Background: an optimization exercise with open tools, aiming at small area and a short achievable clock period. Do not read the settings as production practice. Where RTL was checked, it was by simulation tests only, not by an equivalence proof against the original. Not every run is shown, and edits may drop behaviour that the tests do not exercise. Only the layout flow was run in run 2; the RTL was not checked for function there. No activity file was given, so power comes from the tool's default toggle rates.

File: flow/config.mk
export PLATFORM = sky130hd
export DESIGN_NAME = sysarray_flat
export DESIGN_NICKNAME = sysarray_flat
export VERILOG_FILES = /design/flow/design.v
export SDC_FILE = /design/flow/constraint.sdc
export NUM_CORES = 4
export LEC_CHECK = 0
export CAP_MARGIN = 20
export CORE_MARGIN = 2
export CORE_UTILIZATION = 40
export SLEW_MARGIN = 20
File: flow/constraint.sdc
create_clock -name core_clock -period 5.0 [get_ports {clk}]
set_input_delay 1.0000 -clock core_clock [delete_from_list [all_inputs] [get_ports {clk}]]
set_output_delay 1.0000 -clock core_clock [all_outputs]
set_load 0.01 [all_outputs]
File: flow/design.v
`default_nettype none
`timescale 1ns/1ns
module pe #(
    parameter int A_W = 8,  
    parameter int B_W = 8,
    parameter int ACC_W = 18
) (
    input logic clk, 
    input logic rst,  
    input logic clr,  
    input logic signed [A_W-1:0] a_in,
    input logic signed [B_W-1:0] b_in,
    output logic signed [A_W-1:0] a_out,
    output logic signed [B_W-1:0] b_out,
    output logic signed [ACC_W-1:0] acc_out
);
    localparam int PROD_W = A_W + B_W;
    logic signed [PROD_W-1:0] prod;
    assign prod = a_in * b_in;
    always_ff @(posedge clk) begin
        if (rst) begin
            acc_out <= '0;
            a_out <= '0;
            b_out <= '0;
        end else if (clr) begin
            acc_out <= '0;
            a_out <= a_in;
            b_out <= b_in;
        end else begin
            a_out <= a_in;
            b_out <= b_in;
            acc_out <= acc_out + $signed(prod);
        end
    end
endmodule
`default_nettype none
`timescale 1ns/1ns
module sysarray #(
    parameter int A_W = 8,  
    parameter int B_W = 8,  
    parameter int ACC_W = 18
) (
    input logic clk,
    input logic rst,
    input logic clr,
    input logic [2:0][A_W-1:0] left,
    input logic [2:0][B_W-1:0] top,
    output logic [8:0][ACC_W-1:0] out
);
    logic [2:0][3:0][A_W-1:0] a_bus;  
    logic [3:0][2:0][B_W-1:0] b_bus;
    assign a_bus[0][0] = left[0];  
    assign a_bus[1][0] = left[1];
    assign a_bus[2][0] = left[2];
    assign b_bus[0][0] = top[0];
    assign b_bus[0][1] = top[1];
    assign b_bus[0][2] = top[2];
    pe #(.A_W(A_W),.B_W(B_W),.ACC_W(ACC_W)) pe1 (
        .clk(clk), 
        .rst(rst), 
        .clr(clr),
        .a_in(a_bus[0][0]), 
        .b_in(b_bus[0][0]),
        .a_out(a_bus[0][1]),
        .b_out(b_bus[1][0]),
        .acc_out(out[0])
    );
    pe #(.A_W(A_W),.B_W(B_W),.ACC_W(ACC_W)) pe2 (
        .clk(clk), 
        .rst(rst), 
        .clr(clr),
        .a_in(a_bus[0][1]), 
        .b_in(b_bus[0][1]),
        .a_out(a_bus[0][2]),
        .b_out(b_bus[1][1]),
        .acc_out(out[1])
    );
    pe #(.A_W(A_W),.B_W(B_W),.ACC_W(ACC_W)) pe3 (
        .clk(clk), 
        .rst(rst), 
        .clr(clr),
        .a_in(a_bus[0][2]), 
        .b_in(b_bus[0][2]),
        .a_out(a_bus[0][3]),
        .b_out(b_bus[1][2]),
        .acc_out(out[2])
    );
    pe #(.A_W(A_W),.B_W(B_W),.ACC_W(ACC_W)) pe4 (
        .clk(clk), 
        .rst(rst), 
        .clr(clr),
        .a_in(a_bus[1][0]), 
        .b_in(b_bus[1][0]),
        .a_out(a_bus[1][1]),
        .b_out(b_bus[2][0]),
        .acc_out(out[3])
    );
    pe #(.A_W(A_W),.B_W(B_W),.ACC_W(ACC_W)) pe5 (
        .clk(clk), 
        .rst(rst), 
        .clr(clr),
        .a_in(a_bus[1][1]), 
        .b_in(b_bus[1][1]),
        .a_out(a_bus[1][2]),
        .b_out(b_bus[2][1]),
        .acc_out(out[4])
    );
    pe #(.A_W(A_W),.B_W(B_W),.ACC_W(ACC_W)) pe6 (
        .clk(clk), 
        .rst(rst), 
        .clr(clr),
        .a_in(a_bus[1][2]), 
        .b_in(b_bus[1][2]),
        .a_out(a_bus[1][3]),
        .b_out(b_bus[2][2]),
        .acc_out(out[5])
    );
    pe #(.A_W(A_W),.B_W(B_W),.ACC_W(ACC_W)) pe7 (
        .clk(clk), 
        .rst(rst), 
        .clr(clr),
        .a_in(a_bus[2][0]), 
        .b_in(b_bus[2][0]),
        .a_out(a_bus[2][1]),
        .b_out(b_bus[3][0]),
        .acc_out(out[6])
    );
    pe #(.A_W(A_W),.B_W(B_W),.ACC_W(ACC_W)) pe8 (
        .clk(clk), 
        .rst(rst), 
        .clr(clr),
        .a_in(a_bus[2][1]), 
        .b_in(b_bus[2][1]),
        .a_out(a_bus[2][2]),
        .b_out(b_bus[3][1]),
        .acc_out(out[7])
    );
    pe #(.A_W(A_W),.B_W(B_W),.ACC_W(ACC_W)) pe9 (
        .clk(clk), 
        .rst(rst), 
        .clr(clr),
        .a_in(a_bus[2][2]), 
        .b_in(b_bus[2][2]),
        .a_out(a_bus[2][3]),
        .b_out(b_bus[3][2]),
        .acc_out(out[8])
    );
endmodule
`default_nettype none
`timescale 1ns/1ns
module sysarray_flat (
    input  wire         clk,
    input  wire         rst,
    input  wire         clr,
    input  wire [23:0]  a_left,
    input  wire [23:0]  b_top,
    output wire [161:0] acc_out
);
    sysarray #(.A_W(8), .B_W(8), .ACC_W(18)) u_arr (
        .clk(clk),
        .rst(rst),
        .clr(clr),
        .left(a_left),
        .top(b_top),
        .out(acc_out)
    );
endmodule
File: flow/run.sh
#!/bin/bash
# synth_recipe.tcl (not shown) runs the flow's synth.tcl, then flattens the netlist and writes it again
# the make line also repeats each setting of config.mk as NAME=value (left out here)
make -C /OpenROAD-flow-scripts/flow DESIGN_CONFIG=/design/flow/config.mk WORK_HOME=/design/flow/orfs CLKGATE_MAP_FILE= SYNTH_SCRIPT=/design/flow/synth_recipe.tcl finish
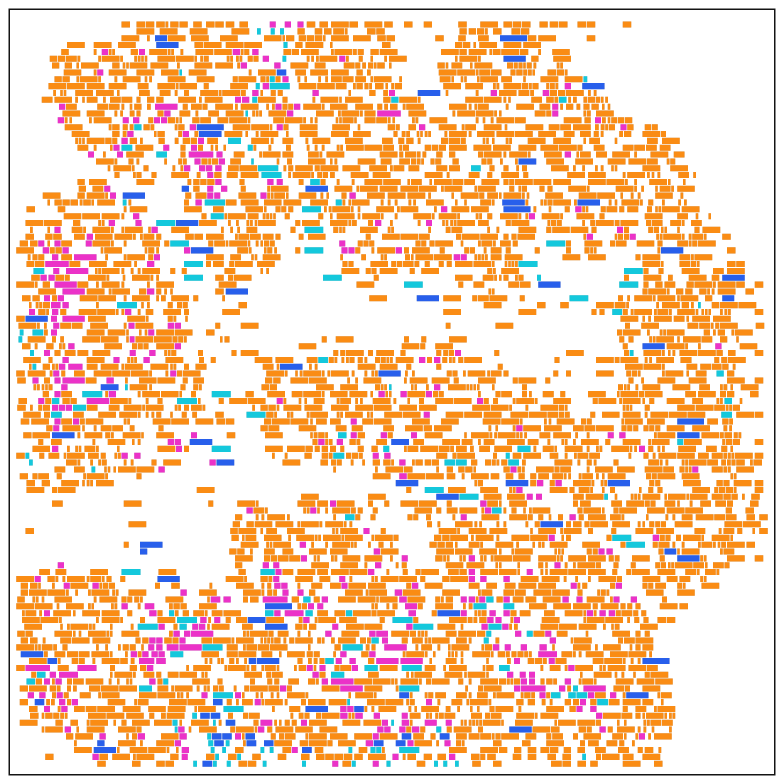
Run 1: cells by drive strength
legend:
  orange:
    size: drive 1 or less
    cells: 3550
    share: 85%
    most_used: inv_1
  cyan:
    size: drive 2
    cells: 157
    share: 3.8%
    most_used: clkbuf_2
  blue:
    size: drive 6 and up
    cells: 78
    share: 1.9%
    most_used: clkbuf_16
  magenta:
    size: drive 3 to 4
    cells: 400
    share: 9.6%
    most_used: buf_4
setup ws final: 0.09840 ns
number of non-clock buffers: 565
Final Cell Area: 43880 sq um
Layout area overhead: 22.20%

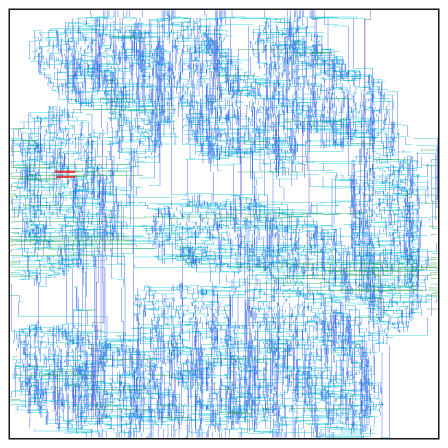
Run 1: signal wires by layer
legend:
  green:
    layer: met3
    wire_length: 3530 um
  red:
    layer: met5
    wire_length: 24.8 um
  blue:
    layer: met2
    wire_length: 42.7 mm
  cyan:
    layer: met1
    wire_length: 37.1 mm
  purple:
    layer: met4
    wire_length: 1630 um
WL final: 85020 um
DR vias: 25029
All-Layer GR Usage: 0.1958
per-cell routed wire length: 15.89 um

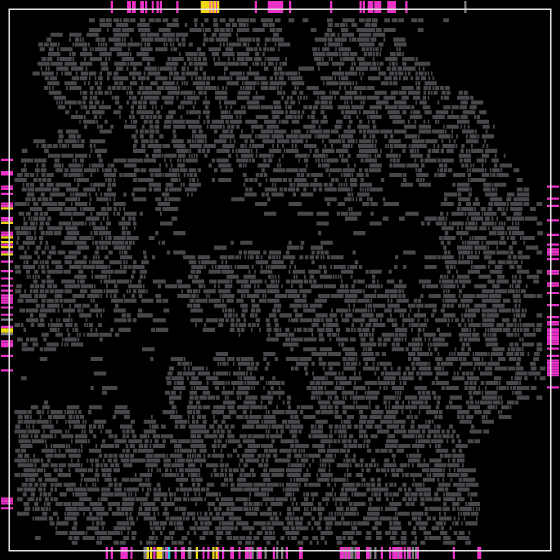
Run 1: ports around the boundary
Pins as bars across the die edge, other pins in grey.
legend:
  magenta:
    port: acc_out
    pins: 162
    direction: output
    edge: 49 south, 42 north, 36 east, 35 west
  yellow:
    port: b_top
    pins: 24
    direction: input
    edge: 8 south, 8 west, 8 north
  cyan:
    port: clr
    pins: 1
    direction: input
    edge: south
all pins by edge: 81 south, 51 north, 45 west, 36 east
IO buf count: 212
die outline height: 303.6 um

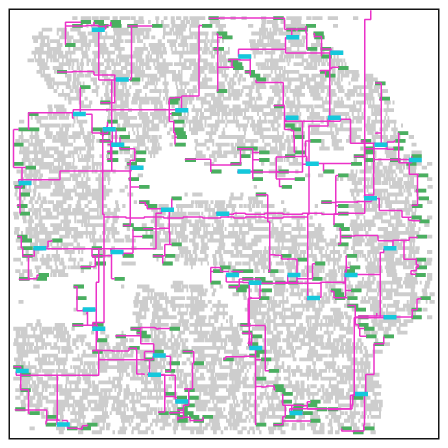
Run 1: clock wires, drivers and flops
legend:
  magenta:
    item: clock wires
    length: 5490 um
  cyan:
    item: cells driving clock nets
    count: 39
  green:
    item: flip-flops
    count: 258
routed clock nets: 40
flops lie: widely spread
Clk network pwr share: 0.175
Clk power: 0.00295 W
worst skew pair latency: 0.59 ns

==> results.ini, run 1 <==
[worst_setup_path]
crit_path_start = b_top[7]
start_kind = primary input
crit_required_ns = 5.51
slowest_stage = fa_1
endpoint_kind = flop

[finish]
clock_buffers = 47
inverters_excl_clock = 789
clkCellAreaFrac = 0.03034
sh_seq_area = 0.1183
drive_above_1_share = 0.1517
dominant_cells = multi-input combinational cells

[die]
nWellTaps = 1165

[timing]
setup_violations = 0
post-route-period-util = 0.9803
slew_violations = 0

[synth]
ys_seq_area_frac = 0.1438
synthAdderAreaFrac = 0.5331
synth_largest_area_cell = fa_1
syn_area_sq_um = 35910
synth_mux_area_frac = 0.002439

[clocking]
postCtsHoldBufs = 0
cts_sinks = 258
ctsResizeCount = 118
cts_setup_buffers = 8

[power]
p_comb_w = 0.0112
p_seq_frac = 0.159

[placement]
hpwl_um = 72100
placed_cells_incl_taps = 5270

[global_route]
grt_pass1_vias = 27861
top_usage_layer = met2
antenna_found_initial = 2
met3_usage = 0.02976

[run_status]
outcome = finished clean

[route]
wl_met3_um = 3528

## Run 2: files that changed since run 1, shown whole
==> flow/design.v <==
`default_nettype none
`timescale 1ns/1ns
module pe (
    input  logic        clk,
    input  logic        rst,
    input  logic        clr,
    input  logic [7:0]  a_in,
    input  logic [7:0]  b_in,
    output logic [17:0] acc_out
);
    logic [17:0] rx, ry, sum;
    logic pp0_0;
    logic pp0_1;
    logic pp0_2;
    logic pp0_3;
    logic pp0_4;
    logic pp0_5;
    logic pp0_6;
    logic pp0_7;
    logic pp1_0;
    logic pp1_1;
    logic pp1_2;
    logic pp1_3;
    logic pp1_4;
    logic pp1_5;
    logic pp1_6;
    logic pp1_7;
    logic pp2_0;
    logic pp2_1;
    logic pp2_2;
    logic pp2_3;
    logic pp2_4;
    logic pp2_5;
    logic pp2_6;
    logic pp2_7;
    logic pp3_0;
    logic pp3_1;
    logic pp3_2;
    logic pp3_3;
    logic pp3_4;
    logic pp3_5;
    logic pp3_6;
    logic pp3_7;
    logic pp4_0;
    logic pp4_1;
    logic pp4_2;
    logic pp4_3;
    logic pp4_4;
    logic pp4_5;
    logic pp4_6;
    logic pp4_7;
    logic pp5_0;
    logic pp5_1;
    logic pp5_2;
    logic pp5_3;
    logic pp5_4;
    logic pp5_5;
    logic pp5_6;
    logic pp5_7;
    logic pp6_0;
    logic pp6_1;
    logic pp6_2;
    logic pp6_3;
    logic pp6_4;
    logic pp6_5;
    logic pp6_6;
    logic pp6_7;
    logic pp7_0;
    logic pp7_1;
    logic pp7_2;
    logic pp7_3;
    logic pp7_4;
    logic pp7_5;
    logic pp7_6;
    logic pp7_7;
    logic ha_s0;
    logic ha_c0;
    logic fa_s0;
    logic fa_c0;
    logic ha_s1;
    logic ha_c1;
    logic fa_s1;
    logic fa_c1;
    logic fa_s2;
    logic fa_c2;
    logic ha_s2;
    logic ha_c2;
    logic fa1_s0;
    logic fa1_c0;
    logic fa_s3;
    logic fa_c3;
    logic fa_s4;
    logic fa_c4;
    logic fa_s5;
    logic fa_c5;
    logic fa_s6;
    logic fa_c6;
    logic fa_s7;
    logic fa_c7;
    logic ha_s3;
    logic ha_c3;
    logic fa_s8;
    logic fa_c8;
    logic ha_s4;
    logic ha_c4;
    logic fa_s9;
    logic fa_c9;
    logic fa_s10;
    logic fa_c10;
    logic fa_s11;
    logic fa_c11;
    logic fa_s12;
    logic fa_c12;
    logic fa_s13;
    logic fa_c13;
    logic fa_s14;
    logic fa_c14;
    logic fa_s15;
    logic fa_c15;
    logic fa_s16;
    logic fa_c16;
    logic fa_s17;
    logic fa_c17;
    logic fa_s18;
    logic fa_c18;
    logic fa_s19;
    logic fa_c19;
    logic fa_s20;
    logic fa_c20;
    logic fa_s21;
    logic fa_c21;
    logic fa_s22;
    logic fa_c22;
    logic fa_s23;
    logic fa_c23;
    logic ha_s5;
    logic ha_c5;
    logic fa_s24;
    logic fa_c24;
    logic fa_s25;
    logic fa_c25;
    logic fa_s26;
    logic fa_c26;
    logic fa_s27;
    logic fa_c27;
    logic fa_s28;
    logic fa_c28;
    logic fa_s29;
    logic fa_c29;
    logic fa_s30;
    logic fa_c30;
    logic fa_s31;
    logic fa_c31;
    logic fa_s32;
    logic fa_c32;
    logic fa_s33;
    logic fa_c33;
    logic fa_s34;
    logic fa_c34;
    logic ha_s6;
    logic ha_c6;
    logic fa_s35;
    logic fa_c35;
    logic fa_s36;
    logic fa_c36;
    logic fa_s37;
    logic fa_c37;
    logic fa_s38;
    logic fa_c38;
    logic fa_s39;
    logic fa_c39;
    logic fa_s40;
    logic fa_c40;
    logic fa_s41;
    logic fa_c41;
    logic fa_s42;
    logic fa_c42;
    logic fa_s43;
    logic fa_c43;
    logic fa_s44;
    logic fa_c44;
    logic fa_s45;
    logic fa_c45;
    logic fa_s46;
    logic fa_c46;
    logic fa_s47;
    logic fa_c47;
    logic inv_s0;
    logic inv_c0;
    logic inv_s1;
    logic inv_c1;
    logic inv_s2;
    logic inv_c2;
    logic cpc0;
    logic cpc1;
    logic cpc2;
    logic cpc3;
    logic cpc4;
    logic cpc5;
    logic cpc6;
    logic cpc7;
    logic cpc8;
    logic cpc9;
    logic cpc10;
    logic cpc11;
    logic cpc12;
    logic cpc13;
    logic cpc14;
    logic cpc15;
    logic cpc16;
    logic cpc17;
    assign pp0_0 = a_in[0] & b_in[0];
    assign pp0_1 = a_in[0] & b_in[1];
    assign pp0_2 = a_in[0] & b_in[2];
    assign pp0_3 = a_in[0] & b_in[3];
    assign pp0_4 = a_in[0] & b_in[4];
    assign pp0_5 = a_in[0] & b_in[5];
    assign pp0_6 = a_in[0] & b_in[6];
    assign pp0_7 = ~(a_in[0] & b_in[7]);
    assign pp1_0 = a_in[1] & b_in[0];
    assign pp1_1 = a_in[1] & b_in[1];
    assign pp1_2 = a_in[1] & b_in[2];
    assign pp1_3 = a_in[1] & b_in[3];
    assign pp1_4 = a_in[1] & b_in[4];
    assign pp1_5 = a_in[1] & b_in[5];
    assign pp1_6 = a_in[1] & b_in[6];
    assign pp1_7 = ~(a_in[1] & b_in[7]);
    assign pp2_0 = a_in[2] & b_in[0];
    assign pp2_1 = a_in[2] & b_in[1];
    assign pp2_2 = a_in[2] & b_in[2];
    assign pp2_3 = a_in[2] & b_in[3];
    assign pp2_4 = a_in[2] & b_in[4];
    assign pp2_5 = a_in[2] & b_in[5];
    assign pp2_6 = a_in[2] & b_in[6];
    assign pp2_7 = ~(a_in[2] & b_in[7]);
    assign pp3_0 = a_in[3] & b_in[0];
    assign pp3_1 = a_in[3] & b_in[1];
    assign pp3_2 = a_in[3] & b_in[2];
    assign pp3_3 = a_in[3] & b_in[3];
    assign pp3_4 = a_in[3] & b_in[4];
    assign pp3_5 = a_in[3] & b_in[5];
    assign pp3_6 = a_in[3] & b_in[6];
    assign pp3_7 = ~(a_in[3] & b_in[7]);
    assign pp4_0 = a_in[4] & b_in[0];
    assign pp4_1 = a_in[4] & b_in[1];
    assign pp4_2 = a_in[4] & b_in[2];
    assign pp4_3 = a_in[4] & b_in[3];
    assign pp4_4 = a_in[4] & b_in[4];
    assign pp4_5 = a_in[4] & b_in[5];
    assign pp4_6 = a_in[4] & b_in[6];
    assign pp4_7 = ~(a_in[4] & b_in[7]);
    assign pp5_0 = a_in[5] & b_in[0];
    assign pp5_1 = a_in[5] & b_in[1];
    assign pp5_2 = a_in[5] & b_in[2];
    assign pp5_3 = a_in[5] & b_in[3];
    assign pp5_4 = a_in[5] & b_in[4];
    assign pp5_5 = a_in[5] & b_in[5];
    assign pp5_6 = a_in[5] & b_in[6];
    assign pp5_7 = ~(a_in[5] & b_in[7]);
    assign pp6_0 = a_in[6] & b_in[0];
    assign pp6_1 = a_in[6] & b_in[1];
    assign pp6_2 = a_in[6] & b_in[2];
    assign pp6_3 = a_in[6] & b_in[3];
    assign pp6_4 = a_in[6] & b_in[4];
    assign pp6_5 = a_in[6] & b_in[5];
    assign pp6_6 = a_in[6] & b_in[6];
    assign pp6_7 = ~(a_in[6] & b_in[7]);
    assign pp7_0 = ~(a_in[7] & b_in[0]);
    assign pp7_1 = ~(a_in[7] & b_in[1]);
    assign pp7_2 = ~(a_in[7] & b_in[2]);
    assign pp7_3 = ~(a_in[7] & b_in[3]);
    assign pp7_4 = ~(a_in[7] & b_in[4]);
    assign pp7_5 = ~(a_in[7] & b_in[5]);
    assign pp7_6 = ~(a_in[7] & b_in[6]);
    assign pp7_7 = a_in[7] & b_in[7];
    ha u_ha_s0 (.x(acc_out[5]), .y(pp0_5), .s(ha_s0), .c(ha_c0));
    fa u_fa_s0 (.x(acc_out[6]), .y(pp0_6), .z(pp1_5), .s(fa_s0), .c(fa_c0));
    ha u_ha_s1 (.x(pp2_4), .y(pp3_3), .s(ha_s1), .c(ha_c1));
    fa u_fa_s1 (.x(acc_out[7]), .y(pp0_7), .z(pp1_6), .s(fa_s1), .c(fa_c1));
    fa u_fa_s2 (.x(pp2_5), .y(pp3_4), .z(pp4_3), .s(fa_s2), .c(fa_c2));
    ha u_ha_s2 (.x(pp5_2), .y(pp6_1), .s(ha_s2), .c(ha_c2));
    assign fa1_s0 = ~(acc_out[8] ^ pp1_7);
    assign fa1_c0 = acc_out[8] | pp1_7;
    fa u_fa_s3 (.x(pp2_6), .y(pp3_5), .z(pp4_4), .s(fa_s3), .c(fa_c3));
    fa u_fa_s4 (.x(pp5_3), .y(pp6_2), .z(pp7_1), .s(fa_s4), .c(fa_c4));
    fa u_fa_s5 (.x(acc_out[9]), .y(pp2_7), .z(pp3_6), .s(fa_s5), .c(fa_c5));
    fa u_fa_s6 (.x(pp4_5), .y(pp5_4), .z(pp6_3), .s(fa_s6), .c(fa_c6));
    fa u_fa_s7 (.x(acc_out[10]), .y(pp3_7), .z(pp4_6), .s(fa_s7), .c(fa_c7));
    ha u_ha_s3 (.x(acc_out[3]), .y(pp0_3), .s(ha_s3), .c(ha_c3));
    fa u_fa_s8 (.x(acc_out[4]), .y(pp0_4), .z(pp1_3), .s(fa_s8), .c(fa_c8));
    ha u_ha_s4 (.x(pp2_2), .y(pp3_1), .s(ha_s4), .c(ha_c4));
    fa u_fa_s9 (.x(pp1_4), .y(pp2_3), .z(pp3_2), .s(fa_s9), .c(fa_c9));
    fa u_fa_s10 (.x(pp4_1), .y(pp5_0), .z(ha_s0), .s(fa_s10), .c(fa_c10));
    fa u_fa_s11 (.x(pp4_2), .y(pp5_1), .z(pp6_0), .s(fa_s11), .c(fa_c11));
    fa u_fa_s12 (.x(ha_c0), .y(ha_s1), .z(fa_s0), .s(fa_s12), .c(fa_c12));
    fa u_fa_s13 (.x(pp7_0), .y(ha_c1), .z(ha_s2), .s(fa_s13), .c(fa_c13));
    fa u_fa_s14 (.x(fa_c0), .y(fa_s1), .z(fa_s2), .s(fa_s14), .c(fa_c14));
    fa u_fa_s15 (.x(ha_c2), .y(fa1_s0), .z(fa_c1), .s(fa_s15), .c(fa_c15));
    fa u_fa_s16 (.x(fa_c2), .y(fa_s3), .z(fa_s4), .s(fa_s16), .c(fa_c16));
    fa u_fa_s17 (.x(pp7_2), .y(fa1_c0), .z(fa_c3), .s(fa_s17), .c(fa_c17));
    fa u_fa_s18 (.x(fa_c4), .y(fa_s5), .z(fa_s6), .s(fa_s18), .c(fa_c18));
    fa u_fa_s19 (.x(pp5_5), .y(pp6_4), .z(pp7_3), .s(fa_s19), .c(fa_c19));
    fa u_fa_s20 (.x(fa_c5), .y(fa_c6), .z(fa_s7), .s(fa_s20), .c(fa_c20));
    fa u_fa_s21 (.x(acc_out[11]), .y(pp4_7), .z(pp5_6), .s(fa_s21), .c(fa_c21));
    fa u_fa_s22 (.x(pp6_5), .y(pp7_4), .z(fa_c7), .s(fa_s22), .c(fa_c22));
    fa u_fa_s23 (.x(acc_out[12]), .y(pp5_7), .z(pp6_6), .s(fa_s23), .c(fa_c23));
    ha u_ha_s5 (.x(acc_out[2]), .y(pp0_2), .s(ha_s5), .c(ha_c5));
    fa u_fa_s24 (.x(pp1_2), .y(pp2_1), .z(pp3_0), .s(fa_s24), .c(fa_c24));
    fa u_fa_s25 (.x(pp4_0), .y(ha_c3), .z(ha_s4), .s(fa_s25), .c(fa_c25));
    fa u_fa_s26 (.x(ha_c4), .y(fa_c8), .z(fa_s9), .s(fa_s26), .c(fa_c26));
    fa u_fa_s27 (.x(fa_c9), .y(fa_s11), .z(fa_c10), .s(fa_s27), .c(fa_c27));
    fa u_fa_s28 (.x(fa_c11), .y(fa_s13), .z(fa_c12), .s(fa_s28), .c(fa_c28));
    fa u_fa_s29 (.x(fa_c13), .y(fa_c14), .z(fa_s15), .s(fa_s29), .c(fa_c29));
    fa u_fa_s30 (.x(fa_c15), .y(fa_c16), .z(fa_s17), .s(fa_s30), .c(fa_c30));
    fa u_fa_s31 (.x(fa_s19), .y(fa_c17), .z(fa_c18), .s(fa_s31), .c(fa_c31));
    fa u_fa_s32 (.x(fa_c19), .y(fa_s21), .z(fa_c20), .s(fa_s32), .c(fa_c32));
    fa u_fa_s33 (.x(pp7_5), .y(fa_c21), .z(fa_s23), .s(fa_s33), .c(fa_c33));
    fa u_fa_s34 (.x(acc_out[13]), .y(pp6_7), .z(pp7_6), .s(fa_s34), .c(fa_c34));
    ha u_ha_s6 (.x(acc_out[1]), .y(pp0_1), .s(ha_s6), .c(ha_c6));
    fa u_fa_s35 (.x(pp1_1), .y(pp2_0), .z(ha_s5), .s(fa_s35), .c(fa_c35));
    fa u_fa_s36 (.x(ha_c5), .y(ha_s3), .z(fa_s24), .s(fa_s36), .c(fa_c36));
    fa u_fa_s37 (.x(fa_c24), .y(fa_s8), .z(fa_s25), .s(fa_s37), .c(fa_c37));
    fa u_fa_s38 (.x(fa_c25), .y(fa_s10), .z(fa_s26), .s(fa_s38), .c(fa_c38));
    fa u_fa_s39 (.x(fa_c26), .y(fa_s12), .z(fa_s27), .s(fa_s39), .c(fa_c39));
    fa u_fa_s40 (.x(fa_s14), .y(fa_c27), .z(fa_s28), .s(fa_s40), .c(fa_c40));
    fa u_fa_s41 (.x(fa_s16), .y(fa_c28), .z(fa_s29), .s(fa_s41), .c(fa_c41));
    fa u_fa_s42 (.x(fa_s18), .y(fa_c29), .z(fa_s30), .s(fa_s42), .c(fa_c42));
    fa u_fa_s43 (.x(fa_s20), .y(fa_c30), .z(fa_s31), .s(fa_s43), .c(fa_c43));
    fa u_fa_s44 (.x(fa_s22), .y(fa_c31), .z(fa_s32), .s(fa_s44), .c(fa_c44));
    fa u_fa_s45 (.x(fa_c22), .y(fa_s33), .z(fa_c32), .s(fa_s45), .c(fa_c45));
    fa u_fa_s46 (.x(fa_c23), .y(fa_s34), .z(fa_c33), .s(fa_s46), .c(fa_c46));
    fa u_fa_s47 (.x(acc_out[14]), .y(pp7_7), .z(fa_c34), .s(fa_s47), .c(fa_c47));
    assign inv_s0 = ~acc_out[15];
    assign inv_c0 = acc_out[15];
    assign inv_s1 = ~acc_out[16];
    assign inv_c1 = acc_out[16];
    assign inv_s2 = ~acc_out[17];
    assign inv_c2 = acc_out[17];
    assign rx = {inv_c1, inv_c0, inv_s0, fa_s47, fa_s46, fa_c44, fa_c43, fa_c42, fa_c41, fa_c40, fa_c39, fa_c38, fa_c37, fa_c36, fa_c35, ha_c6, pp1_0, acc_out[0]};
    assign ry = {inv_s2, inv_s1, fa_c47, fa_c46, fa_c45, fa_s45, fa_s44, fa_s43, fa_s42, fa_s41, fa_s40, fa_s39, fa_s38, fa_s37, fa_s36, fa_s35, ha_s6, pp0_0};
    ha u_cpa0 (.x(acc_out[0]), .y(pp0_0), .s(sum[0]), .c(cpc0));
    fa u_cpa1 (.x(pp1_0), .y(ha_s6), .z(cpc0), .s(sum[1]), .c(cpc1));
    fa u_cpa2 (.x(ha_c6), .y(fa_s35), .z(cpc1), .s(sum[2]), .c(cpc2));
    fa u_cpa3 (.x(fa_c35), .y(fa_s36), .z(cpc2), .s(sum[3]), .c(cpc3));
    fa u_cpa4 (.x(fa_c36), .y(fa_s37), .z(cpc3), .s(sum[4]), .c(cpc4));
    fa u_cpa5 (.x(fa_c37), .y(fa_s38), .z(cpc4), .s(sum[5]), .c(cpc5));
    fa u_cpa6 (.x(fa_c38), .y(fa_s39), .z(cpc5), .s(sum[6]), .c(cpc6));
    fa u_cpa7 (.x(fa_c39), .y(fa_s40), .z(cpc6), .s(sum[7]), .c(cpc7));
    fa u_cpa8 (.x(fa_c40), .y(fa_s41), .z(cpc7), .s(sum[8]), .c(cpc8));
    fa u_cpa9 (.x(fa_c41), .y(fa_s42), .z(cpc8), .s(sum[9]), .c(cpc9));
    fa u_cpa10 (.x(fa_c42), .y(fa_s43), .z(cpc9), .s(sum[10]), .c(cpc10));
    fa u_cpa11 (.x(fa_c43), .y(fa_s44), .z(cpc10), .s(sum[11]), .c(cpc11));
    fa u_cpa12 (.x(fa_c44), .y(fa_s45), .z(cpc11), .s(sum[12]), .c(cpc12));
    fa u_cpa13 (.x(fa_s46), .y(fa_c45), .z(cpc12), .s(sum[13]), .c(cpc13));
    fa u_cpa14 (.x(fa_s47), .y(fa_c46), .z(cpc13), .s(sum[14]), .c(cpc14));
    fa u_cpa15 (.x(inv_s0), .y(fa_c47), .z(cpc14), .s(sum[15]), .c(cpc15));
    fa u_cpa16 (.x(inv_c0), .y(inv_s1), .z(cpc15), .s(sum[16]), .c(cpc16));
    fa u_cpa17 (.x(inv_c1), .y(inv_s2), .z(cpc16), .s(sum[17]), .c(cpc17));
    always_ff @(posedge clk) begin
        if (rst || clr) acc_out <= '0;
        else            acc_out <= sum;
    end
endmodule
module fa (
    input  logic x,
    input  logic y,
    input  logic z,
    output logic s,
    output logic c
);
    assign s = x ^ y ^ z;
    assign c = (x & y) | (x & z) | (y & z);
endmodule
module ha (
    input  logic x,
    input  logic y,
    output logic s,
    output logic c
);
    assign s = x ^ y;
    assign c = x & y;
endmodule
`default_nettype none
`timescale 1ns/1ns
module sysarray (
    input  logic               clk,
    input  logic               rst,
    input  logic               clr,
    input  logic [2:0][7:0]    left,
    input  logic [2:0][7:0]    top,
    output logic [8:0][17:0]   out
);
    logic [2:0][2:0][7:0] a_in;   
    logic [2:0][2:0][7:0] b_in;   
    genvar r, c;
    generate
        for (r = 0; r < 3; r++) begin : g_row
            assign a_in[r][0] = left[r];
            assign b_in[0][r] = top[r];
            for (c = 0; c < 3; c++) begin : g_col
                if (c < 2) begin : g_hop
                    logic [7:0] a_q, b_q;
                    always_ff @(posedge clk) begin
                        if (rst) begin
                            a_q <= '0;
                            b_q <= '0;
                        end else begin
                            a_q <= a_in[r][c];
                            b_q <= b_in[c][r];
                        end
                    end
                    assign a_in[r][c+1] = a_q;
                    assign b_in[c+1][r] = b_q;
                end
                pe u_pe (
                    .clk(clk),
                    .rst(rst),
                    .clr(clr),
                    .a_in(a_in[r][c]),
                    .b_in(b_in[r][c]),
                    .acc_out(out[3*r+c])
                );
            end
        end
    endgenerate
endmodule
`default_nettype none
`timescale 1ns/1ns
module sysarray_flat (
    input  wire         clk,
    input  wire         rst,
    input  wire         clr,
    input  wire [23:0]  a_left,
    input  wire [23:0]  b_top,
    output wire [161:0] acc_out
);
    sysarray u_arr (
        .clk(clk),
        .rst(rst),
        .clr(clr),
        .left(a_left),
        .top(b_top),
        .out(acc_out)
    );
endmodule
==> flow/config.mk <==
export PLATFORM = sky130hd
export DESIGN_NAME = sysarray_flat
export DESIGN_NICKNAME = sysarray_flat
export VERILOG_FILES = /design/flow/design.v
export SDC_FILE = /design/flow/constraint.sdc
export NUM_CORES = 4
export LEC_CHECK = 0
export CAP_MARGIN = 20
export CORE_MARGIN = 2
export CORE_UTILIZATION = 40
export SLEW_MARGIN = 20
export SYNTH_HIERARCHICAL = 1
export SYNTH_MINIMUM_KEEP_SIZE = 0
==> run 2 against run 1 <==
Effect of this change:
- first-iteration DRC count shrank 44%
- sequential power about the same
- maximum frequency down 35%
- the layout now fails its checks (negative setup slack)
- clock power is 5% lower
- routed wire length down 31%
- critical path depth rose by 5
- critical endpoint is now u_arr.g_row[0].g_col[0].u_pe.acc_out[17]$_SDFF_PP0_
- synthesized area shrank 32%
==> results.ini, run 2 <==
[clocking]
cts_sinks = 258  ; unchanged
insertion_delay_ns = 0.56  ; was 0.59 ns
ctsResizeCount = 171  ; was 118
cts_setup_buffers = 6  ; was 8

[power]
power_frac_clock = 0.232  ; was 0.175
p_seq_frac = 0.219  ; was 0.159
powerClk_w = 0.00281  ; was 0.00295 W
p_comb_w = 0.00666  ; was 0.0112 W

[timing]
setup_slack_ns = -2.551  ; was 0.09840 ns
setup_violations = 64  ; was 0

[worst_setup_path]
start_kind = primary input  ; unchanged
slowest_stage = fa_1  ; unchanged
crit_path_start = b_top[2]  ; was b_top[7]
endpoint_kind = flop  ; unchanged

[global_route]
met3_usage = 0.03396  ; was 0.02976
grt_pass1_vias = 18312  ; was 27861
grt_usage = 0.1973  ; was 0.1958
antenna_found_initial = 0  ; was 2

[finish]
clkCellAreaFrac = 0.04202  ; was 0.03034
drive_above_1_share = 0.3007  ; was 0.1517
dominant_cells = multi-input combinational cells  ; unchanged
clock_buffers = 50  ; was 47
inverters_excl_clock = 54  ; was 789

[placement]
numPortBuffers = 212  ; unchanged
placed_cells_incl_taps = 3098  ; was 5270
hpwl_um = 48340  ; was 72100 um

[route]
drt-total-wl_um = 58850  ; was 85020 um
wl_met3_um = 2467  ; was 3528 um
post_drt_wl_per_cell_um = 18.55  ; was 15.89 um
dr_total_vias = 15149  ; was 25029

[synth]
synth_largest_area_cell = fa_1  ; unchanged
synth_mux_area_frac = 0  ; was 0.002439
synthAdderAreaFrac = 0.5208  ; was 0.5331
syn_area_sq_um = 24430  ; was 35910 sq um

[run_status]
violations = negative setup slack
outcome = failed layout checks  ; was finished clean

[die]
nWellTaps = 782  ; was 1165

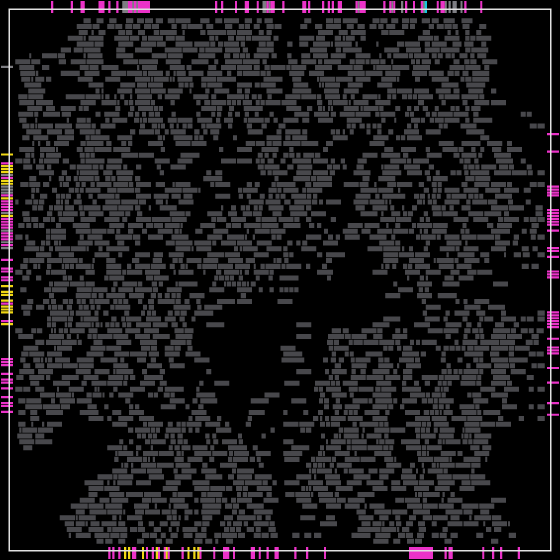
Run 2: ports around the boundary
Pins as bars across the die edge, other pins in grey.
legend:
  cyan:
    port: clr
    pins: 1
    direction: input
    edge: north
  yellow:
    port: b_top
    pins: 24
    direction: input
    edge: 16 west, 8 south
  magenta:
    port: acc_out
    pins: 162
    direction: output
    edge: 51 north, 45 south, 33 west, 33 east
all pins by edge: 69 north, 58 west, 53 south, 33 east
Horiz. Die Dim: 251.2 um
die outline height: 251.2 um

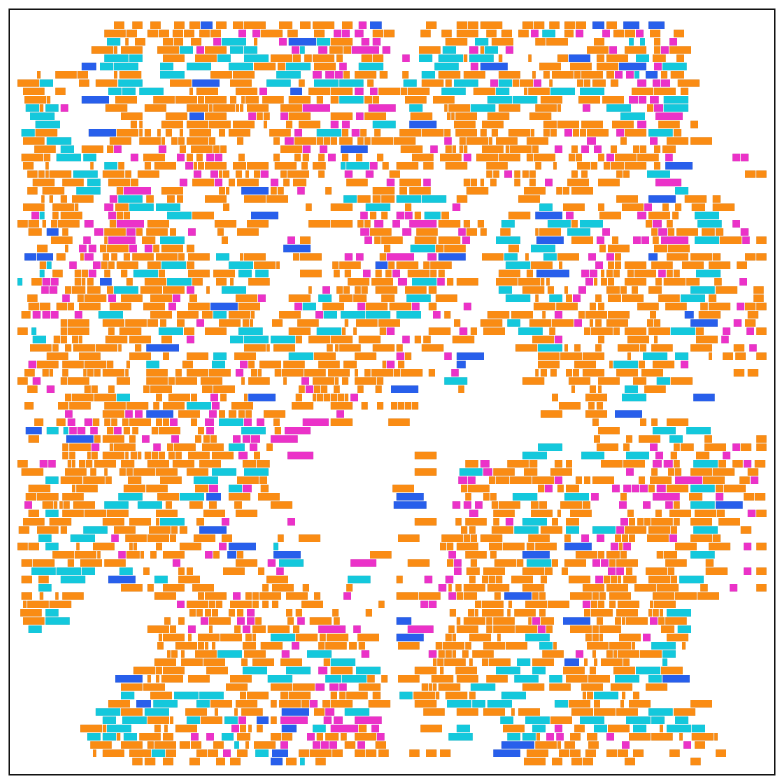
Run 2: cells by drive strength
legend:
  magenta:
    size: drive 3 to 4
    cells: 366
    share: 15%
    most_used: buf_4
  orange:
    size: drive 1 or less
    cells: 1672
    share: 70%
    most_used: fa_1
  blue:
    size: drive 6 and up
    cells: 72
    share: 3.0%
    most_used: clkbuf_16
  cyan:
    size: drive 2
    cells: 281
    share: 12%
    most_used: fa_2
Layout area overhead: 27.35%
Final Cell Area: 31120 sq um
number of non-clock buffers: 511

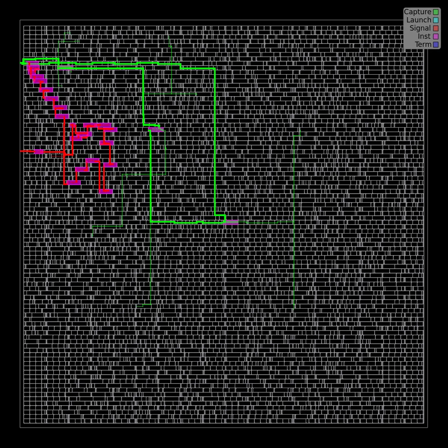
Run 2: the worst timing path
final cell count without fillers: 3173
Final Util: 0.5156
Final Critical Period: 7.551 ns
TNS Setup: -79.67 ns

==> run 3, diff against run 2 <==
--- a/flow/design.v
+++ b/flow/design.v
@@ -191,24 +191,6 @@
     logic inv_c1;
     logic inv_s2;
     logic inv_c2;
-    logic cpc0;
-    logic cpc1;
-    logic cpc2;
-    logic cpc3;
-    logic cpc4;
-    logic cpc5;
-    logic cpc6;
-    logic cpc7;
-    logic cpc8;
-    logic cpc9;
-    logic cpc10;
-    logic cpc11;
-    logic cpc12;
-    logic cpc13;
-    logic cpc14;
-    logic cpc15;
-    logic cpc16;
-    logic cpc17;
     assign pp0_0 = a_in[0] & b_in[0];
     assign pp0_1 = a_in[0] & b_in[1];
     assign pp0_2 = a_in[0] & b_in[2];
@@ -338,24 +320,7 @@
     assign inv_c2 = acc_out[17];
     assign rx = {inv_c1, inv_c0, inv_s0, fa_s47, fa_s46, fa_c44, fa_c43, fa_c42, fa_c41, fa_c40, fa_c39, fa_c38, fa_c37, fa_c36, fa_c35, ha_c6, pp1_0, acc_out[0]};
     assign ry = {inv_s2, inv_s1, fa_c47, fa_c46, fa_c45, fa_s45, fa_s44, fa_s43, fa_s42, fa_s41, fa_s40, fa_s39, fa_s38, fa_s37, fa_s36, fa_s35, ha_s6, pp0_0};
-    ha u_cpa0 (.x(acc_out[0]), .y(pp0_0), .s(sum[0]), .c(cpc0));
-    fa u_cpa1 (.x(pp1_0), .y(ha_s6), .z(cpc0), .s(sum[1]), .c(cpc1));
-    fa u_cpa2 (.x(ha_c6), .y(fa_s35), .z(cpc1), .s(sum[2]), .c(cpc2));
-    fa u_cpa3 (.x(fa_c35), .y(fa_s36), .z(cpc2), .s(sum[3]), .c(cpc3));
-    fa u_cpa4 (.x(fa_c36), .y(fa_s37), .z(cpc3), .s(sum[4]), .c(cpc4));
-    fa u_cpa5 (.x(fa_c37), .y(fa_s38), .z(cpc4), .s(sum[5]), .c(cpc5));
-    fa u_cpa6 (.x(fa_c38), .y(fa_s39), .z(cpc5), .s(sum[6]), .c(cpc6));
-    fa u_cpa7 (.x(fa_c39), .y(fa_s40), .z(cpc6), .s(sum[7]), .c(cpc7));
-    fa u_cpa8 (.x(fa_c40), .y(fa_s41), .z(cpc7), .s(sum[8]), .c(cpc8));
-    fa u_cpa9 (.x(fa_c41), .y(fa_s42), .z(cpc8), .s(sum[9]), .c(cpc9));
-    fa u_cpa10 (.x(fa_c42), .y(fa_s43), .z(cpc9), .s(sum[10]), .c(cpc10));
-    fa u_cpa11 (.x(fa_c43), .y(fa_s44), .z(cpc10), .s(sum[11]), .c(cpc11));
-    fa u_cpa12 (.x(fa_c44), .y(fa_s45), .z(cpc11), .s(sum[12]), .c(cpc12));
-    fa u_cpa13 (.x(fa_s46), .y(fa_c45), .z(cpc12), .s(sum[13]), .c(cpc13));
-    fa u_cpa14 (.x(fa_s47), .y(fa_c46), .z(cpc13), .s(sum[14]), .c(cpc14));
-    fa u_cpa15 (.x(inv_s0), .y(fa_c47), .z(cpc14), .s(sum[15]), .c(cpc15));
-    fa u_cpa16 (.x(inv_c0), .y(inv_s1), .z(cpc15), .s(sum[16]), .c(cpc16));
-    fa u_cpa17 (.x(inv_c1), .y(inv_s2), .z(cpc16), .s(sum[17]), .c(cpc17));
+    assign sum = rx + ry;
     always_ff @(posedge clk) begin
         if (rst || clr) acc_out <= '0;
         else            acc_out <= sum;
--- a/flow/config.mk
+++ b/flow/config.mk
@@ -8,6 +8,7 @@
 export CAP_MARGIN = 20
 export CORE_MARGIN = 2
 export CORE_UTILIZATION = 40
+export SETUP_SLACK_MARGIN = 1.0
 export SLEW_MARGIN = 20
 export SYNTH_HIERARCHICAL = 1
 export SYNTH_MINIMUM_KEEP_SIZE = 0
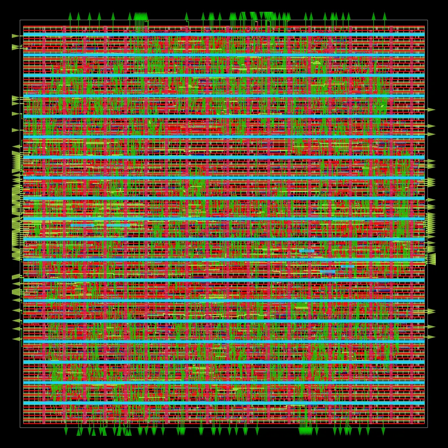
Run 3: the whole layout, all layers
WL final: 78750 um
Die Footprint: 73290 sq um
Horiz. Die Dim: 270.7 um
Core Rows: 97
die outline height: 270.7 um

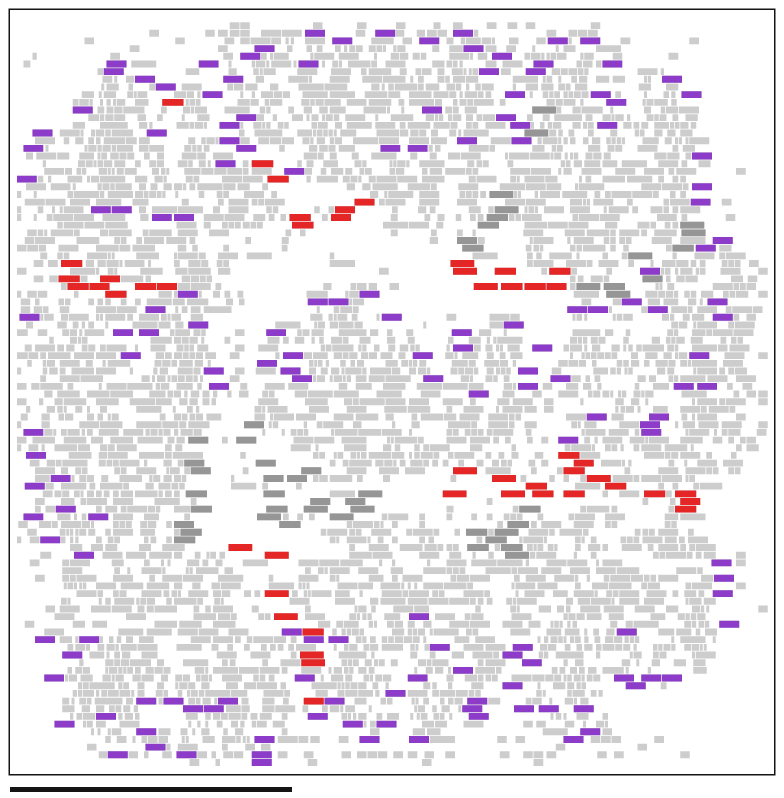
Run 3: register map, names as in the netlist
The bar under the picture is 100 um long. Other sequential cells in the stronger grey, the rest of the logic in the fainter grey.
legend:
  red:
    signal: u_arr.g_row.g_col.g_hop.b_q
    placed_flops: 48
  purple:
    signal: u_arr.g_row.g_col.u_pe.acc_out
    placed_flops: 162
    where: widely spread
flip-flop and latch power: 0.00281 W
Final Util: 0.4995
register area: 5330 sq um
sequential fraction of total cell area: 0.1518

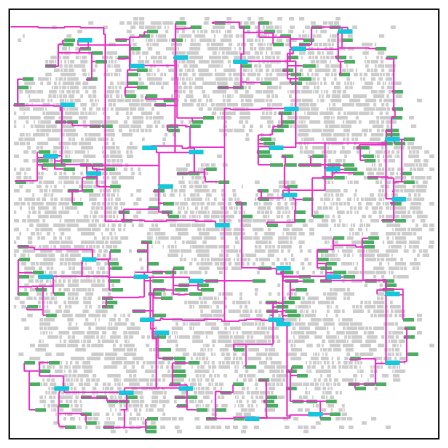
Run 3: clock wires, drivers and flops
legend:
  magenta:
    item: clock wires
    length: 4750 um
  green:
    item: flip-flops
    count: 258
  cyan:
    item: cells driving clock nets
    count: 36
routed clock nets: 37
Clk network pwr share: 0.125
Final Skew: 0.01807 ns
worst skew pair latency: 0.55 ns
Clk power: 0.00248 W

==> run 3 against run 2 <==
Effect of this change:
- the run now finishes clean
- clock skew is 0.00098 ns lower
- global-route usage grew 1.7 points
- critical path depth shrank 8
- setup slack better by 3.5 ns
- utilization down 1.6 points
- sequential power increased by 6%
- routed wire length is 34% higher
- sequential share of layout area shrank 1.5 points
- power up 63%
- first-iteration DRC count increased by 130%
==> results.ini, run 3 <==
[finish]
buffers = 341  ; was 511
top_register = u_arr.g_row.g_col.u_pe.acc_out  ; unchanged
syn_to_final_growth_pct = 23.36  ; was 27.35%
drive_above_1_share = 0.2307  ; was 0.3007
inverters_excl_clock = 99  ; was 54
design_area_sq_um = 35100  ; was 31120 sq um
clkCellAreaFrac = 0.03179  ; was 0.04202
fin_cells = 4044  ; was 3173
clock_buffers = 53  ; was 50
dominant_cells = multi-input combinational cells  ; unchanged

[global_route]
grt_usage = 0.2147  ; was 0.1973
met3_usage = 0.03666  ; was 0.03396
top_usage_layer = met2  ; unchanged
grt_pass1_vias = 23025  ; was 18312
antenna_found_initial = 7  ; was 0

[synth]
synth_mux_area_frac = 0.009498  ; was 0
synthFlopType = dfxtp_1  ; unchanged
ys_seq_area_frac = 0.1815  ; was 0.2114
synth_largest_area_cell = fa_1  ; unchanged
synthAdderAreaFrac = 0.4092  ; was 0.5208
yosysMostFrequentCell = and2_1  ; was fa_1

[placement]
hpwl_um = 61790  ; was 48340 um
placed_cells_incl_taps = 3943  ; was 3098
numPortBuffers = 212  ; unchanged

[timing]
rsz0062_at_grt = yes  ; unchanged
post-route-period-util = 0.8164  ; was 1.510
tightest_slew_ns = 1.110  ; was 0.9187 ns
setup_violations = 0  ; was 64
finalSetupTns_ns = 0  ; was -79.67 ns
final.min_clock_period_ns = 4.082  ; was 7.551 ns
setup_slack_ns = 0.9180  ; was -2.551 ns
slew_violations = 0  ; unchanged

[route]
dr_total_vias = 21374  ; was 15149
wl_met2_um = 38790  ; was 30030 um
post_drt_wl_per_cell_um = 19.47  ; was 18.55 um
drc = 0  ; unchanged
wl_met3_um = 3732  ; was 2467 um
vias_per_cell = 5.285  ; was 4.774

[power]
p_seq_frac = 0.142  ; was 0.219
powerDensity_nw_per_um2 = 564.1  ; was 389.3 nW/um^2
p_leak_nw = 14.57  ; was 13.24 nW
ir_worst_vdd_mv = 0.3341  ; was 0.3207 mV
p_comb_w = 0.0145  ; was 0.00666 W

[worst_setup_path]
endpoint_kind = flop  ; unchanged
crit_path_start = a_left[14]  ; was b_top[2]
setup.worst_path.class = primary input to flop  ; unchanged
slowest_stage = fa_2  ; was fa_1
crit_required_ns = 5.41  ; was 5.40 ns
start_kind = primary input  ; unchanged

[clocking]
cts_sinks = 258  ; unchanged
root_buffer = clkbuf_16  ; unchanged
cts_setup_buffers = 21  ; was 6
postCtsHoldBufs = 0  ; unchanged
ctsResizeCount = 294  ; was 171

[min_path]
hp-class = flop to flop  ; unchanged

[die]
nWellTaps = 940  ; was 782

[flow_run]
cap_violations = 0  ; unchanged

[run_status]
outcome = finished clean  ; was failed layout checks

==> run 4, diff against run 3 <==
--- a/flow/config.mk
+++ b/flow/config.mk
@@ -8,7 +8,7 @@
 export CAP_MARGIN = 20
 export CORE_MARGIN = 2
 export CORE_UTILIZATION = 40
-export SETUP_SLACK_MARGIN = 1.0
+export SETUP_SLACK_MARGIN = 0.5
 export SLEW_MARGIN = 20
 export SYNTH_HIERARCHICAL = 1
 export SYNTH_MINIMUM_KEEP_SIZE = 0
==> run 4 against run 3 <==
Effect of this change:
- utilization fell by 1.3 points
- still clean on timing, DRC and antenna
- register-to-register slack got worse by 0.25 ns
- final area fell by 2.7%
- clock power rose by 8.9%
- critical endpoint is now u_arr.g_row[1].g_col[0].u_pe.acc_out[16]$_SDFF_PP0_
==> results.ini, run 4 <==
[run_status]
outcome = finished clean  ; unchanged

[timing]
final.min_clock_period_ns = 4.403  ; was 4.082 ns
post-route-period-util = 0.8807  ; was 0.8164
tightest_slew_ns = 0.7051  ; was 1.110 ns
setup_slack_ns = 0.5967  ; was 0.9180 ns

[global_route]
grt_usage = 0.2134  ; was 0.2147
grt_pass1_vias = 23724  ; was 23025

[route]
drt-total-wl_um = 77590  ; was 78750 um
drc = 0  ; unchanged
dr_total_vias = 21544  ; was 21374

[synth]
synth_largest_area_cell = fa_1  ; unchanged
ys_seq_area_frac = 0.1815  ; unchanged
synthAdderAreaFrac = 0.4092  ; unchanged
syn_area_sq_um = 28450  ; unchanged

[worst_setup_path]
slowest_stage = fa_1  ; was fa_2
endpoint_kind = flop  ; unchanged

[power]
p_seq_w = 0.00280  ; was 0.00281 W

[clocking]
ctsResizeCount = 34  ; was 294
cts_sinks = 258  ; unchanged

[placement]
hpwl_um = 62810  ; was 61790 um

[finish]
clkCellAreaFrac = 0.03585  ; was 0.03179
regArea_sq_um = 5184  ; was 5330 sq um
drive_above_1_share = 0.1275  ; was 0.2307
top_register = u_arr.g_row.g_col.u_pe.acc_out  ; unchanged

[die]
rows = 97  ; unchanged

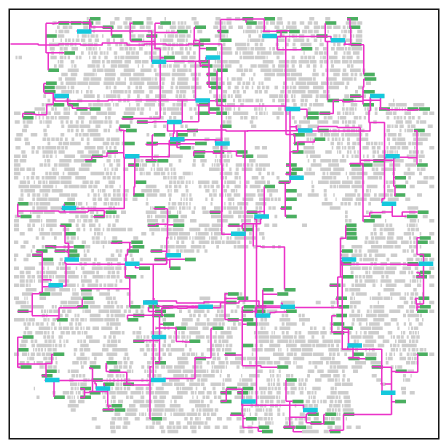
Run 4: clock wires, drivers and flops
legend:
  green:
    item: flip-flops
    count: 258
  cyan:
    item: cells driving clock nets
    count: 38
  magenta:
    item: clock wires
    length: 5170 um
flops lie: widely spread
routed clock nets: 39
Clk network pwr share: 0.145
Final Skew: 0.02917 ns
worst skew pair latency: 0.56 ns
Clk power: 0.00270 W

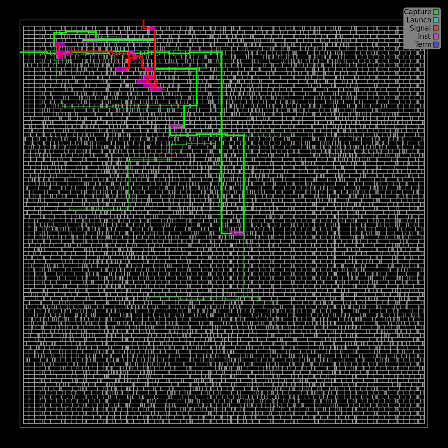
Run 4: the worst timing path
TNS Setup: 0 ns
final cell count without fillers: 4101

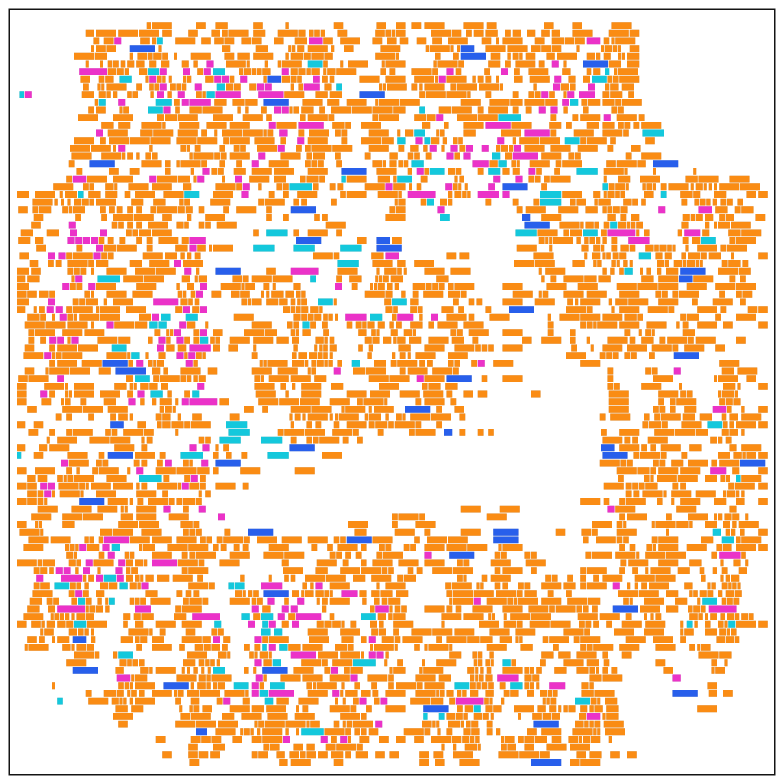
Run 4: cells by drive strength
legend:
  blue:
    size: drive 6 and up
    cells: 51
    share: 1.6%
    most_used: clkbuf_16
  cyan:
    size: drive 2
    cells: 117
    share: 3.7%
    most_used: a21oi_2
  magenta:
    size: drive 3 to 4
    cells: 235
    share: 7.4%
    most_used: buf_4
  orange:
    size: drive 1 or less
    cells: 2757
    share: 87%
    most_used: and2_1
number of non-clock buffers: 393
Layout area overhead: 20.07%
Final Cell Area: 34170 sq um

Run 4, ports around the boundary:
Pins as bars across the die edge, other pins in grey.
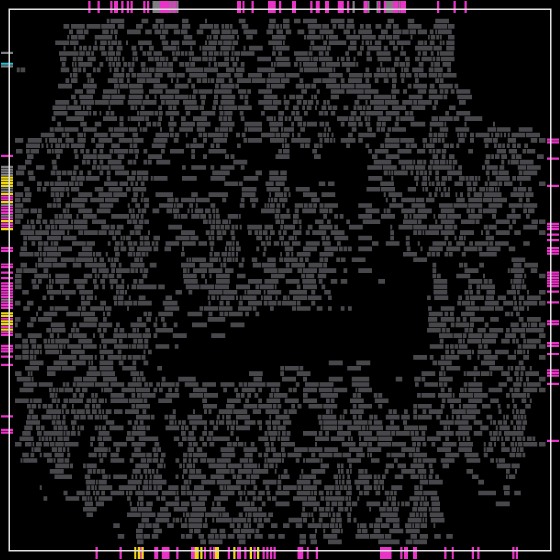

==> run 5, diff against run 4 <==
--- a/flow/config.mk
+++ b/flow/config.mk
@@ -8,7 +8,7 @@
 export CAP_MARGIN = 20
 export CORE_MARGIN = 2
 export CORE_UTILIZATION = 40
-export SETUP_SLACK_MARGIN = 0.5
+export SETUP_SLACK_MARGIN = 2.0
 export SLEW_MARGIN = 20
 export SYNTH_HIERARCHICAL = 1
 export SYNTH_MINIMUM_KEEP_SIZE = 0
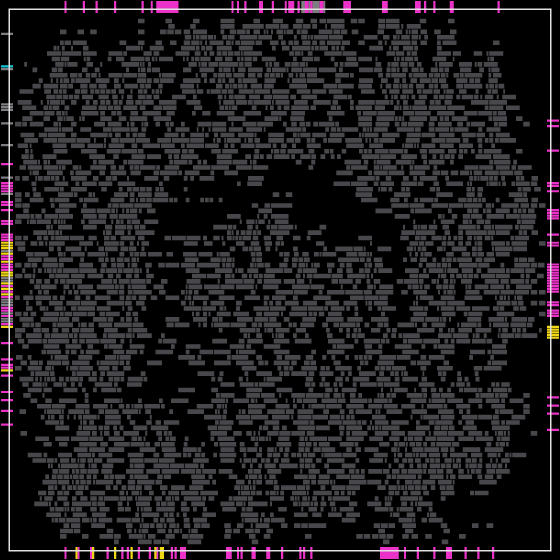
Run 5: ports around the boundary
Pins as bars across the die edge, other pins in grey.
legend:
  cyan:
    port: clr
    pins: 1
    direction: input
    edge: west
  magenta:
    port: acc_out
    pins: 162
    direction: output
    edge: 49 north, 46 south, 34 west, 33 east
  yellow:
    port: b_top
    pins: 24
    direction: input
    edge: 12 west, 7 south, 5 east
all pins by edge: 65 west, 57 north, 53 south, 38 east

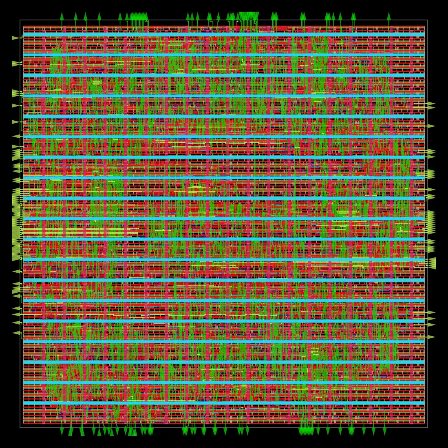
Run 5: the whole layout, all layers
WL final: 82990 um
Final Cell Area: 39230 sq um
IO Pins: 213
final cell count without fillers: 4181
Final Util: 0.5583

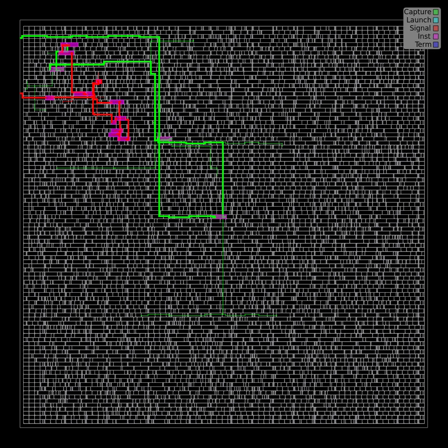
Run 5: the worst timing path
Final Critical Period: 3.960 ns
setup ws final: 1.040 ns

==> run 5 against run 4 <==
Effect of this change:
- still clean
- synthesized area stayed put
- setup slack better by 0.44 ns
- non-clock buffer count is 73 higher
- cell count is 2.0% higher
- die area stayed put
==> results.ini, run 5 <==
[global_route]
antenna_found_initial = 2  ; was 1
met3_usage = 0.03461  ; was 0.03488
grt_pass1_vias = 24580  ; was 23724
top_usage_layer = met2  ; unchanged

[run_status]
outcome = finished clean  ; unchanged

[worst_setup_path]
endpoint_kind = flop  ; unchanged
crit_path_start = a_left[9]  ; was a_left[8]
crit_required_ns = 5.47  ; was 5.48 ns
start_kind = primary input  ; unchanged
setup.worst_path.class = primary input to flop  ; unchanged

[timing]
rsz0062_at_grt = yes  ; unchanged
finalSetupTns_ns = 0  ; unchanged
tightest_slew_ns = 1.100  ; was 0.7051 ns
slew_violations = 0  ; unchanged
finalClockSkew_ns = 0.02179  ; was 0.02917 ns

[power]
p_seq_frac = 0.121  ; was 0.150
power_frac_clock = 0.123  ; was 0.145
ir_worst_vdd_mv = 0.4792  ; was 0.4879 mV
p_seq_w = 0.00280  ; about the same

[finish]
dominant_cells = multi-input combinational cells  ; unchanged
inverters_excl_clock = 99  ; unchanged
clkCellAreaFrac = 0.03349  ; was 0.03585
clock_buffers = 52  ; was 51
top_register = u_arr.g_row.g_col.u_pe.acc_out  ; unchanged
sh_seq_area = 0.1380  ; was 0.1517

[die]
dieArea_sq_um = 73290  ; unchanged
die_x_um = 270.7  ; unchanged
nWellTaps = 940  ; unchanged

[placement]
numPortBuffers = 212  ; unchanged
placed_cells_incl_taps = 3927  ; was 4033

[clocking]
insertion_delay_ns = 0.56  ; about the same
cts_setup_buffers = 123  ; was 1
postCtsHoldBufs = 0  ; unchanged

[route]
wl_met3_um = 3488  ; was 3469 um
dr_total_vias = 22158  ; was 21544

[synth]
ys_seq_area_frac = 0.1815  ; unchanged
syn_area_sq_um = 28450  ; unchanged
synthAdderAreaFrac = 0.4092  ; unchanged

[flow_run]
cap_violations = 0  ; unchanged

==> run 6, diff against run 5 <==
--- a/flow/config.mk
+++ b/flow/config.mk
@@ -8,7 +8,7 @@
 export CAP_MARGIN = 20
 export CORE_MARGIN = 2
 export CORE_UTILIZATION = 40
-export SETUP_SLACK_MARGIN = 2.0
+export SETUP_SLACK_MARGIN = 1.5
 export SLEW_MARGIN = 20
 export SYNTH_HIERARCHICAL = 1
 export SYNTH_MINIMUM_KEEP_SIZE = 0
==> run 6 against run 5 <==
Effect of this change:
- count of clock-buffer cells in the layout decreased by 3
- combinational power about the same
- worst hold slack better by 0.0016 ns
- synthesized cell count stayed put
- largest power group unchanged
==> results.ini, run 6 <==
[run_status]
outcome = finished clean  ; unchanged

[timing]
tightest_slew_ns = 1.075  ; was 1.100 ns
setup_violations = 0  ; unchanged
post-route-period-util = 0.7897  ; was 0.7919

[finish]
design_area_sq_um = 38490  ; was 39230 sq um
dominant_cells = multi-input combinational cells  ; unchanged
top_register = u_arr.g_row.g_col.u_pe.acc_out  ; unchanged
clock_buffers = 49  ; was 52
inverters_excl_clock = 99  ; unchanged
syn_to_final_growth_pct = 35.27  ; was 37.87%

[power]
power_frac_clock = 0.116  ; was 0.123
p_comb_w = 0.0176  ; was 0.0175 W
powerDensity_nw_per_um2 = 599.3  ; was 589.3 nW/um^2
powerClk_w = 0.00267  ; was 0.00285 W
ir_worst_vdd_mv = 0.4789  ; was 0.4792 mV
p_leak_nw = 15.45  ; was 15.60 nW

[die]
die_h_um = 270.7  ; unchanged
dieArea_sq_um = 73290  ; unchanged
rows = 97  ; unchanged
ios = 213  ; unchanged
die_x_um = 270.7  ; unchanged

[clocking]
insertion_delay_ns = 0.56  ; about the same
postCtsHoldBufs = 0  ; unchanged
root_buffer = clkbuf_16  ; unchanged

[route]
dr_total_vias = 22243  ; was 22158
wl_met2_um = 42570  ; was 42030 um
drc = 0  ; unchanged
drt-total-wl_um = 83550  ; was 82990 um
vias_per_cell = 5.334  ; was 5.300

[synth]
syn_area_sq_um = 28450  ; unchanged
ys_seq_area_frac = 0.1815  ; unchanged

[worst_setup_path]
setup.worst_path.class = primary input to flop  ; unchanged
start_kind = primary input  ; unchanged

[global_route]
top_usage_layer = met2  ; unchanged
grt_usage = 0.2247  ; was 0.2234
met3_usage = 0.02618  ; was 0.03461

[flow_run]
cap_violations = 0  ; unchanged

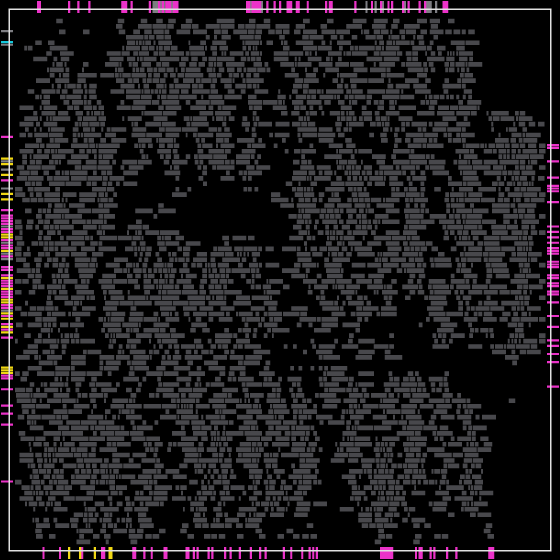
Run 6: ports around the boundary
Pins as bars across the die edge, other pins in grey.
legend:
  magenta:
    port: acc_out
    pins: 162
    direction: output
    edge: 49 north, 46 south, 35 west, 32 east
  cyan:
    port: clr
    pins: 1
    direction: input
    edge: west
  yellow:
    port: b_top
    pins: 24
    direction: input
    edge: 19 west, 5 south

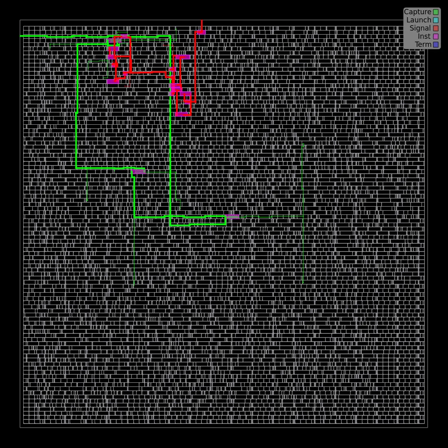
Run 6: the worst timing path
setup ws final: 1.052 ns
Final Critical Period: 3.948 ns
Final Util: 0.5477
final cell count without fillers: 4170

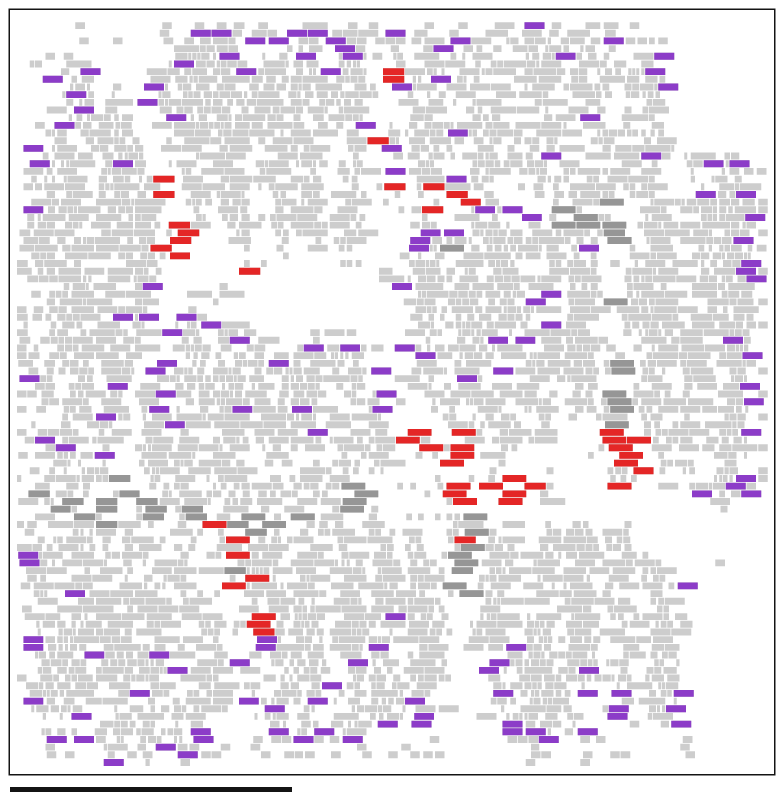
Run 6: register map, names as in the netlist
The bar under the picture is 100 um long. Other sequential cells in the stronger grey, the rest of the logic in the fainter grey.
legend:
  purple:
    signal: u_arr.g_row.g_col.u_pe.acc_out
    placed_flops: 162
    where: widely spread
  red:
    signal: u_arr.g_row.g_col.g_hop.b_q
    placed_flops: 48
not coloured: 48
register area: 5421 sq um
flip-flop and latch power: 0.00280 W
sequential fraction of total cell area: 0.1409

Run 6, cells by drive strength:
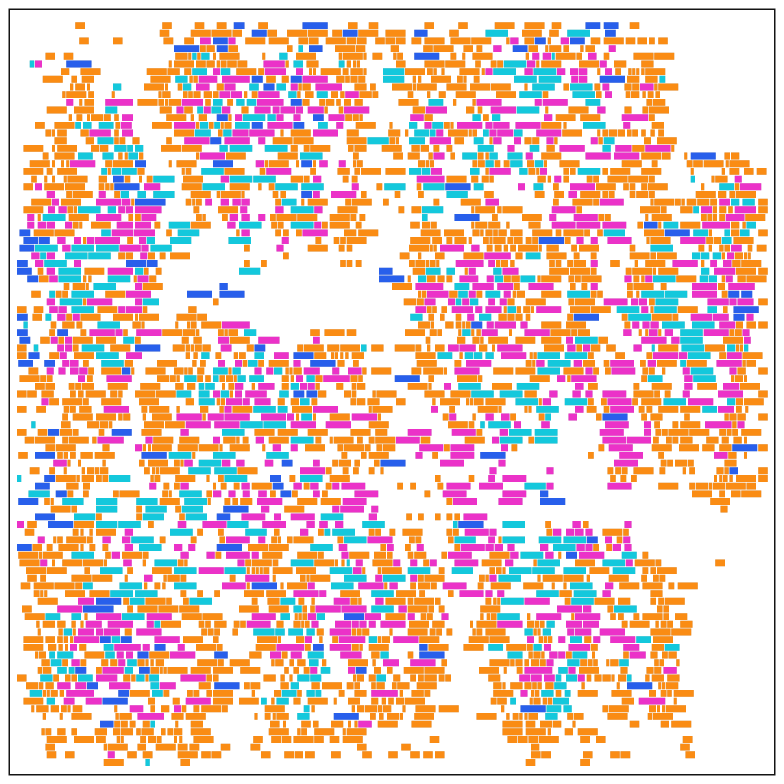

==> run 7, diff against run 6 <==
--- a/flow/config.mk
+++ b/flow/config.mk
@@ -8,7 +8,6 @@
 export CAP_MARGIN = 20
 export CORE_MARGIN = 2
 export CORE_UTILIZATION = 40
-export SETUP_SLACK_MARGIN = 1.5
 export SLEW_MARGIN = 20
 export SYNTH_HIERARCHICAL = 1
 export SYNTH_MINIMUM_KEEP_SIZE = 0
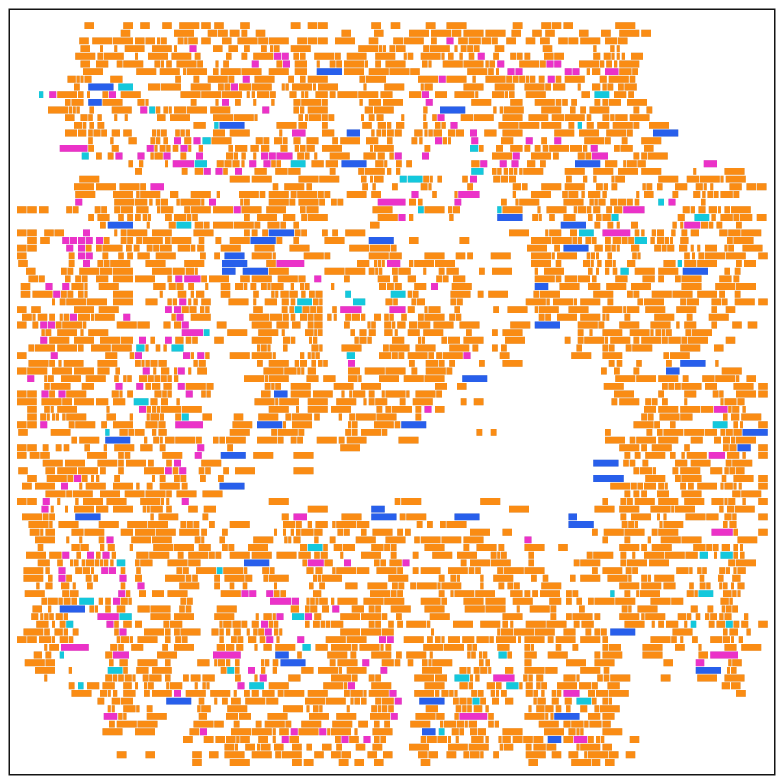
Run 7: cells by drive strength
legend:
  blue:
    size: drive 6 and up
    cells: 53
    share: 1.7%
    most_used: clkbuf_16
  cyan:
    size: drive 2
    cells: 62
    share: 2.0%
  magenta:
    size: drive 3 to 4
    cells: 202
    share: 6.4%
    most_used: buf_4
  orange:
    size: drive 1 or less
    cells: 2829
    share: 90%
    most_used: and2_1
number of non-clock buffers: 375
Layout area overhead: 18.49%

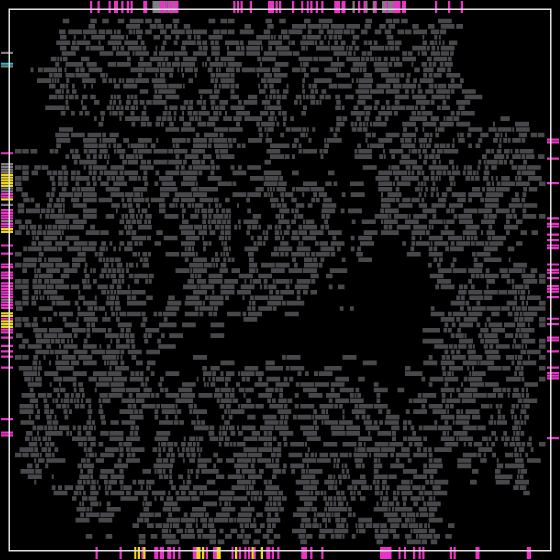
Run 7: ports around the boundary
Pins as bars across the die edge, other pins in grey.
legend:
  magenta:
    port: acc_out
    pins: 162
    direction: output
    edge: 50 north, 47 south, 36 west, 29 east
  cyan:
    port: clr
    pins: 1
    direction: input
    edge: west
  yellow:
    port: b_top
    pins: 24
    direction: input
    edge: 13 west, 11 south

==> run 7 against run 6 <==
Effect of this change:
- combinational power is 29% lower
- sequential share of layout area grew 1.2 points
- via count down 4.0%
- utilization fell by 6.8 points
- count of clock-buffer cells in the layout up 7
- critical path type unchanged
- critical endpoint is now u_arr.g_row[0].g_col[2].u_pe.acc_out[12]$_SDFF_PP0_
- largest power group unchanged
==> results.ini, run 7 <==
[run_status]
outcome = finished clean  ; unchanged

[finish]
top_register = u_arr.g_row.g_col.u_pe.acc_out  ; unchanged
dominant_cells = multi-input combinational cells  ; unchanged
fin_cells = 4087  ; was 4170
design_area_sq_um = 33710  ; was 38490 sq um
clock_buffers = 56  ; was 49

[timing]
post-route-period-util = 0.9489  ; was 0.7897
setup_slack_ns = 0.2555  ; was 1.052 ns
rsz0062_at_grt = no  ; was yes
setup_violations = 0  ; unchanged
final.min_clock_period_ns = 4.745  ; was 3.948 ns
tightest_slew_ns = 1.002  ; was 1.075 ns
finalSetupTns_ns = 0  ; unchanged

[clocking]
postCtsHoldBufs = 0  ; unchanged
ctsResizeCount = 0  ; was 599
root_buffer = clkbuf_16  ; unchanged
insertion_delay_ns = 0.55  ; was 0.56 ns
cts_setup_buffers = 0  ; was 106

[synth]
syn_area_sq_um = 28450  ; unchanged
synthFlopType = dfxtp_1  ; unchanged
synth_largest_area_cell = fa_1  ; unchanged
ys_seq_area_frac = 0.1815  ; unchanged
synth_mux_area_frac = 0.009498  ; unchanged

[route]
drt-total-wl_um = 77430  ; was 83550 um
dr_total_vias = 21349  ; was 22243
wl_met3_um = 3170  ; was 2804 um
drc = 0  ; unchanged
vias_per_cell = 5.224  ; was 5.334
post_drt_wl_per_cell_um = 18.95  ; was 20.04 um
wl_met2_um = 38540  ; was 42570 um

[global_route]
antenna_found_initial = 2  ; was 1
met3_usage = 0.03781  ; was 0.02618
grt_usage = 0.2148  ; was 0.2247
grt_pass1_vias = 23569  ; was 24535

[placement]
numPortBuffers = 212  ; unchanged
placed_cells_incl_taps = 4018  ; was 3926

[die]
rows = 97  ; unchanged
nWellTaps = 940  ; unchanged
die_h_um = 270.7  ; unchanged
ios = 213  ; unchanged
dieArea_sq_um = 73290  ; unchanged
die_x_um = 270.7  ; unchanged

[power]
p_seq_w = 0.00280  ; about the same
p_leak_nw = 14.73  ; was 15.45 nW
powerDensity_nw_per_um2 = 535.4  ; was 599.3 nW/um^2
power_frac_clock = 0.150  ; was 0.116
p_seq_frac = 0.155  ; was 0.121
powerClk_w = 0.00272  ; was 0.00267 W

[worst_setup_path]
start_kind = primary input  ; unchanged
crit_required_ns = 5.43  ; about the same
crit_path_start = b_top[21]  ; was a_left[9]

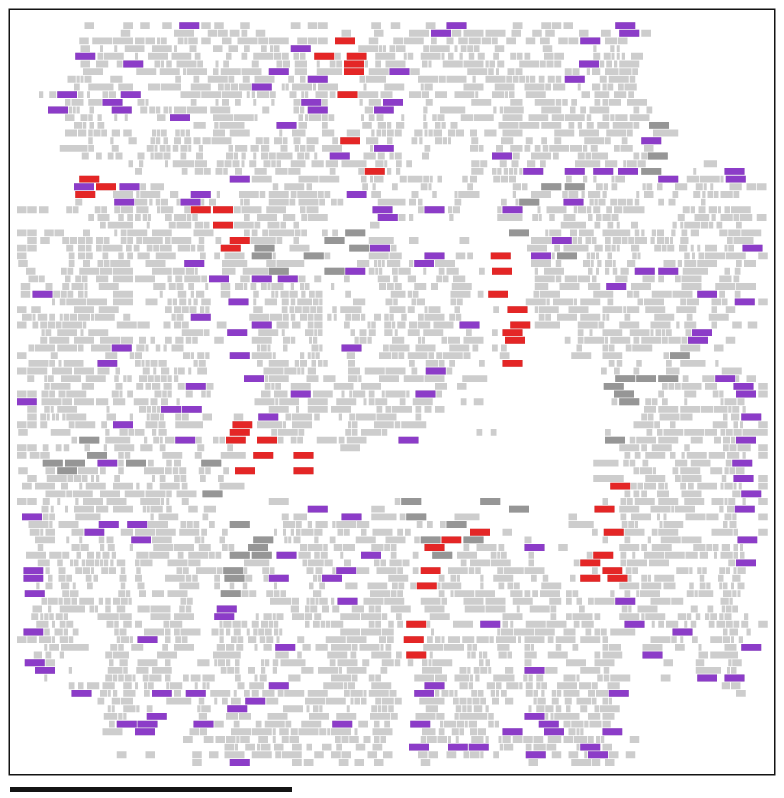
Run 7: register map, names as in the netlist
The bar under the picture is 100 um long. Other sequential cells in the stronger grey, the rest of the logic in the fainter grey.
legend:
  red:
    signal: u_arr.g_row.g_col.g_hop.b_q
    placed_flops: 48
  purple:
    signal: u_arr.g_row.g_col.u_pe.acc_out
    placed_flops: 162
    where: widely spread
Final Util: 0.4798
sequential fraction of total cell area: 0.1532
register area: 5165 sq um

==> run 8, diff against run 7 <==
--- a/flow/design.v
+++ b/flow/design.v
@@ -191,6 +191,11 @@
     logic inv_c1;
     logic inv_s2;
     logic inv_c2;
+    logic cpc0;
+    logic cpc1;
+    logic cpc2;
+    logic cpc3;
+    logic [14:0] hi_sum;
     assign pp0_0 = a_in[0] & b_in[0];
     assign pp0_1 = a_in[0] & b_in[1];
     assign pp0_2 = a_in[0] & b_in[2];
@@ -320,7 +325,12 @@
     assign inv_c2 = acc_out[17];
     assign rx = {inv_c1, inv_c0, inv_s0, fa_s47, fa_s46, fa_c44, fa_c43, fa_c42, fa_c41, fa_c40, fa_c39, fa_c38, fa_c37, fa_c36, fa_c35, ha_c6, pp1_0, acc_out[0]};
     assign ry = {inv_s2, inv_s1, fa_c47, fa_c46, fa_c45, fa_s45, fa_s44, fa_s43, fa_s42, fa_s41, fa_s40, fa_s39, fa_s38, fa_s37, fa_s36, fa_s35, ha_s6, pp0_0};
-    assign sum = rx + ry;
+    ha u_cpa0 (.x(acc_out[0]), .y(pp0_0), .s(sum[0]), .c(cpc0));
+    fa u_cpa1 (.x(pp1_0), .y(ha_s6), .z(cpc0), .s(sum[1]), .c(cpc1));
+    fa u_cpa2 (.x(ha_c6), .y(fa_s35), .z(cpc1), .s(sum[2]), .c(cpc2));
+    fa u_cpa3 (.x(fa_c35), .y(fa_s36), .z(cpc2), .s(sum[3]), .c(cpc3));
+    assign hi_sum = {rx[17:4], cpc3} + {ry[17:4], cpc3};
+    assign sum[17:4] = hi_sum[14:1];
     always_ff @(posedge clk) begin
         if (rst || clr) acc_out <= '0;
         else            acc_out <= sum;
@@ -336,6 +346,26 @@
     assign s = x ^ y ^ z;
     assign c = (x & y) | (x & z) | (y & z);
 endmodule
+module bsel (
+    input  logic one,
+    input  logic two,
+    input  logic neg,
+    input  logic x,
+    input  logic y,
+    output logic p
+);
+    assign p = ((one & x) | (two & y)) ^ neg;
+endmodule
+module bseln (
+    input  logic one,
+    input  logic two,
+    input  logic neg,
+    input  logic x,
+    input  logic y,
+    output logic p
+);
+    assign p = ~(((one & x) | (two & y)) ^ neg);
+endmodule
 module ha (
     input  logic x,
     input  logic y,
--- a/flow/config.mk
+++ b/flow/config.mk
@@ -8,6 +8,7 @@
 export CAP_MARGIN = 20
 export CORE_MARGIN = 2
 export CORE_UTILIZATION = 40
+export SETUP_SLACK_MARGIN = 1.0
 export SLEW_MARGIN = 20
 export SYNTH_HIERARCHICAL = 1
 export SYNTH_MINIMUM_KEEP_SIZE = 0
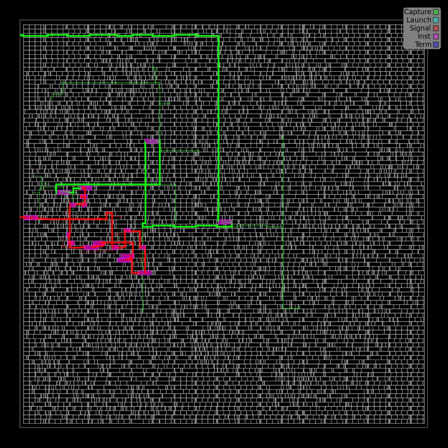
Run 8: the worst timing path
Final Critical Period: 4.192 ns
setup ws final: 0.8075 ns
Final Util: 0.5238
final cell count without fillers: 3834

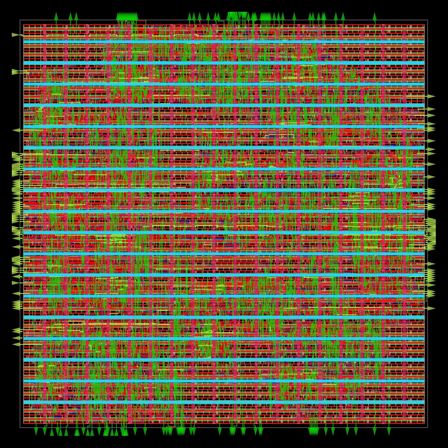
Run 8: the whole layout, all layers
die outline height: 261.5 um
WL final: 72310 um
Final Cell Area: 34440 sq um
Core Rows: 94
Horiz. Die Dim: 261.5 um

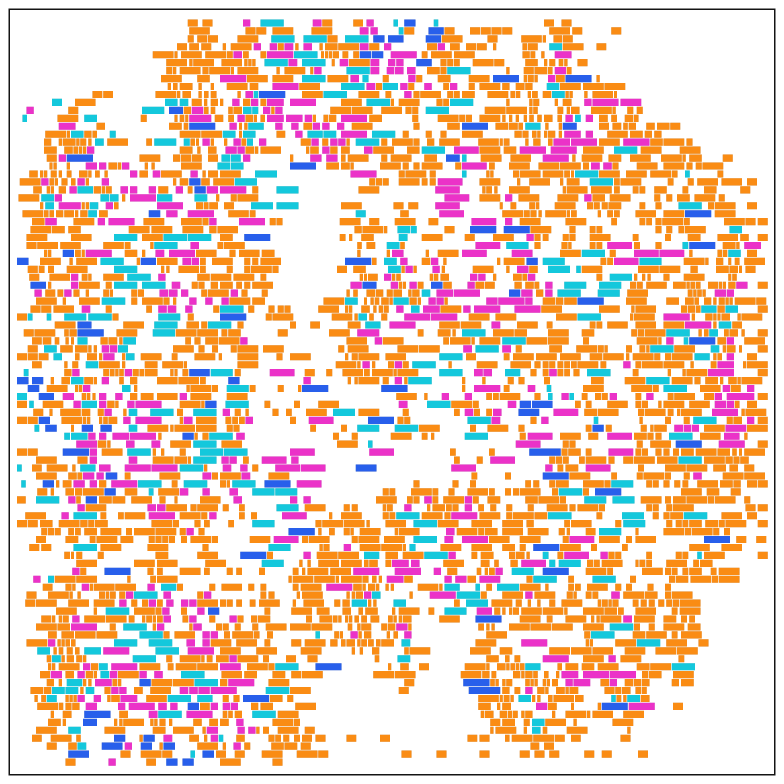
Run 8: cells by drive strength
legend:
  orange:
    size: drive 1 or less
    cells: 2156
    share: 73%
    most_used: and2_1
  blue:
    size: drive 6 and up
    cells: 96
    share: 3.2%
    most_used: buf_6
  magenta:
    size: drive 3 to 4
    cells: 441
    share: 15%
    most_used: buf_4
  cyan:
    size: drive 2
    cells: 276
    share: 9.3%
    most_used: fa_2
Layout area overhead: 29.87%
number of non-clock buffers: 457

==> run 8 against run 7 <==
Effect of this change:
- sequential share of layout area grew 0.20 points
- critical path depth grew 3
- final area grew 2.1%
- routed wire length shrank 6.6%
- via count shrank 7.0%
- clock power shrank 7%
- non-clock buffer count grew 82
- global-route usage grew 0.067 points
- worst hold slack lost 0.041 ns
- die area shrank 6.7%
- cell count shrank 6.2%
==> results.ini, run 8 <==
[run_status]
outcome = finished clean  ; unchanged

[clocking]
root_buffer = clkbuf_16  ; unchanged
cts_setup_buffers = 35  ; was 0
ctsResizeCount = 388  ; was 0
cts_sinks = 258  ; unchanged
insertion_delay_ns = 0.55  ; about the same
postCtsHoldBufs = 0  ; unchanged

[placement]
hpwl_um = 56380  ; was 62910 um
placed_cells_incl_taps = 3691  ; was 4018
numPortBuffers = 212  ; unchanged

[finish]
regArea_sq_um = 5345  ; was 5165 sq um
drive_above_1_share = 0.2738  ; was 0.1008
inverters_excl_clock = 63  ; was 99
sh_seq_area = 0.1552  ; was 0.1532
dominant_cells = multi-input combinational cells  ; unchanged
top_register = u_arr.g_row.g_col.u_pe.acc_out  ; unchanged
clock_buffers = 49  ; was 56

[die]
dieArea_sq_um = 68370  ; was 73290 sq um
ios = 213  ; unchanged
nWellTaps = 864  ; was 940

[timing]
tightest_slew_ns = 0.6278  ; was 1.002 ns
post-route-period-util = 0.8385  ; was 0.9489
hold_viol_final = 0  ; unchanged
finalClockSkew_ns = 0.02223  ; was 0.01454 ns
slew_violations = 0  ; unchanged
rsz0062_at_grt = yes  ; was no
finalSetupTns_ns = 0  ; unchanged

[power]
p_leak_nw = 14.79  ; was 14.73 nW
power_frac_clock = 0.128  ; was 0.150
p_seq_w = 0.00277  ; was 0.00280 W
powerClk_w = 0.00253  ; was 0.00272 W
p_comb_w = 0.0145  ; was 0.0125 W
p_seq_frac = 0.140  ; was 0.155
power_switching_w = 0.008410  ; was 0.008021 W

[route]
wl_met3_um = 3119  ; was 3170 um
drc = 0  ; unchanged
dr_total_vias = 19854  ; was 21349
wl_met2_um = 36430  ; was 38540 um
vias_per_cell = 5.178  ; was 5.224
post_drt_wl_per_cell_um = 18.86  ; was 18.95 um

[worst_setup_path]
slowest_stage = fa_2  ; was clkdlybuf4s50_1
crit_path_start = b_top[14]  ; was b_top[21]
setup.worst_path.class = primary input to flop  ; unchanged
start_kind = primary input  ; unchanged
endpoint_kind = flop  ; unchanged

[synth]
synth_largest_area_cell = fa_1  ; unchanged
synthFlopType = dfxtp_1  ; unchanged
synthAdderAreaFrac = 0.4467  ; was 0.4092
yosysMostFrequentCell = and2_1  ; unchanged
yosysTopAreaCellShare = 0.3533  ; was 0.3103
synth_mux_area_frac = 0  ; was 0.009498
ys_seq_area_frac = 0.1948  ; was 0.1815

[global_route]
grt_usage = 0.2155  ; was 0.2148
antenna_found_initial = 1  ; was 2
grt_pass1_vias = 21769  ; was 23569
met3_usage = 0.02942  ; was 0.03781

[flow_run]
cap_violations = 0  ; unchanged

[min_path]
hp-class = flop to flop  ; unchanged

==> run 9, diff against run 8 <==
==> flow/flow/run.sh (new file) <==
#!/bin/bash
# The standard layout, with every port buffered by the smallest buffer
# (sky130_fd_sc_hd__buf_1) rather than the cell buffer_ports picks by itself;
# repair_design and repair_timing resize them afterwards where needed.
set -euo pipefail
export BUFFER_PORTS_ARGS="-buffer_cell sky130_fd_sc_hd__buf_1"
bash standard.sh > standard.log 2>&1
==> flow/standard.sh (new file) <==
#!/bin/bash
# synth_recipe.tcl (not shown) runs the flow's synth.tcl, then flattens the netlist and writes it again
# the make line also repeats each setting of config.mk as NAME=value (left out here)
make -C /OpenROAD-flow-scripts/flow DESIGN_CONFIG=/design/flow/config.mk WORK_HOME=/design/flow/orfs CLKGATE_MAP_FILE= SYNTH_SCRIPT=/design/flow/synth_recipe.tcl "${@:-finish}"
--- a/flow/config.mk
+++ b/flow/config.mk
@@ -8,7 +8,7 @@
 export CAP_MARGIN = 20
 export CORE_MARGIN = 2
 export CORE_UTILIZATION = 40
-export SETUP_SLACK_MARGIN = 1.0
+export SETUP_SLACK_MARGIN = 1.25
 export SLEW_MARGIN = 20
 export SYNTH_HIERARCHICAL = 1
 export SYNTH_MINIMUM_KEEP_SIZE = 0
removed: flow/run.sh
==> run 9 against run 8 <==
Effect of this change:
- still clean
- power is 2.9% higher
- combinational power grew 3%
- sequential share of layout area is 0.22 points higher
- via count about the same
- clock power is 7% higher
- routed wire length rose by 1.5%
- die area unchanged
- final area decreased by 0.67%
- sequential power is essentially flat
- global-route usage up 0.063 points
- cell count down 0.55%
- largest cell class unchanged
==> results.ini, run 9 <==
[placement]
placed_cells_incl_taps = 3553  ; was 3691
hpwl_um = 54260  ; was 56380 um
numPortBuffers = 212  ; unchanged

[worst_setup_path]
crit_path_start = b_top[21]  ; was b_top[14]
endpoint_kind = flop  ; unchanged
crit_required_ns = 5.43  ; was 5.42 ns
slowest_stage = fa_1  ; was fa_2

[finish]
regArea_sq_um = 5385  ; was 5345 sq um
clkCellAreaFrac = 0.03606  ; was 0.03321
design_area_sq_um = 34210  ; was 34440 sq um
dominant_cells = multi-input combinational cells  ; unchanged
top_register = u_arr.g_row.g_col.u_pe.acc_out  ; unchanged

[route]
drt-total-wl_um = 73420  ; was 72310 um
wl_met3_um = 3106  ; was 3119 um

[run_status]
outcome = finished clean  ; unchanged

[timing]
tightest_slew_ns = 0.9633  ; was 0.6278 ns
post-route-period-util = 0.8210  ; was 0.8385
setup_slack_ns = 0.8948  ; was 0.8075 ns

[synth]
synth_mux_area_frac = 0  ; unchanged
ys_seq_area_frac = 0.1948  ; unchanged
syn_area_sq_um = 26520  ; unchanged
yosysTopAreaCellShare = 0.3533  ; unchanged

[power]
p_seq_frac = 0.136  ; was 0.140
powerDensity_nw_per_um2 = 594.0  ; was 573.5 nW/um^2
p_comb_w = 0.0149  ; was 0.0145 W

[die]
die_x_um = 261.5  ; unchanged

[global_route]
antenna_found_initial = 1  ; unchanged

[clocking]
ctsResizeCount = 467  ; was 388
root_buffer = clkbuf_16  ; unchanged
insertion_delay_ns = 0.56  ; was 0.55 ns

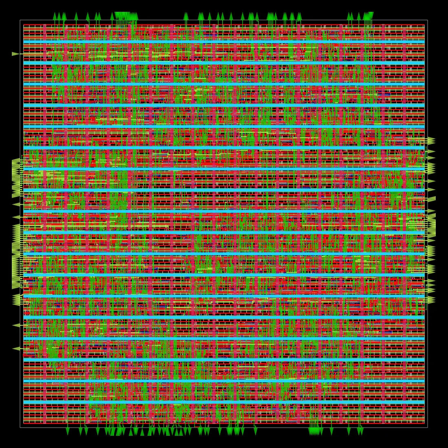
Run 9: the whole layout, all layers
final cell count without fillers: 3813
Die Footprint: 68370 sq um

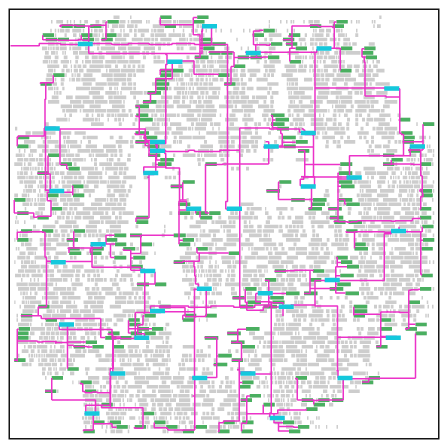
Run 9: clock wires, drivers and flops
legend:
  cyan:
    item: cells driving clock nets
    count: 36
  magenta:
    item: clock wires
    length: 4940 um
  green:
    item: flip-flops
    count: 258
flops lie: widely spread
Final Skew: 0.01637 ns
Clk network pwr share: 0.133

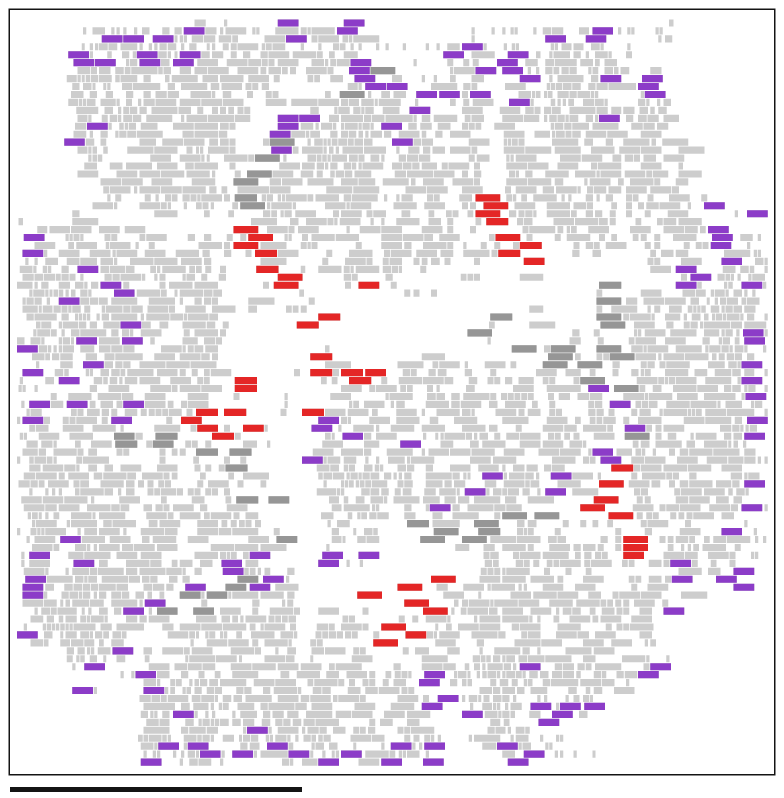
Run 9: register map, names as in the netlist
The bar under the picture is 100 um long. Other sequential cells in the stronger grey, the rest of the logic in the fainter grey.
legend:
  purple:
    signal: u_arr.g_row.g_col.u_pe.acc_out
    placed_flops: 162
    where: widely spread
  red:
    signal: u_arr.g_row.g_col.g_hop.b_q
    placed_flops: 48
not coloured: 48
sequential fraction of total cell area: 0.1574
Final Util: 0.5203
flip-flop and latch power: 0.00276 W

Run 9, ports around the boundary:
Pins as bars across the die edge, other pins in grey.
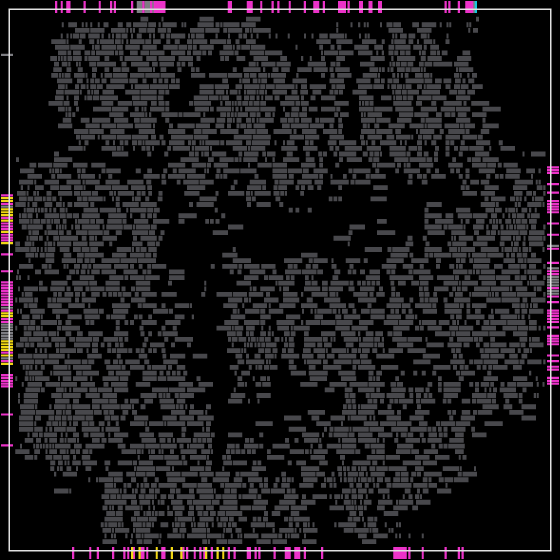

==> run 10, diff against run 9 <==
--- a/flow/config.mk
+++ b/flow/config.mk
@@ -8,7 +8,8 @@
 export CAP_MARGIN = 20
 export CORE_MARGIN = 2
 export CORE_UTILIZATION = 40
-export SETUP_SLACK_MARGIN = 1.25
+export CTS_BUF_LIST = sky130_fd_sc_hd__clkbuf_4 sky130_fd_sc_hd__clkbuf_8
+export SETUP_SLACK_MARGIN = 1.0
 export SLEW_MARGIN = 20
 export SYNTH_HIERARCHICAL = 1
 export SYNTH_MINIMUM_KEEP_SIZE = 0
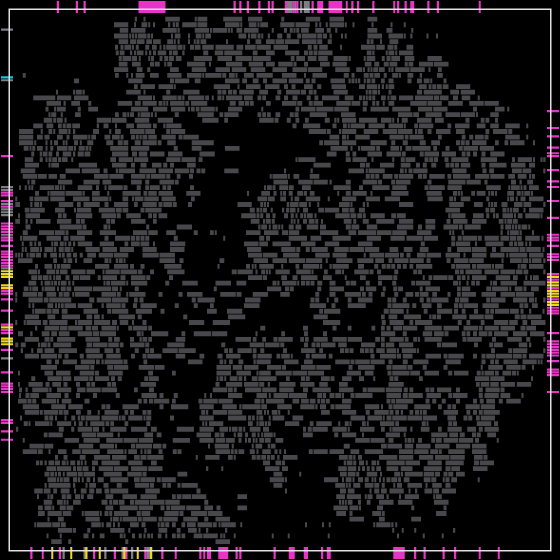
Run 10: ports around the boundary
Pins as bars across the die edge, other pins in grey.
legend:
  magenta:
    port: acc_out
    pins: 162
    direction: output
    edge: 49 north, 41 south, 37 east, 35 west
  cyan:
    port: clr
    pins: 1
    direction: input
    edge: west
  yellow:
    port: b_top
    pins: 24
    direction: input
    edge: 9 west, 8 east, 7 south
all pins by edge: 57 north, 56 west, 55 south, 45 east

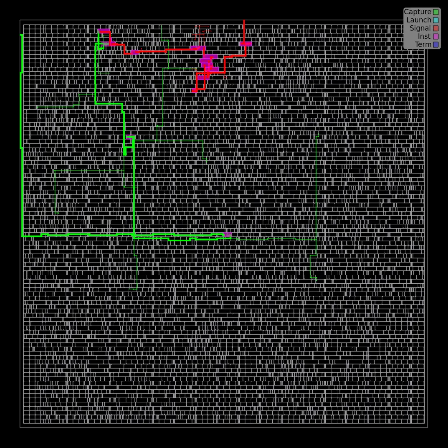
Run 10: the worst timing path
final cell count without fillers: 3718
Final Critical Period: 4.022 ns
Final Util: 0.4842
setup ws final: 0.9778 ns

==> run 10 against run 9 <==
Effect of this change:
- still clean
- sequential share of layout area is 1.1 points higher
- setup slack better by 0.083 ns
- register-to-register slack better by 0.07 ns
- non-clock buffer count decreased by 131
- global-route usage decreased by 0.70 points
- synthesized cell count unchanged
- clock power hardly changed
- count of clock-buffer cells in the layout up 30
- final area down 6.9%
- sequential cell count is the same
- die area did not move
- largest power group unchanged
==> results.ini, run 10 <==
[worst_setup_path]
slowest_stage = fa_1  ; unchanged
endpoint_kind = flop  ; unchanged
setup.worst_path.class = primary input to flop  ; unchanged
start_kind = primary input  ; unchanged

[timing]
finalSetupTns_ns = 0  ; unchanged
slew_violations = 0  ; unchanged
rsz0062_at_grt = yes  ; unchanged
tightest_slew_ns = 0.9685  ; was 0.9633 ns
setup_violations = 0  ; unchanged
finalClockSkew_ns = 0.04962  ; was 0.01637 ns

[global_route]
top_usage_layer = met2  ; unchanged
antenna_found_initial = 3  ; was 1
grt_usage = 0.2092  ; was 0.2161

[power]
ir_worst_vdd_mv = 0.5561  ; was 0.7956 mV
p_leak_nw = 13.61  ; was 14.48 nW
powerClk_w = 0.00269  ; was 0.00270 W

[synth]
synthAdderAreaFrac = 0.4467  ; unchanged

[route]
wl_met3_um = 3228  ; was 3106 um
drc = 0  ; unchanged

[finish]
clkCellAreaFrac = 0.04048  ; was 0.03606
top_register = u_arr.g_row.g_col.u_pe.acc_out  ; unchanged
syn_to_final_growth_pct = 20.06  ; was 29.00%

[clocking]
cts_setup_buffers = 9  ; was 123
insertion_delay_ns = 0.68  ; was 0.56 ns
ctsResizeCount = 148  ; was 467

[placement]
hpwl_um = 54460  ; was 54260 um
numPortBuffers = 212  ; unchanged

[run_status]
outcome = finished clean  ; unchanged

[flow_run]
cap_violations = 0  ; unchanged

[die]
ios = 213  ; unchanged

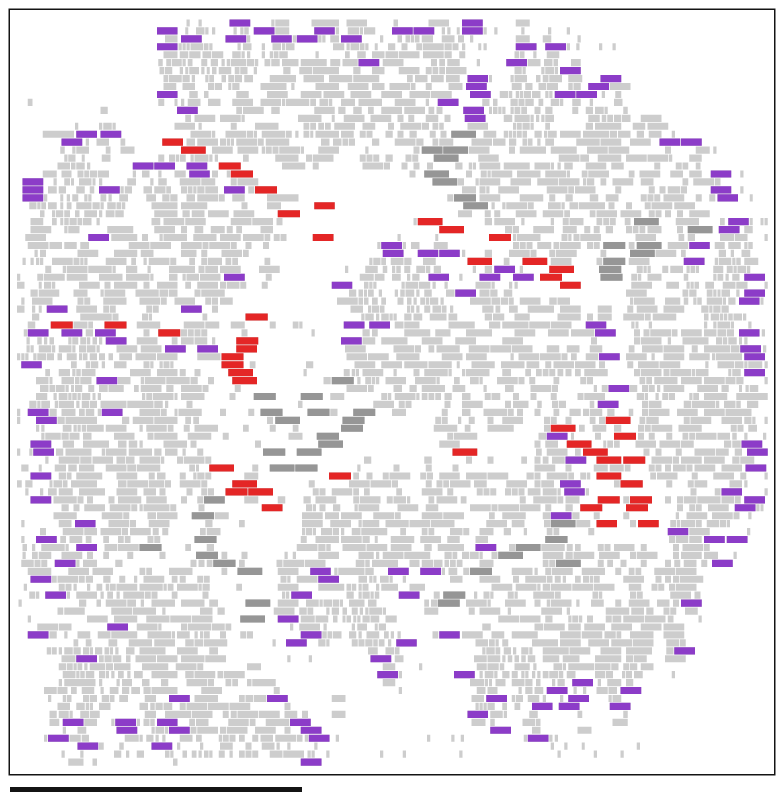
Run 10: register map, names as in the netlist
The bar under the picture is 100 um long. Other sequential cells in the stronger grey, the rest of the logic in the fainter grey.
legend:
  red:
    signal: u_arr.g_row.g_col.g_hop.b_q
    placed_flops: 48
  purple:
    signal: u_arr.g_row.g_col.u_pe.acc_out
    placed_flops: 162
    where: widely spread
not coloured: 48
register area: 5370 sq um
sequential fraction of total cell area: 0.1687

Run 10, the whole layout, all layers:
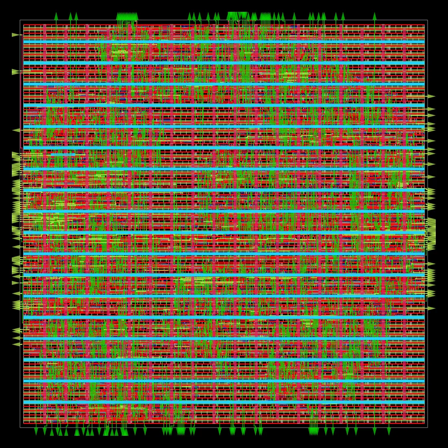

==> run 11, diff against run 10 <==
--- a/flow/config.mk
+++ b/flow/config.mk
@@ -5,6 +5,7 @@
 export SDC_FILE = /design/flow/constraint.sdc
 export NUM_CORES = 4
 export LEC_CHECK = 0
+export ABC_AREA = 1
 export CAP_MARGIN = 20
 export CORE_MARGIN = 2
 export CORE_UTILIZATION = 40
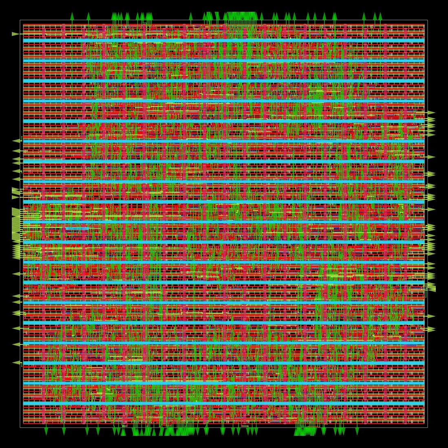
Run 11: the whole layout, all layers
Horiz. Die Dim: 275.0 um
final cell count without fillers: 5064
Core Rows: 99

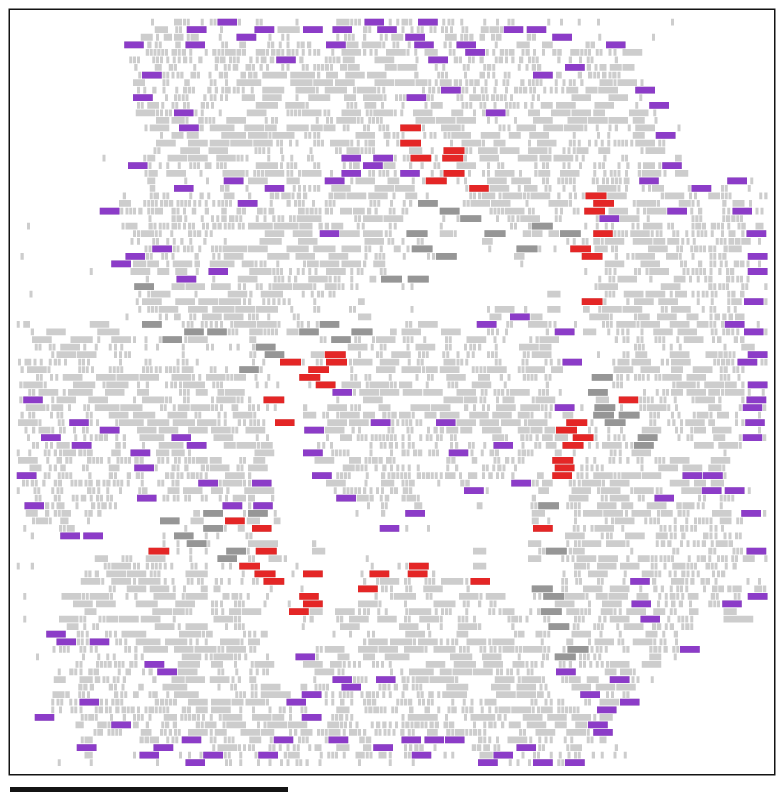
Run 11: register map, names as in the netlist
The bar under the picture is 100 um long. Other sequential cells in the stronger grey, the rest of the logic in the fainter grey.
legend:
  red:
    signal: u_arr.g_row.g_col.g_hop.b_q
    placed_flops: 48
  purple:
    signal: u_arr.g_row.g_col.u_pe.acc_out
    placed_flops: 162
    where: widely spread
Final Util: 0.4462
flip-flop and latch power: 0.00283 W
sequential fraction of total cell area: 0.1610
register area: 5231 sq um

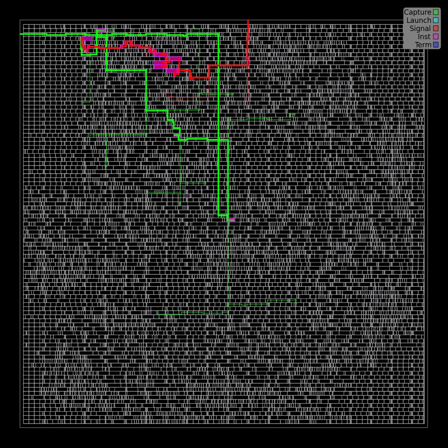
Run 11: the worst timing path
setup ws final: 1.171 ns
Final Critical Period: 3.829 ns

==> run 11 against run 10 <==
Effect of this change:
- count of clock-buffer cells in the layout increased by 2
- synthesized cell count is 57% higher
- register-to-register slack better by 0.22 ns
- first-iteration DRC count increased by 4.9%
- combinational power fell by 7%
- worst hold slack worse by 0.015 ns
- non-clock buffer count down 61
- setup slack improved by 0.19 ns
- die area rose by 11%
- cell count rose by 36%
- sequential power is 3% higher
- critical path type unchanged
- largest cell class unchanged
==> results.ini, run 11 <==
[finish]
drive_above_1_share = 0.08776  ; was 0.2278
dominant_cells = multi-input combinational cells  ; unchanged
clkCellAreaFrac = 0.03815  ; was 0.04048

[timing]
finalSetupTns_ns = 0  ; unchanged

[route]
wl_met3_um = 3492  ; was 3228 um
drc = 0  ; unchanged
post_drt_wl_per_cell_um = 14.38  ; was 18.85 um
drt-total-wl_um = 72810  ; was 70070 um

[global_route]
met3_usage = 0.03762  ; was 0.03349
grt_usage = 0.1993  ; was 0.2092

[clocking]
cts_setup_buffers = 0  ; was 9
ctsResizeCount = 0  ; was 148
insertion_delay_ns = 0.66  ; was 0.68 ns

[worst_setup_path]
endpoint_kind = flop  ; unchanged
crit_path_start = b_top[19]  ; was a_left[16]
start_kind = primary input  ; unchanged

[run_status]
outcome = finished clean  ; unchanged

[power]
power_switching_w = 0.008375  ; was 0.007852 W
powerClk_w = 0.00265  ; was 0.00269 W
p_comb_w = 0.0114  ; was 0.0122 W
ir_worst_vdd_mv = 0.3291  ; was 0.5561 mV
p_seq_frac = 0.167  ; was 0.156

[synth]
synth_mux_area_frac = 0  ; unchanged

[flow_run]
cap_violations = 0  ; unchanged

[min_path]
hp-class = flop to flop  ; unchanged

==> run 12, diff against run 11 <==
--- a/flow/config.mk
+++ b/flow/config.mk
@@ -5,10 +5,9 @@
 export SDC_FILE = /design/flow/constraint.sdc
 export NUM_CORES = 4
 export LEC_CHECK = 0
-export ABC_AREA = 1
 export CAP_MARGIN = 20
 export CORE_MARGIN = 2
-export CORE_UTILIZATION = 40
+export CORE_UTILIZATION = 60
 export CTS_BUF_LIST = sky130_fd_sc_hd__clkbuf_4 sky130_fd_sc_hd__clkbuf_8
 export SETUP_SLACK_MARGIN = 1.0
 export SLEW_MARGIN = 20
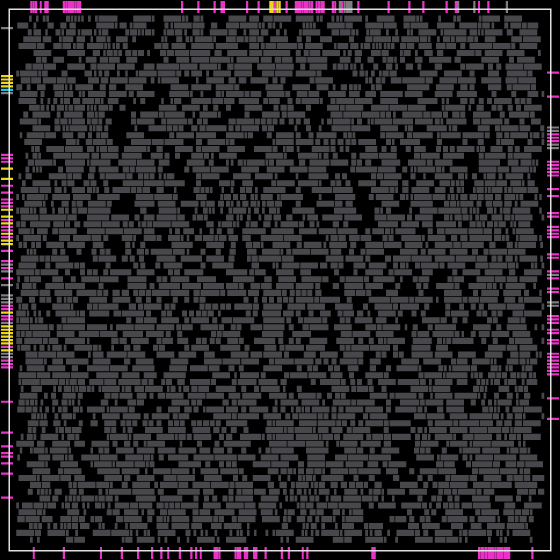
Run 12: ports around the boundary
Pins as bars across the die edge, other pins in grey.
legend:
  yellow:
    port: b_top
    pins: 24
    direction: input
    edge: 20 west, 4 north
  cyan:
    port: clr
    pins: 1
    direction: input
    edge: west
  magenta:
    port: acc_out
    pins: 162
    direction: output
    edge: 46 north, 44 south, 40 east, 32 west
all pins by edge: 64 west, 58 north, 47 east, 44 south
Horiz. Die Dim: 214.2 um
die outline height: 214.2 um

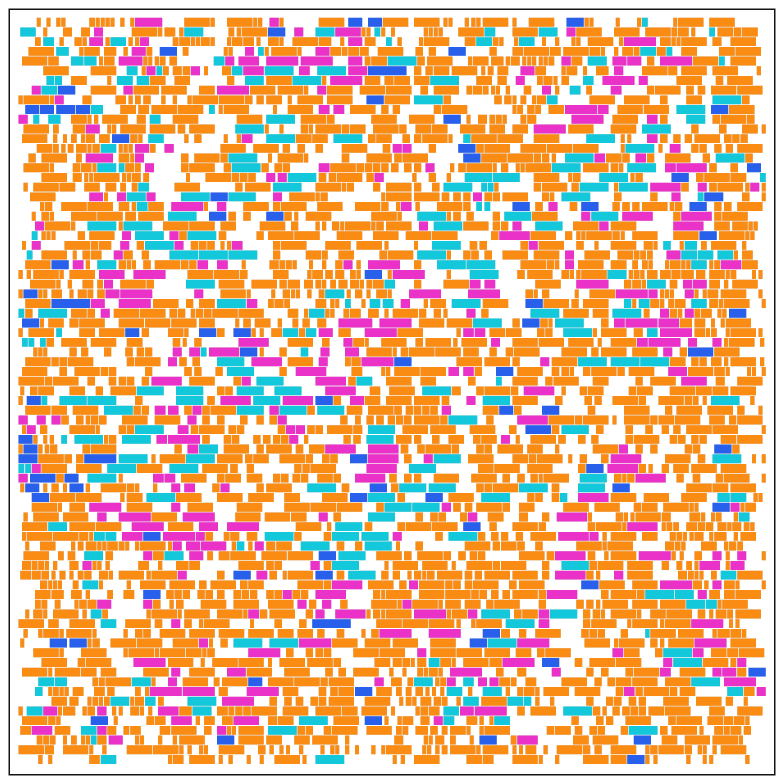
Run 12: cells by drive strength
legend:
  magenta:
    size: drive 3 to 4
    cells: 319
    share: 11%
    most_used: buf_4
  cyan:
    size: drive 2
    cells: 267
    share: 9.3%
    most_used: fa_2
  orange:
    size: drive 1 or less
    cells: 2206
    share: 77%
    most_used: and2_1
  blue:
    size: drive 6 and up
    cells: 87
    share: 3.0%
    most_used: clkbuf_8
Layout area overhead: 19.39%
number of non-clock buffers: 339
setup ws final: 0.9159 ns

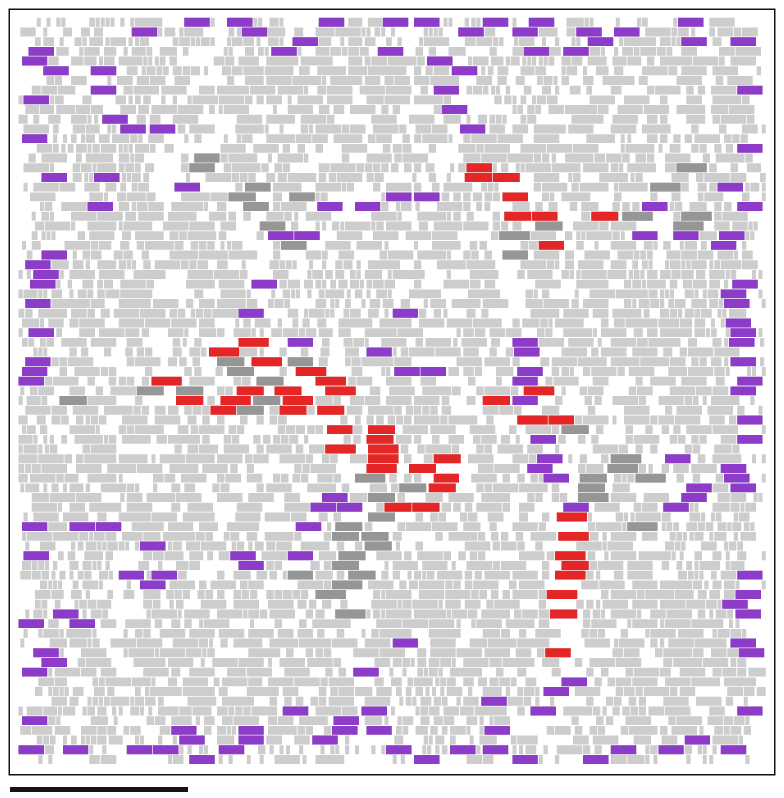
Run 12: register map, names as in the netlist
The bar under the picture is 50 um long. Other sequential cells in the stronger grey, the rest of the logic in the fainter grey.
legend:
  purple:
    signal: u_arr.g_row.g_col.u_pe.acc_out
    placed_flops: 162
    where: widely spread
  red:
    signal: u_arr.g_row.g_col.g_hop.b_q
    placed_flops: 48
not coloured: 48
Final Util: 0.7206
register area: 5349 sq um

==> run 12 against run 11 <==
Effect of this change:
- register-to-register slack worse by 0.25 ns
- maximum frequency is 6.2% lower
- routed wire length is 5.9% lower
- power is 5.6% higher
- synthesized area is 9.7% lower
- global-route usage is 10 points higher
- setup slack worse by 0.25 ns
- critical endpoint is now u_arr.g_row[0].g_col[1].u_pe.acc_out[14]$_SDFF_PP0_
==> results.ini, run 12 <==
[run_status]
outcome = finished clean  ; unchanged

[global_route]
grt_usage = 0.3016  ; was 0.1993
met3_usage = 0.05007  ; was 0.03762
antenna_found_initial = 3  ; was 4
grt_pass1_vias = 20855  ; was 23247
top_usage_layer = met2  ; unchanged

[min_path]
hp-class = flop to flop  ; unchanged

[timing]
finalClockSkew_ns = 0.03695  ; was 0.02637 ns
setup_violations = 0  ; unchanged
tightest_slew_ns = 0.8262  ; was 1.058 ns
post-route-period-util = 0.8168  ; was 0.7658
rsz0062_at_grt = yes  ; was no
slew_violations = 0  ; unchanged
hold_viol_final = 0  ; unchanged
final.min_clock_period_ns = 4.084  ; was 3.829 ns

[die]
rows = 77  ; was 99
dieArea_sq_um = 45890  ; was 75630 sq um
ios = 213  ; unchanged
nWellTaps = 592  ; was 959

[worst_setup_path]
endpoint_kind = flop  ; unchanged
slowest_stage = fa_1  ; was fa_2
crit_path_start = b_top[13]  ; was b_top[19]
start_kind = primary input  ; unchanged
setup.worst_path.class = primary input to flop  ; unchanged

[synth]
ys_seq_area_frac = 0.1948  ; was 0.1758
synth_mux_area_frac = 0  ; unchanged
yosysTopAreaCellShare = 0.3533  ; was 0.3189
yosysMostFrequentCell = and2_1  ; was nand2_1
synthFlopType = dfxtp_1  ; unchanged

[clocking]
cts_sinks = 258  ; unchanged
postCtsHoldBufs = 0  ; unchanged
ctsResizeCount = 148  ; was 0
cts_setup_buffers = 17  ; was 0
root_buffer = clkbuf_8  ; unchanged

[finish]
dominant_cells = multi-input combinational cells  ; unchanged
inverters_excl_clock = 63  ; was 942
sh_seq_area = 0.1690  ; was 0.1610
clkCellAreaFrac = 0.03458  ; was 0.03815
fin_cells = 3472  ; was 5064
design_area_sq_um = 31660  ; was 32500 sq um
top_register = u_arr.g_row.g_col.u_pe.acc_out  ; unchanged
drive_above_1_share = 0.2338  ; was 0.08776

[route]
vias_per_cell = 5.618  ; was 4.473
drc = 0  ; unchanged
drt-total-wl_um = 68540  ; was 72810 um
wl_met3_um = 3700  ; was 3492 um
post_drt_wl_per_cell_um = 19.74  ; was 14.38 um

[power]
power_switching_w = 0.008022  ; was 0.008375 W
ir_worst_vdd_mv = 0.5260  ; was 0.3291 mV
p_leak_nw = 13.73  ; was 19.14 nW
power_frac_clock = 0.132  ; was 0.157
p_comb_w = 0.0127  ; was 0.0114 W
p_seq_frac = 0.156  ; was 0.167
powerDensity_nw_per_um2 = 563.8  ; was 520.3 nW/um^2
p_seq_w = 0.00278  ; was 0.00283 W
powerClk_w = 0.00236  ; was 0.00265 W

[placement]
numPortBuffers = 212  ; unchanged

[flow_run]
cap_violations = 0  ; unchanged

==> run 13, diff against run 12 <==
--- a/flow/config.mk
+++ b/flow/config.mk
@@ -7,8 +7,7 @@
 export LEC_CHECK = 0
 export CAP_MARGIN = 20
 export CORE_MARGIN = 2
-export CORE_UTILIZATION = 60
-export CTS_BUF_LIST = sky130_fd_sc_hd__clkbuf_4 sky130_fd_sc_hd__clkbuf_8
+export CORE_UTILIZATION = 40
 export SETUP_SLACK_MARGIN = 1.0
 export SLEW_MARGIN = 20
 export SYNTH_HIERARCHICAL = 1
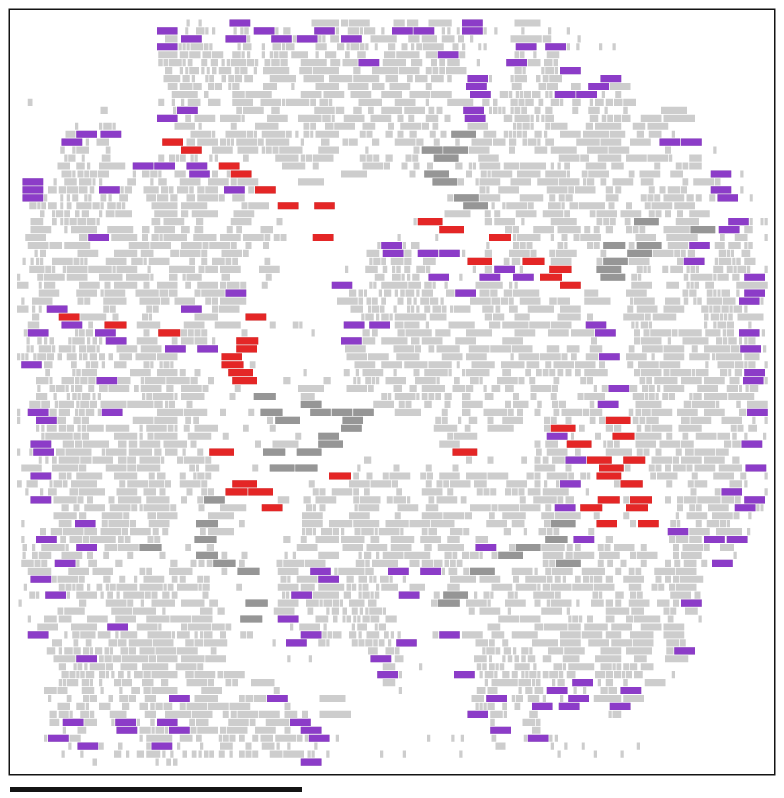
Run 13: register map, names as in the netlist
The bar under the picture is 100 um long. Other sequential cells in the stronger grey, the rest of the logic in the fainter grey.
legend:
  purple:
    signal: u_arr.g_row.g_col.u_pe.acc_out
    placed_flops: 162
    where: widely spread
  red:
    signal: u_arr.g_row.g_col.g_hop.b_q
    placed_flops: 48
Final Util: 0.4934
flip-flop and latch power: 0.00276 W
register area: 5351 sq um
sequential fraction of total cell area: 0.1650

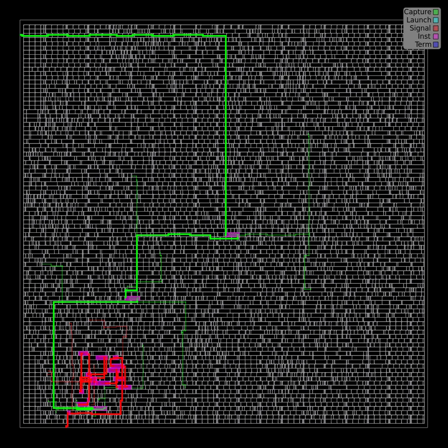
Run 13: the worst timing path
setup ws final: 0.8986 ns
Final Critical Period: 4.101 ns
final cell count without fillers: 3712

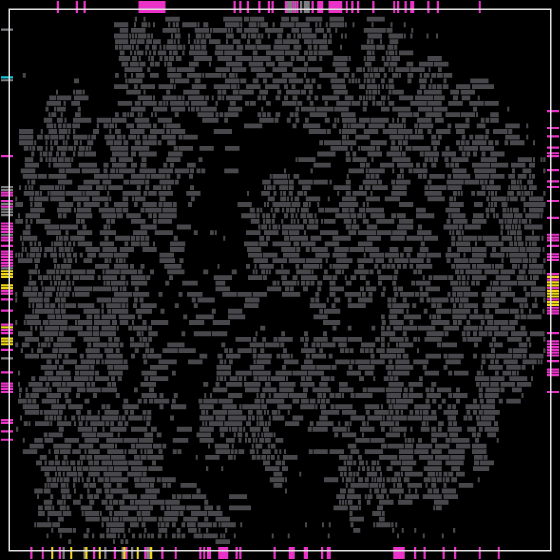
Run 13: ports around the boundary
Pins as bars across the die edge, other pins in grey.
legend:
  magenta:
    port: acc_out
    pins: 162
    direction: output
    edge: 49 north, 41 south, 37 east, 35 west
  yellow:
    port: b_top
    pins: 24
    direction: input
    edge: 9 west, 8 east, 7 south
  cyan:
    port: clr
    pins: 1
    direction: input
    edge: west
all pins by edge: 57 north, 56 west, 55 south, 45 east
die outline height: 261.5 um
Horiz. Die Dim: 261.5 um

==> run 13 against run 12 <==
Effect of this change:
- still clean
- critical path depth is the same
- routed wire length grew 2.9%
- global-route usage shrank 9.2 points
- setup slack lost 0.017 ns
- maximum frequency shrank 0.42%
- sequential cell count is the same
- clock skew shrank 0.0061 ns
- largest cell class unchanged
==> results.ini, run 13 <==
[global_route]
met3_usage = 0.03455  ; was 0.05007
antenna_found_initial = 3  ; unchanged
grt_usage = 0.2100  ; was 0.3016
top_usage_layer = met2  ; unchanged
grt_pass1_vias = 21177  ; was 20855

[clocking]
root_buffer = clkbuf_16  ; was clkbuf_8
cts_sinks = 258  ; unchanged
insertion_delay_ns = 0.57  ; was 0.66 ns

[timing]
slew_violations = 0  ; unchanged
rsz0062_at_grt = yes  ; unchanged
finalSetupTns_ns = 0  ; unchanged
hold_viol_final = 0  ; unchanged
finalClockSkew_ns = 0.03086  ; was 0.03695 ns

[synth]
synthFlopType = dfxtp_1  ; unchanged
yosysMostFrequentCell = and2_1  ; unchanged
synthAdderAreaFrac = 0.4467  ; unchanged
synth_largest_area_cell = fa_1  ; unchanged
ys_seq_area_frac = 0.1948  ; unchanged

[finish]
design_area_sq_um = 32440  ; was 31660 sq um
clkCellAreaFrac = 0.03962  ; was 0.03458
buffers = 333  ; was 339
clock_buffers = 48  ; was 75
drive_above_1_share = 0.2356  ; was 0.2338
inverters_excl_clock = 63  ; unchanged
syn_to_final_growth_pct = 22.32  ; was 19.39%

[route]
wl_met2_um = 35690  ; was 33410 um
post_drt_wl_per_cell_um = 19.01  ; was 19.74 um
dr_total_vias = 19240  ; was 19504
vias_per_cell = 5.183  ; was 5.618
drc = 0  ; unchanged

[run_status]
outcome = finished clean  ; unchanged

[worst_setup_path]
start_kind = primary input  ; unchanged
slowest_stage = fa_1  ; unchanged
crit_required_ns = 5.44  ; was 5.59 ns
setup.worst_path.class = primary input to flop  ; unchanged
crit_path_start = b_top[5]  ; was b_top[13]

[placement]
hpwl_um = 54460  ; was 52700 um
placed_cells_incl_taps = 3559  ; was 3300
numPortBuffers = 212  ; unchanged

[power]
p_comb_w = 0.0129  ; was 0.0127 W
p_seq_frac = 0.149  ; was 0.156
ir_worst_vdd_mv = 0.4647  ; was 0.5260 mV
powerDensity_nw_per_um2 = 570.5  ; was 563.8 nW/um^2
power_frac_clock = 0.152  ; was 0.132
power_switching_w = 0.008118  ; was 0.008022 W

[die]
rows = 94  ; was 77
dieArea_sq_um = 68370  ; was 45890 sq um
nWellTaps = 864  ; was 592
ios = 213  ; unchanged

[min_path]
hp-class = flop to flop  ; unchanged

==> run 14, diff against run 13 <==
--- a/flow/config.mk
+++ b/flow/config.mk
@@ -5,10 +5,10 @@
 export SDC_FILE = /design/flow/constraint.sdc
 export NUM_CORES = 4
 export LEC_CHECK = 0
-export CAP_MARGIN = 20
+export CAP_MARGIN = 0
 export CORE_MARGIN = 2
 export CORE_UTILIZATION = 40
 export SETUP_SLACK_MARGIN = 1.0
-export SLEW_MARGIN = 20
+export SLEW_MARGIN = 0
 export SYNTH_HIERARCHICAL = 1
 export SYNTH_MINIMUM_KEEP_SIZE = 0
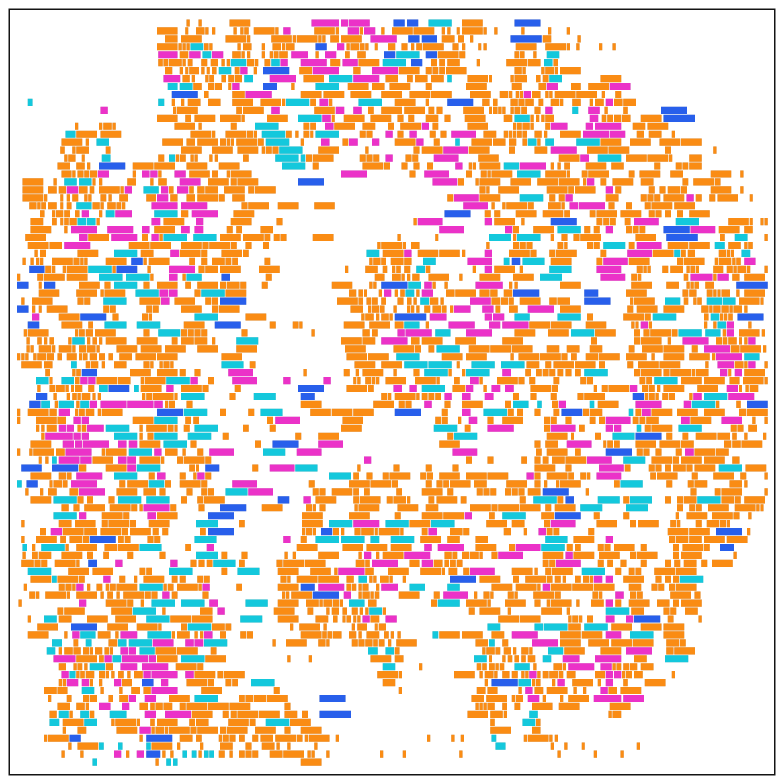
Run 14: cells by drive strength
legend:
  orange:
    size: drive 1 or less
    cells: 2177
    share: 76%
    most_used: and2_1
  cyan:
    size: drive 2
    cells: 260
    share: 9.1%
    most_used: fa_2
  magenta:
    size: drive 3 to 4
    cells: 328
    share: 12%
    most_used: buf_4
  blue:
    size: drive 6 and up
    cells: 83
    share: 2.9%
    most_used: clkbuf_16
number of non-clock buffers: 333
Layout area overhead: 22.32%
Final Cell Area: 32440 sq um

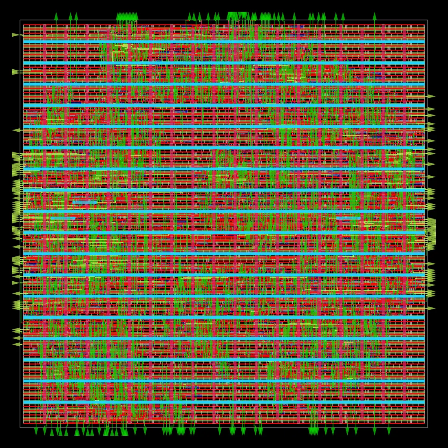
Run 14: the whole layout, all layers
WL final: 70550 um
Core Rows: 94

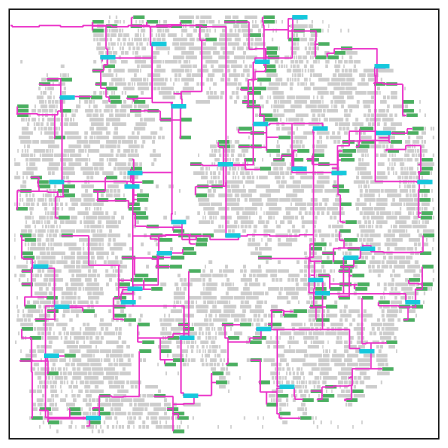
Run 14: clock wires, drivers and flops
legend:
  green:
    item: flip-flops
    count: 258
  magenta:
    item: clock wires
    length: 4800 um
  cyan:
    item: cells driving clock nets
    count: 36
flops lie: widely spread
routed clock nets: 37
Clk power: 0.00282 W
worst skew pair latency: 0.57 ns
Clk network pwr share: 0.152

==> run 14 against run 13 <==
Effect of this change:
- combinational power about the same
- global-route usage unchanged
- setup slack unchanged
- power unchanged
- first-iteration DRC count unchanged
- sequential cell count unchanged
- worst hold slack unchanged
- clock power about the same
- maximum frequency unchanged
- final area unchanged
- critical path type unchanged
==> results.ini, run 14 <==
[finish]
top_register = u_arr.g_row.g_col.u_pe.acc_out  ; unchanged
clkCellAreaFrac = 0.03962  ; unchanged
regArea_sq_um = 5351  ; unchanged
dominant_cells = multi-input combinational cells  ; unchanged
clock_buffers = 48  ; unchanged
fin_cells = 3712  ; unchanged
final_util = 0.4934  ; unchanged

[timing]
tightest_slew_ns = 0.9648  ; unchanged
rsz0062_at_grt = yes  ; unchanged
finalClockSkew_ns = 0.03086  ; unchanged
final.min_clock_period_ns = 4.101  ; unchanged
post-route-period-util = 0.8203  ; unchanged
slew_violations = 0  ; unchanged
setup_slack_ns = 0.8986  ; unchanged

[die]
ios = 213  ; unchanged
die_h_um = 261.5  ; unchanged
die_x_um = 261.5  ; unchanged
nWellTaps = 864  ; unchanged

[placement]
hpwl_um = 54460  ; unchanged
placed_cells_incl_taps = 3559  ; unchanged
numPortBuffers = 212  ; unchanged

[flow_run]
cap_violations = 0  ; unchanged

[route]
wl_met2_um = 35690  ; unchanged
drc = 0  ; unchanged
wl_met3_um = 3233  ; unchanged

[worst_setup_path]
setup.worst_path.class = primary input to flop  ; unchanged
crit_path_start = b_top[5]  ; unchanged
slowest_stage = fa_1  ; unchanged

[min_path]
hp-class = flop to flop  ; unchanged

[clocking]
cts_sinks = 258  ; unchanged
cts_setup_buffers = 26  ; unchanged

[synth]
synth_largest_area_cell = fa_1  ; unchanged
yosysMostFrequentCell = and2_1  ; unchanged
yosysTopAreaCellShare = 0.3533  ; unchanged

[global_route]
grt_pass1_vias = 21177  ; unchanged
antenna_found_initial = 3  ; unchanged

[power]
ir_worst_vdd_mv = 0.4647  ; unchanged
p_leak_nw = 13.77  ; unchanged

[run_status]
outcome = finished clean  ; unchanged

port drivers added, routing unchanged:
No port has a modelled driver above. Below, the same layouts with a new extraction and two added sets of constraints.
Step 1 sets driving cells, clkbuf_16 on the clock port and buf_2 on the other inputs (assumed; they add their load-dependent delay and slew).
Step 2 times the ports against the registers' clock, not the clock port: input delays grow and output delays shrink by t, the midpoint of the rising clock arrivals with the driver on.
Slacks: ideal / step 1 / step 2; pairs: ideal / step 1.
run | t, ns | setup WS [ns] | worst hold slack (ns) | worst setup path after step 2 | worst slew at a driven data input, ns
run 1 | 0.635 | 0.098 / 0.129 / -0.507 | 0.540 / 0.540 / 0.540 | input to register | 0.07
run 2 | 0.609 | -2.551 / -2.531 / -3.140 | 0.605 / 0.605 / 0.605 | input to register | 0.05
run 3 | 0.602 | 0.918 / 0.964 / 0.362 | 0.534 / 0.534 / 0.534 | input to register | 0.10
run 4 | 0.611 | 0.597 / 0.641 / 0.029 | 0.554 / 0.554 / 0.554 | input to register | 0.12
run 5 | 0.607 | 1.040 / 1.035 / 0.428 | 0.525 / 0.525 / 0.525 | input to register | 0.16
run 6 | 0.620 | 1.052 / 1.078 / 0.458 | 0.527 / 0.527 / 0.527 | input to register | 0.11
run 7 | 0.617 | 0.255 / 0.304 / -0.314 | 0.574 / 0.574 / 0.574 | input to register | 0.10
run 8 | 0.601 | 0.808 / 0.842 / 0.241 | 0.533 / 0.533 / 0.533 | input to register | 0.14
run 9 | 0.609 | 0.895 / 0.939 / 0.329 | 0.511 / 0.511 / 0.511 | input to register | 0.13
run 10 | 0.709 | 0.978 / 0.983 / 0.274 | 0.532 / 0.532 / 0.532 | input to register | 0.10
run 11 | 0.716 | 1.171 / 1.173 / 0.457 | 0.518 / 0.518 / 0.518 | input to register | 0.10
run 12 | 0.696 | 0.916 / 0.918 / 0.222 | 0.521 / 0.521 / 0.521 | input to register | 0.12
run 13 | 0.617 | 0.899 / 0.905 / 0.288 | 0.523 / 0.523 / 0.523 | input to register | 0.13
run 14 | 0.617 | 0.899 / 0.905 / 0.288 | 0.523 / 0.523 / 0.523 | input to register | 0.13
Met with ideal ports but missed after step 2: setup timing in run 1 and run 7. The setup slack of run 11, which loses most, moves by +0.002 ns with the drivers and by -0.714 ns with both steps.
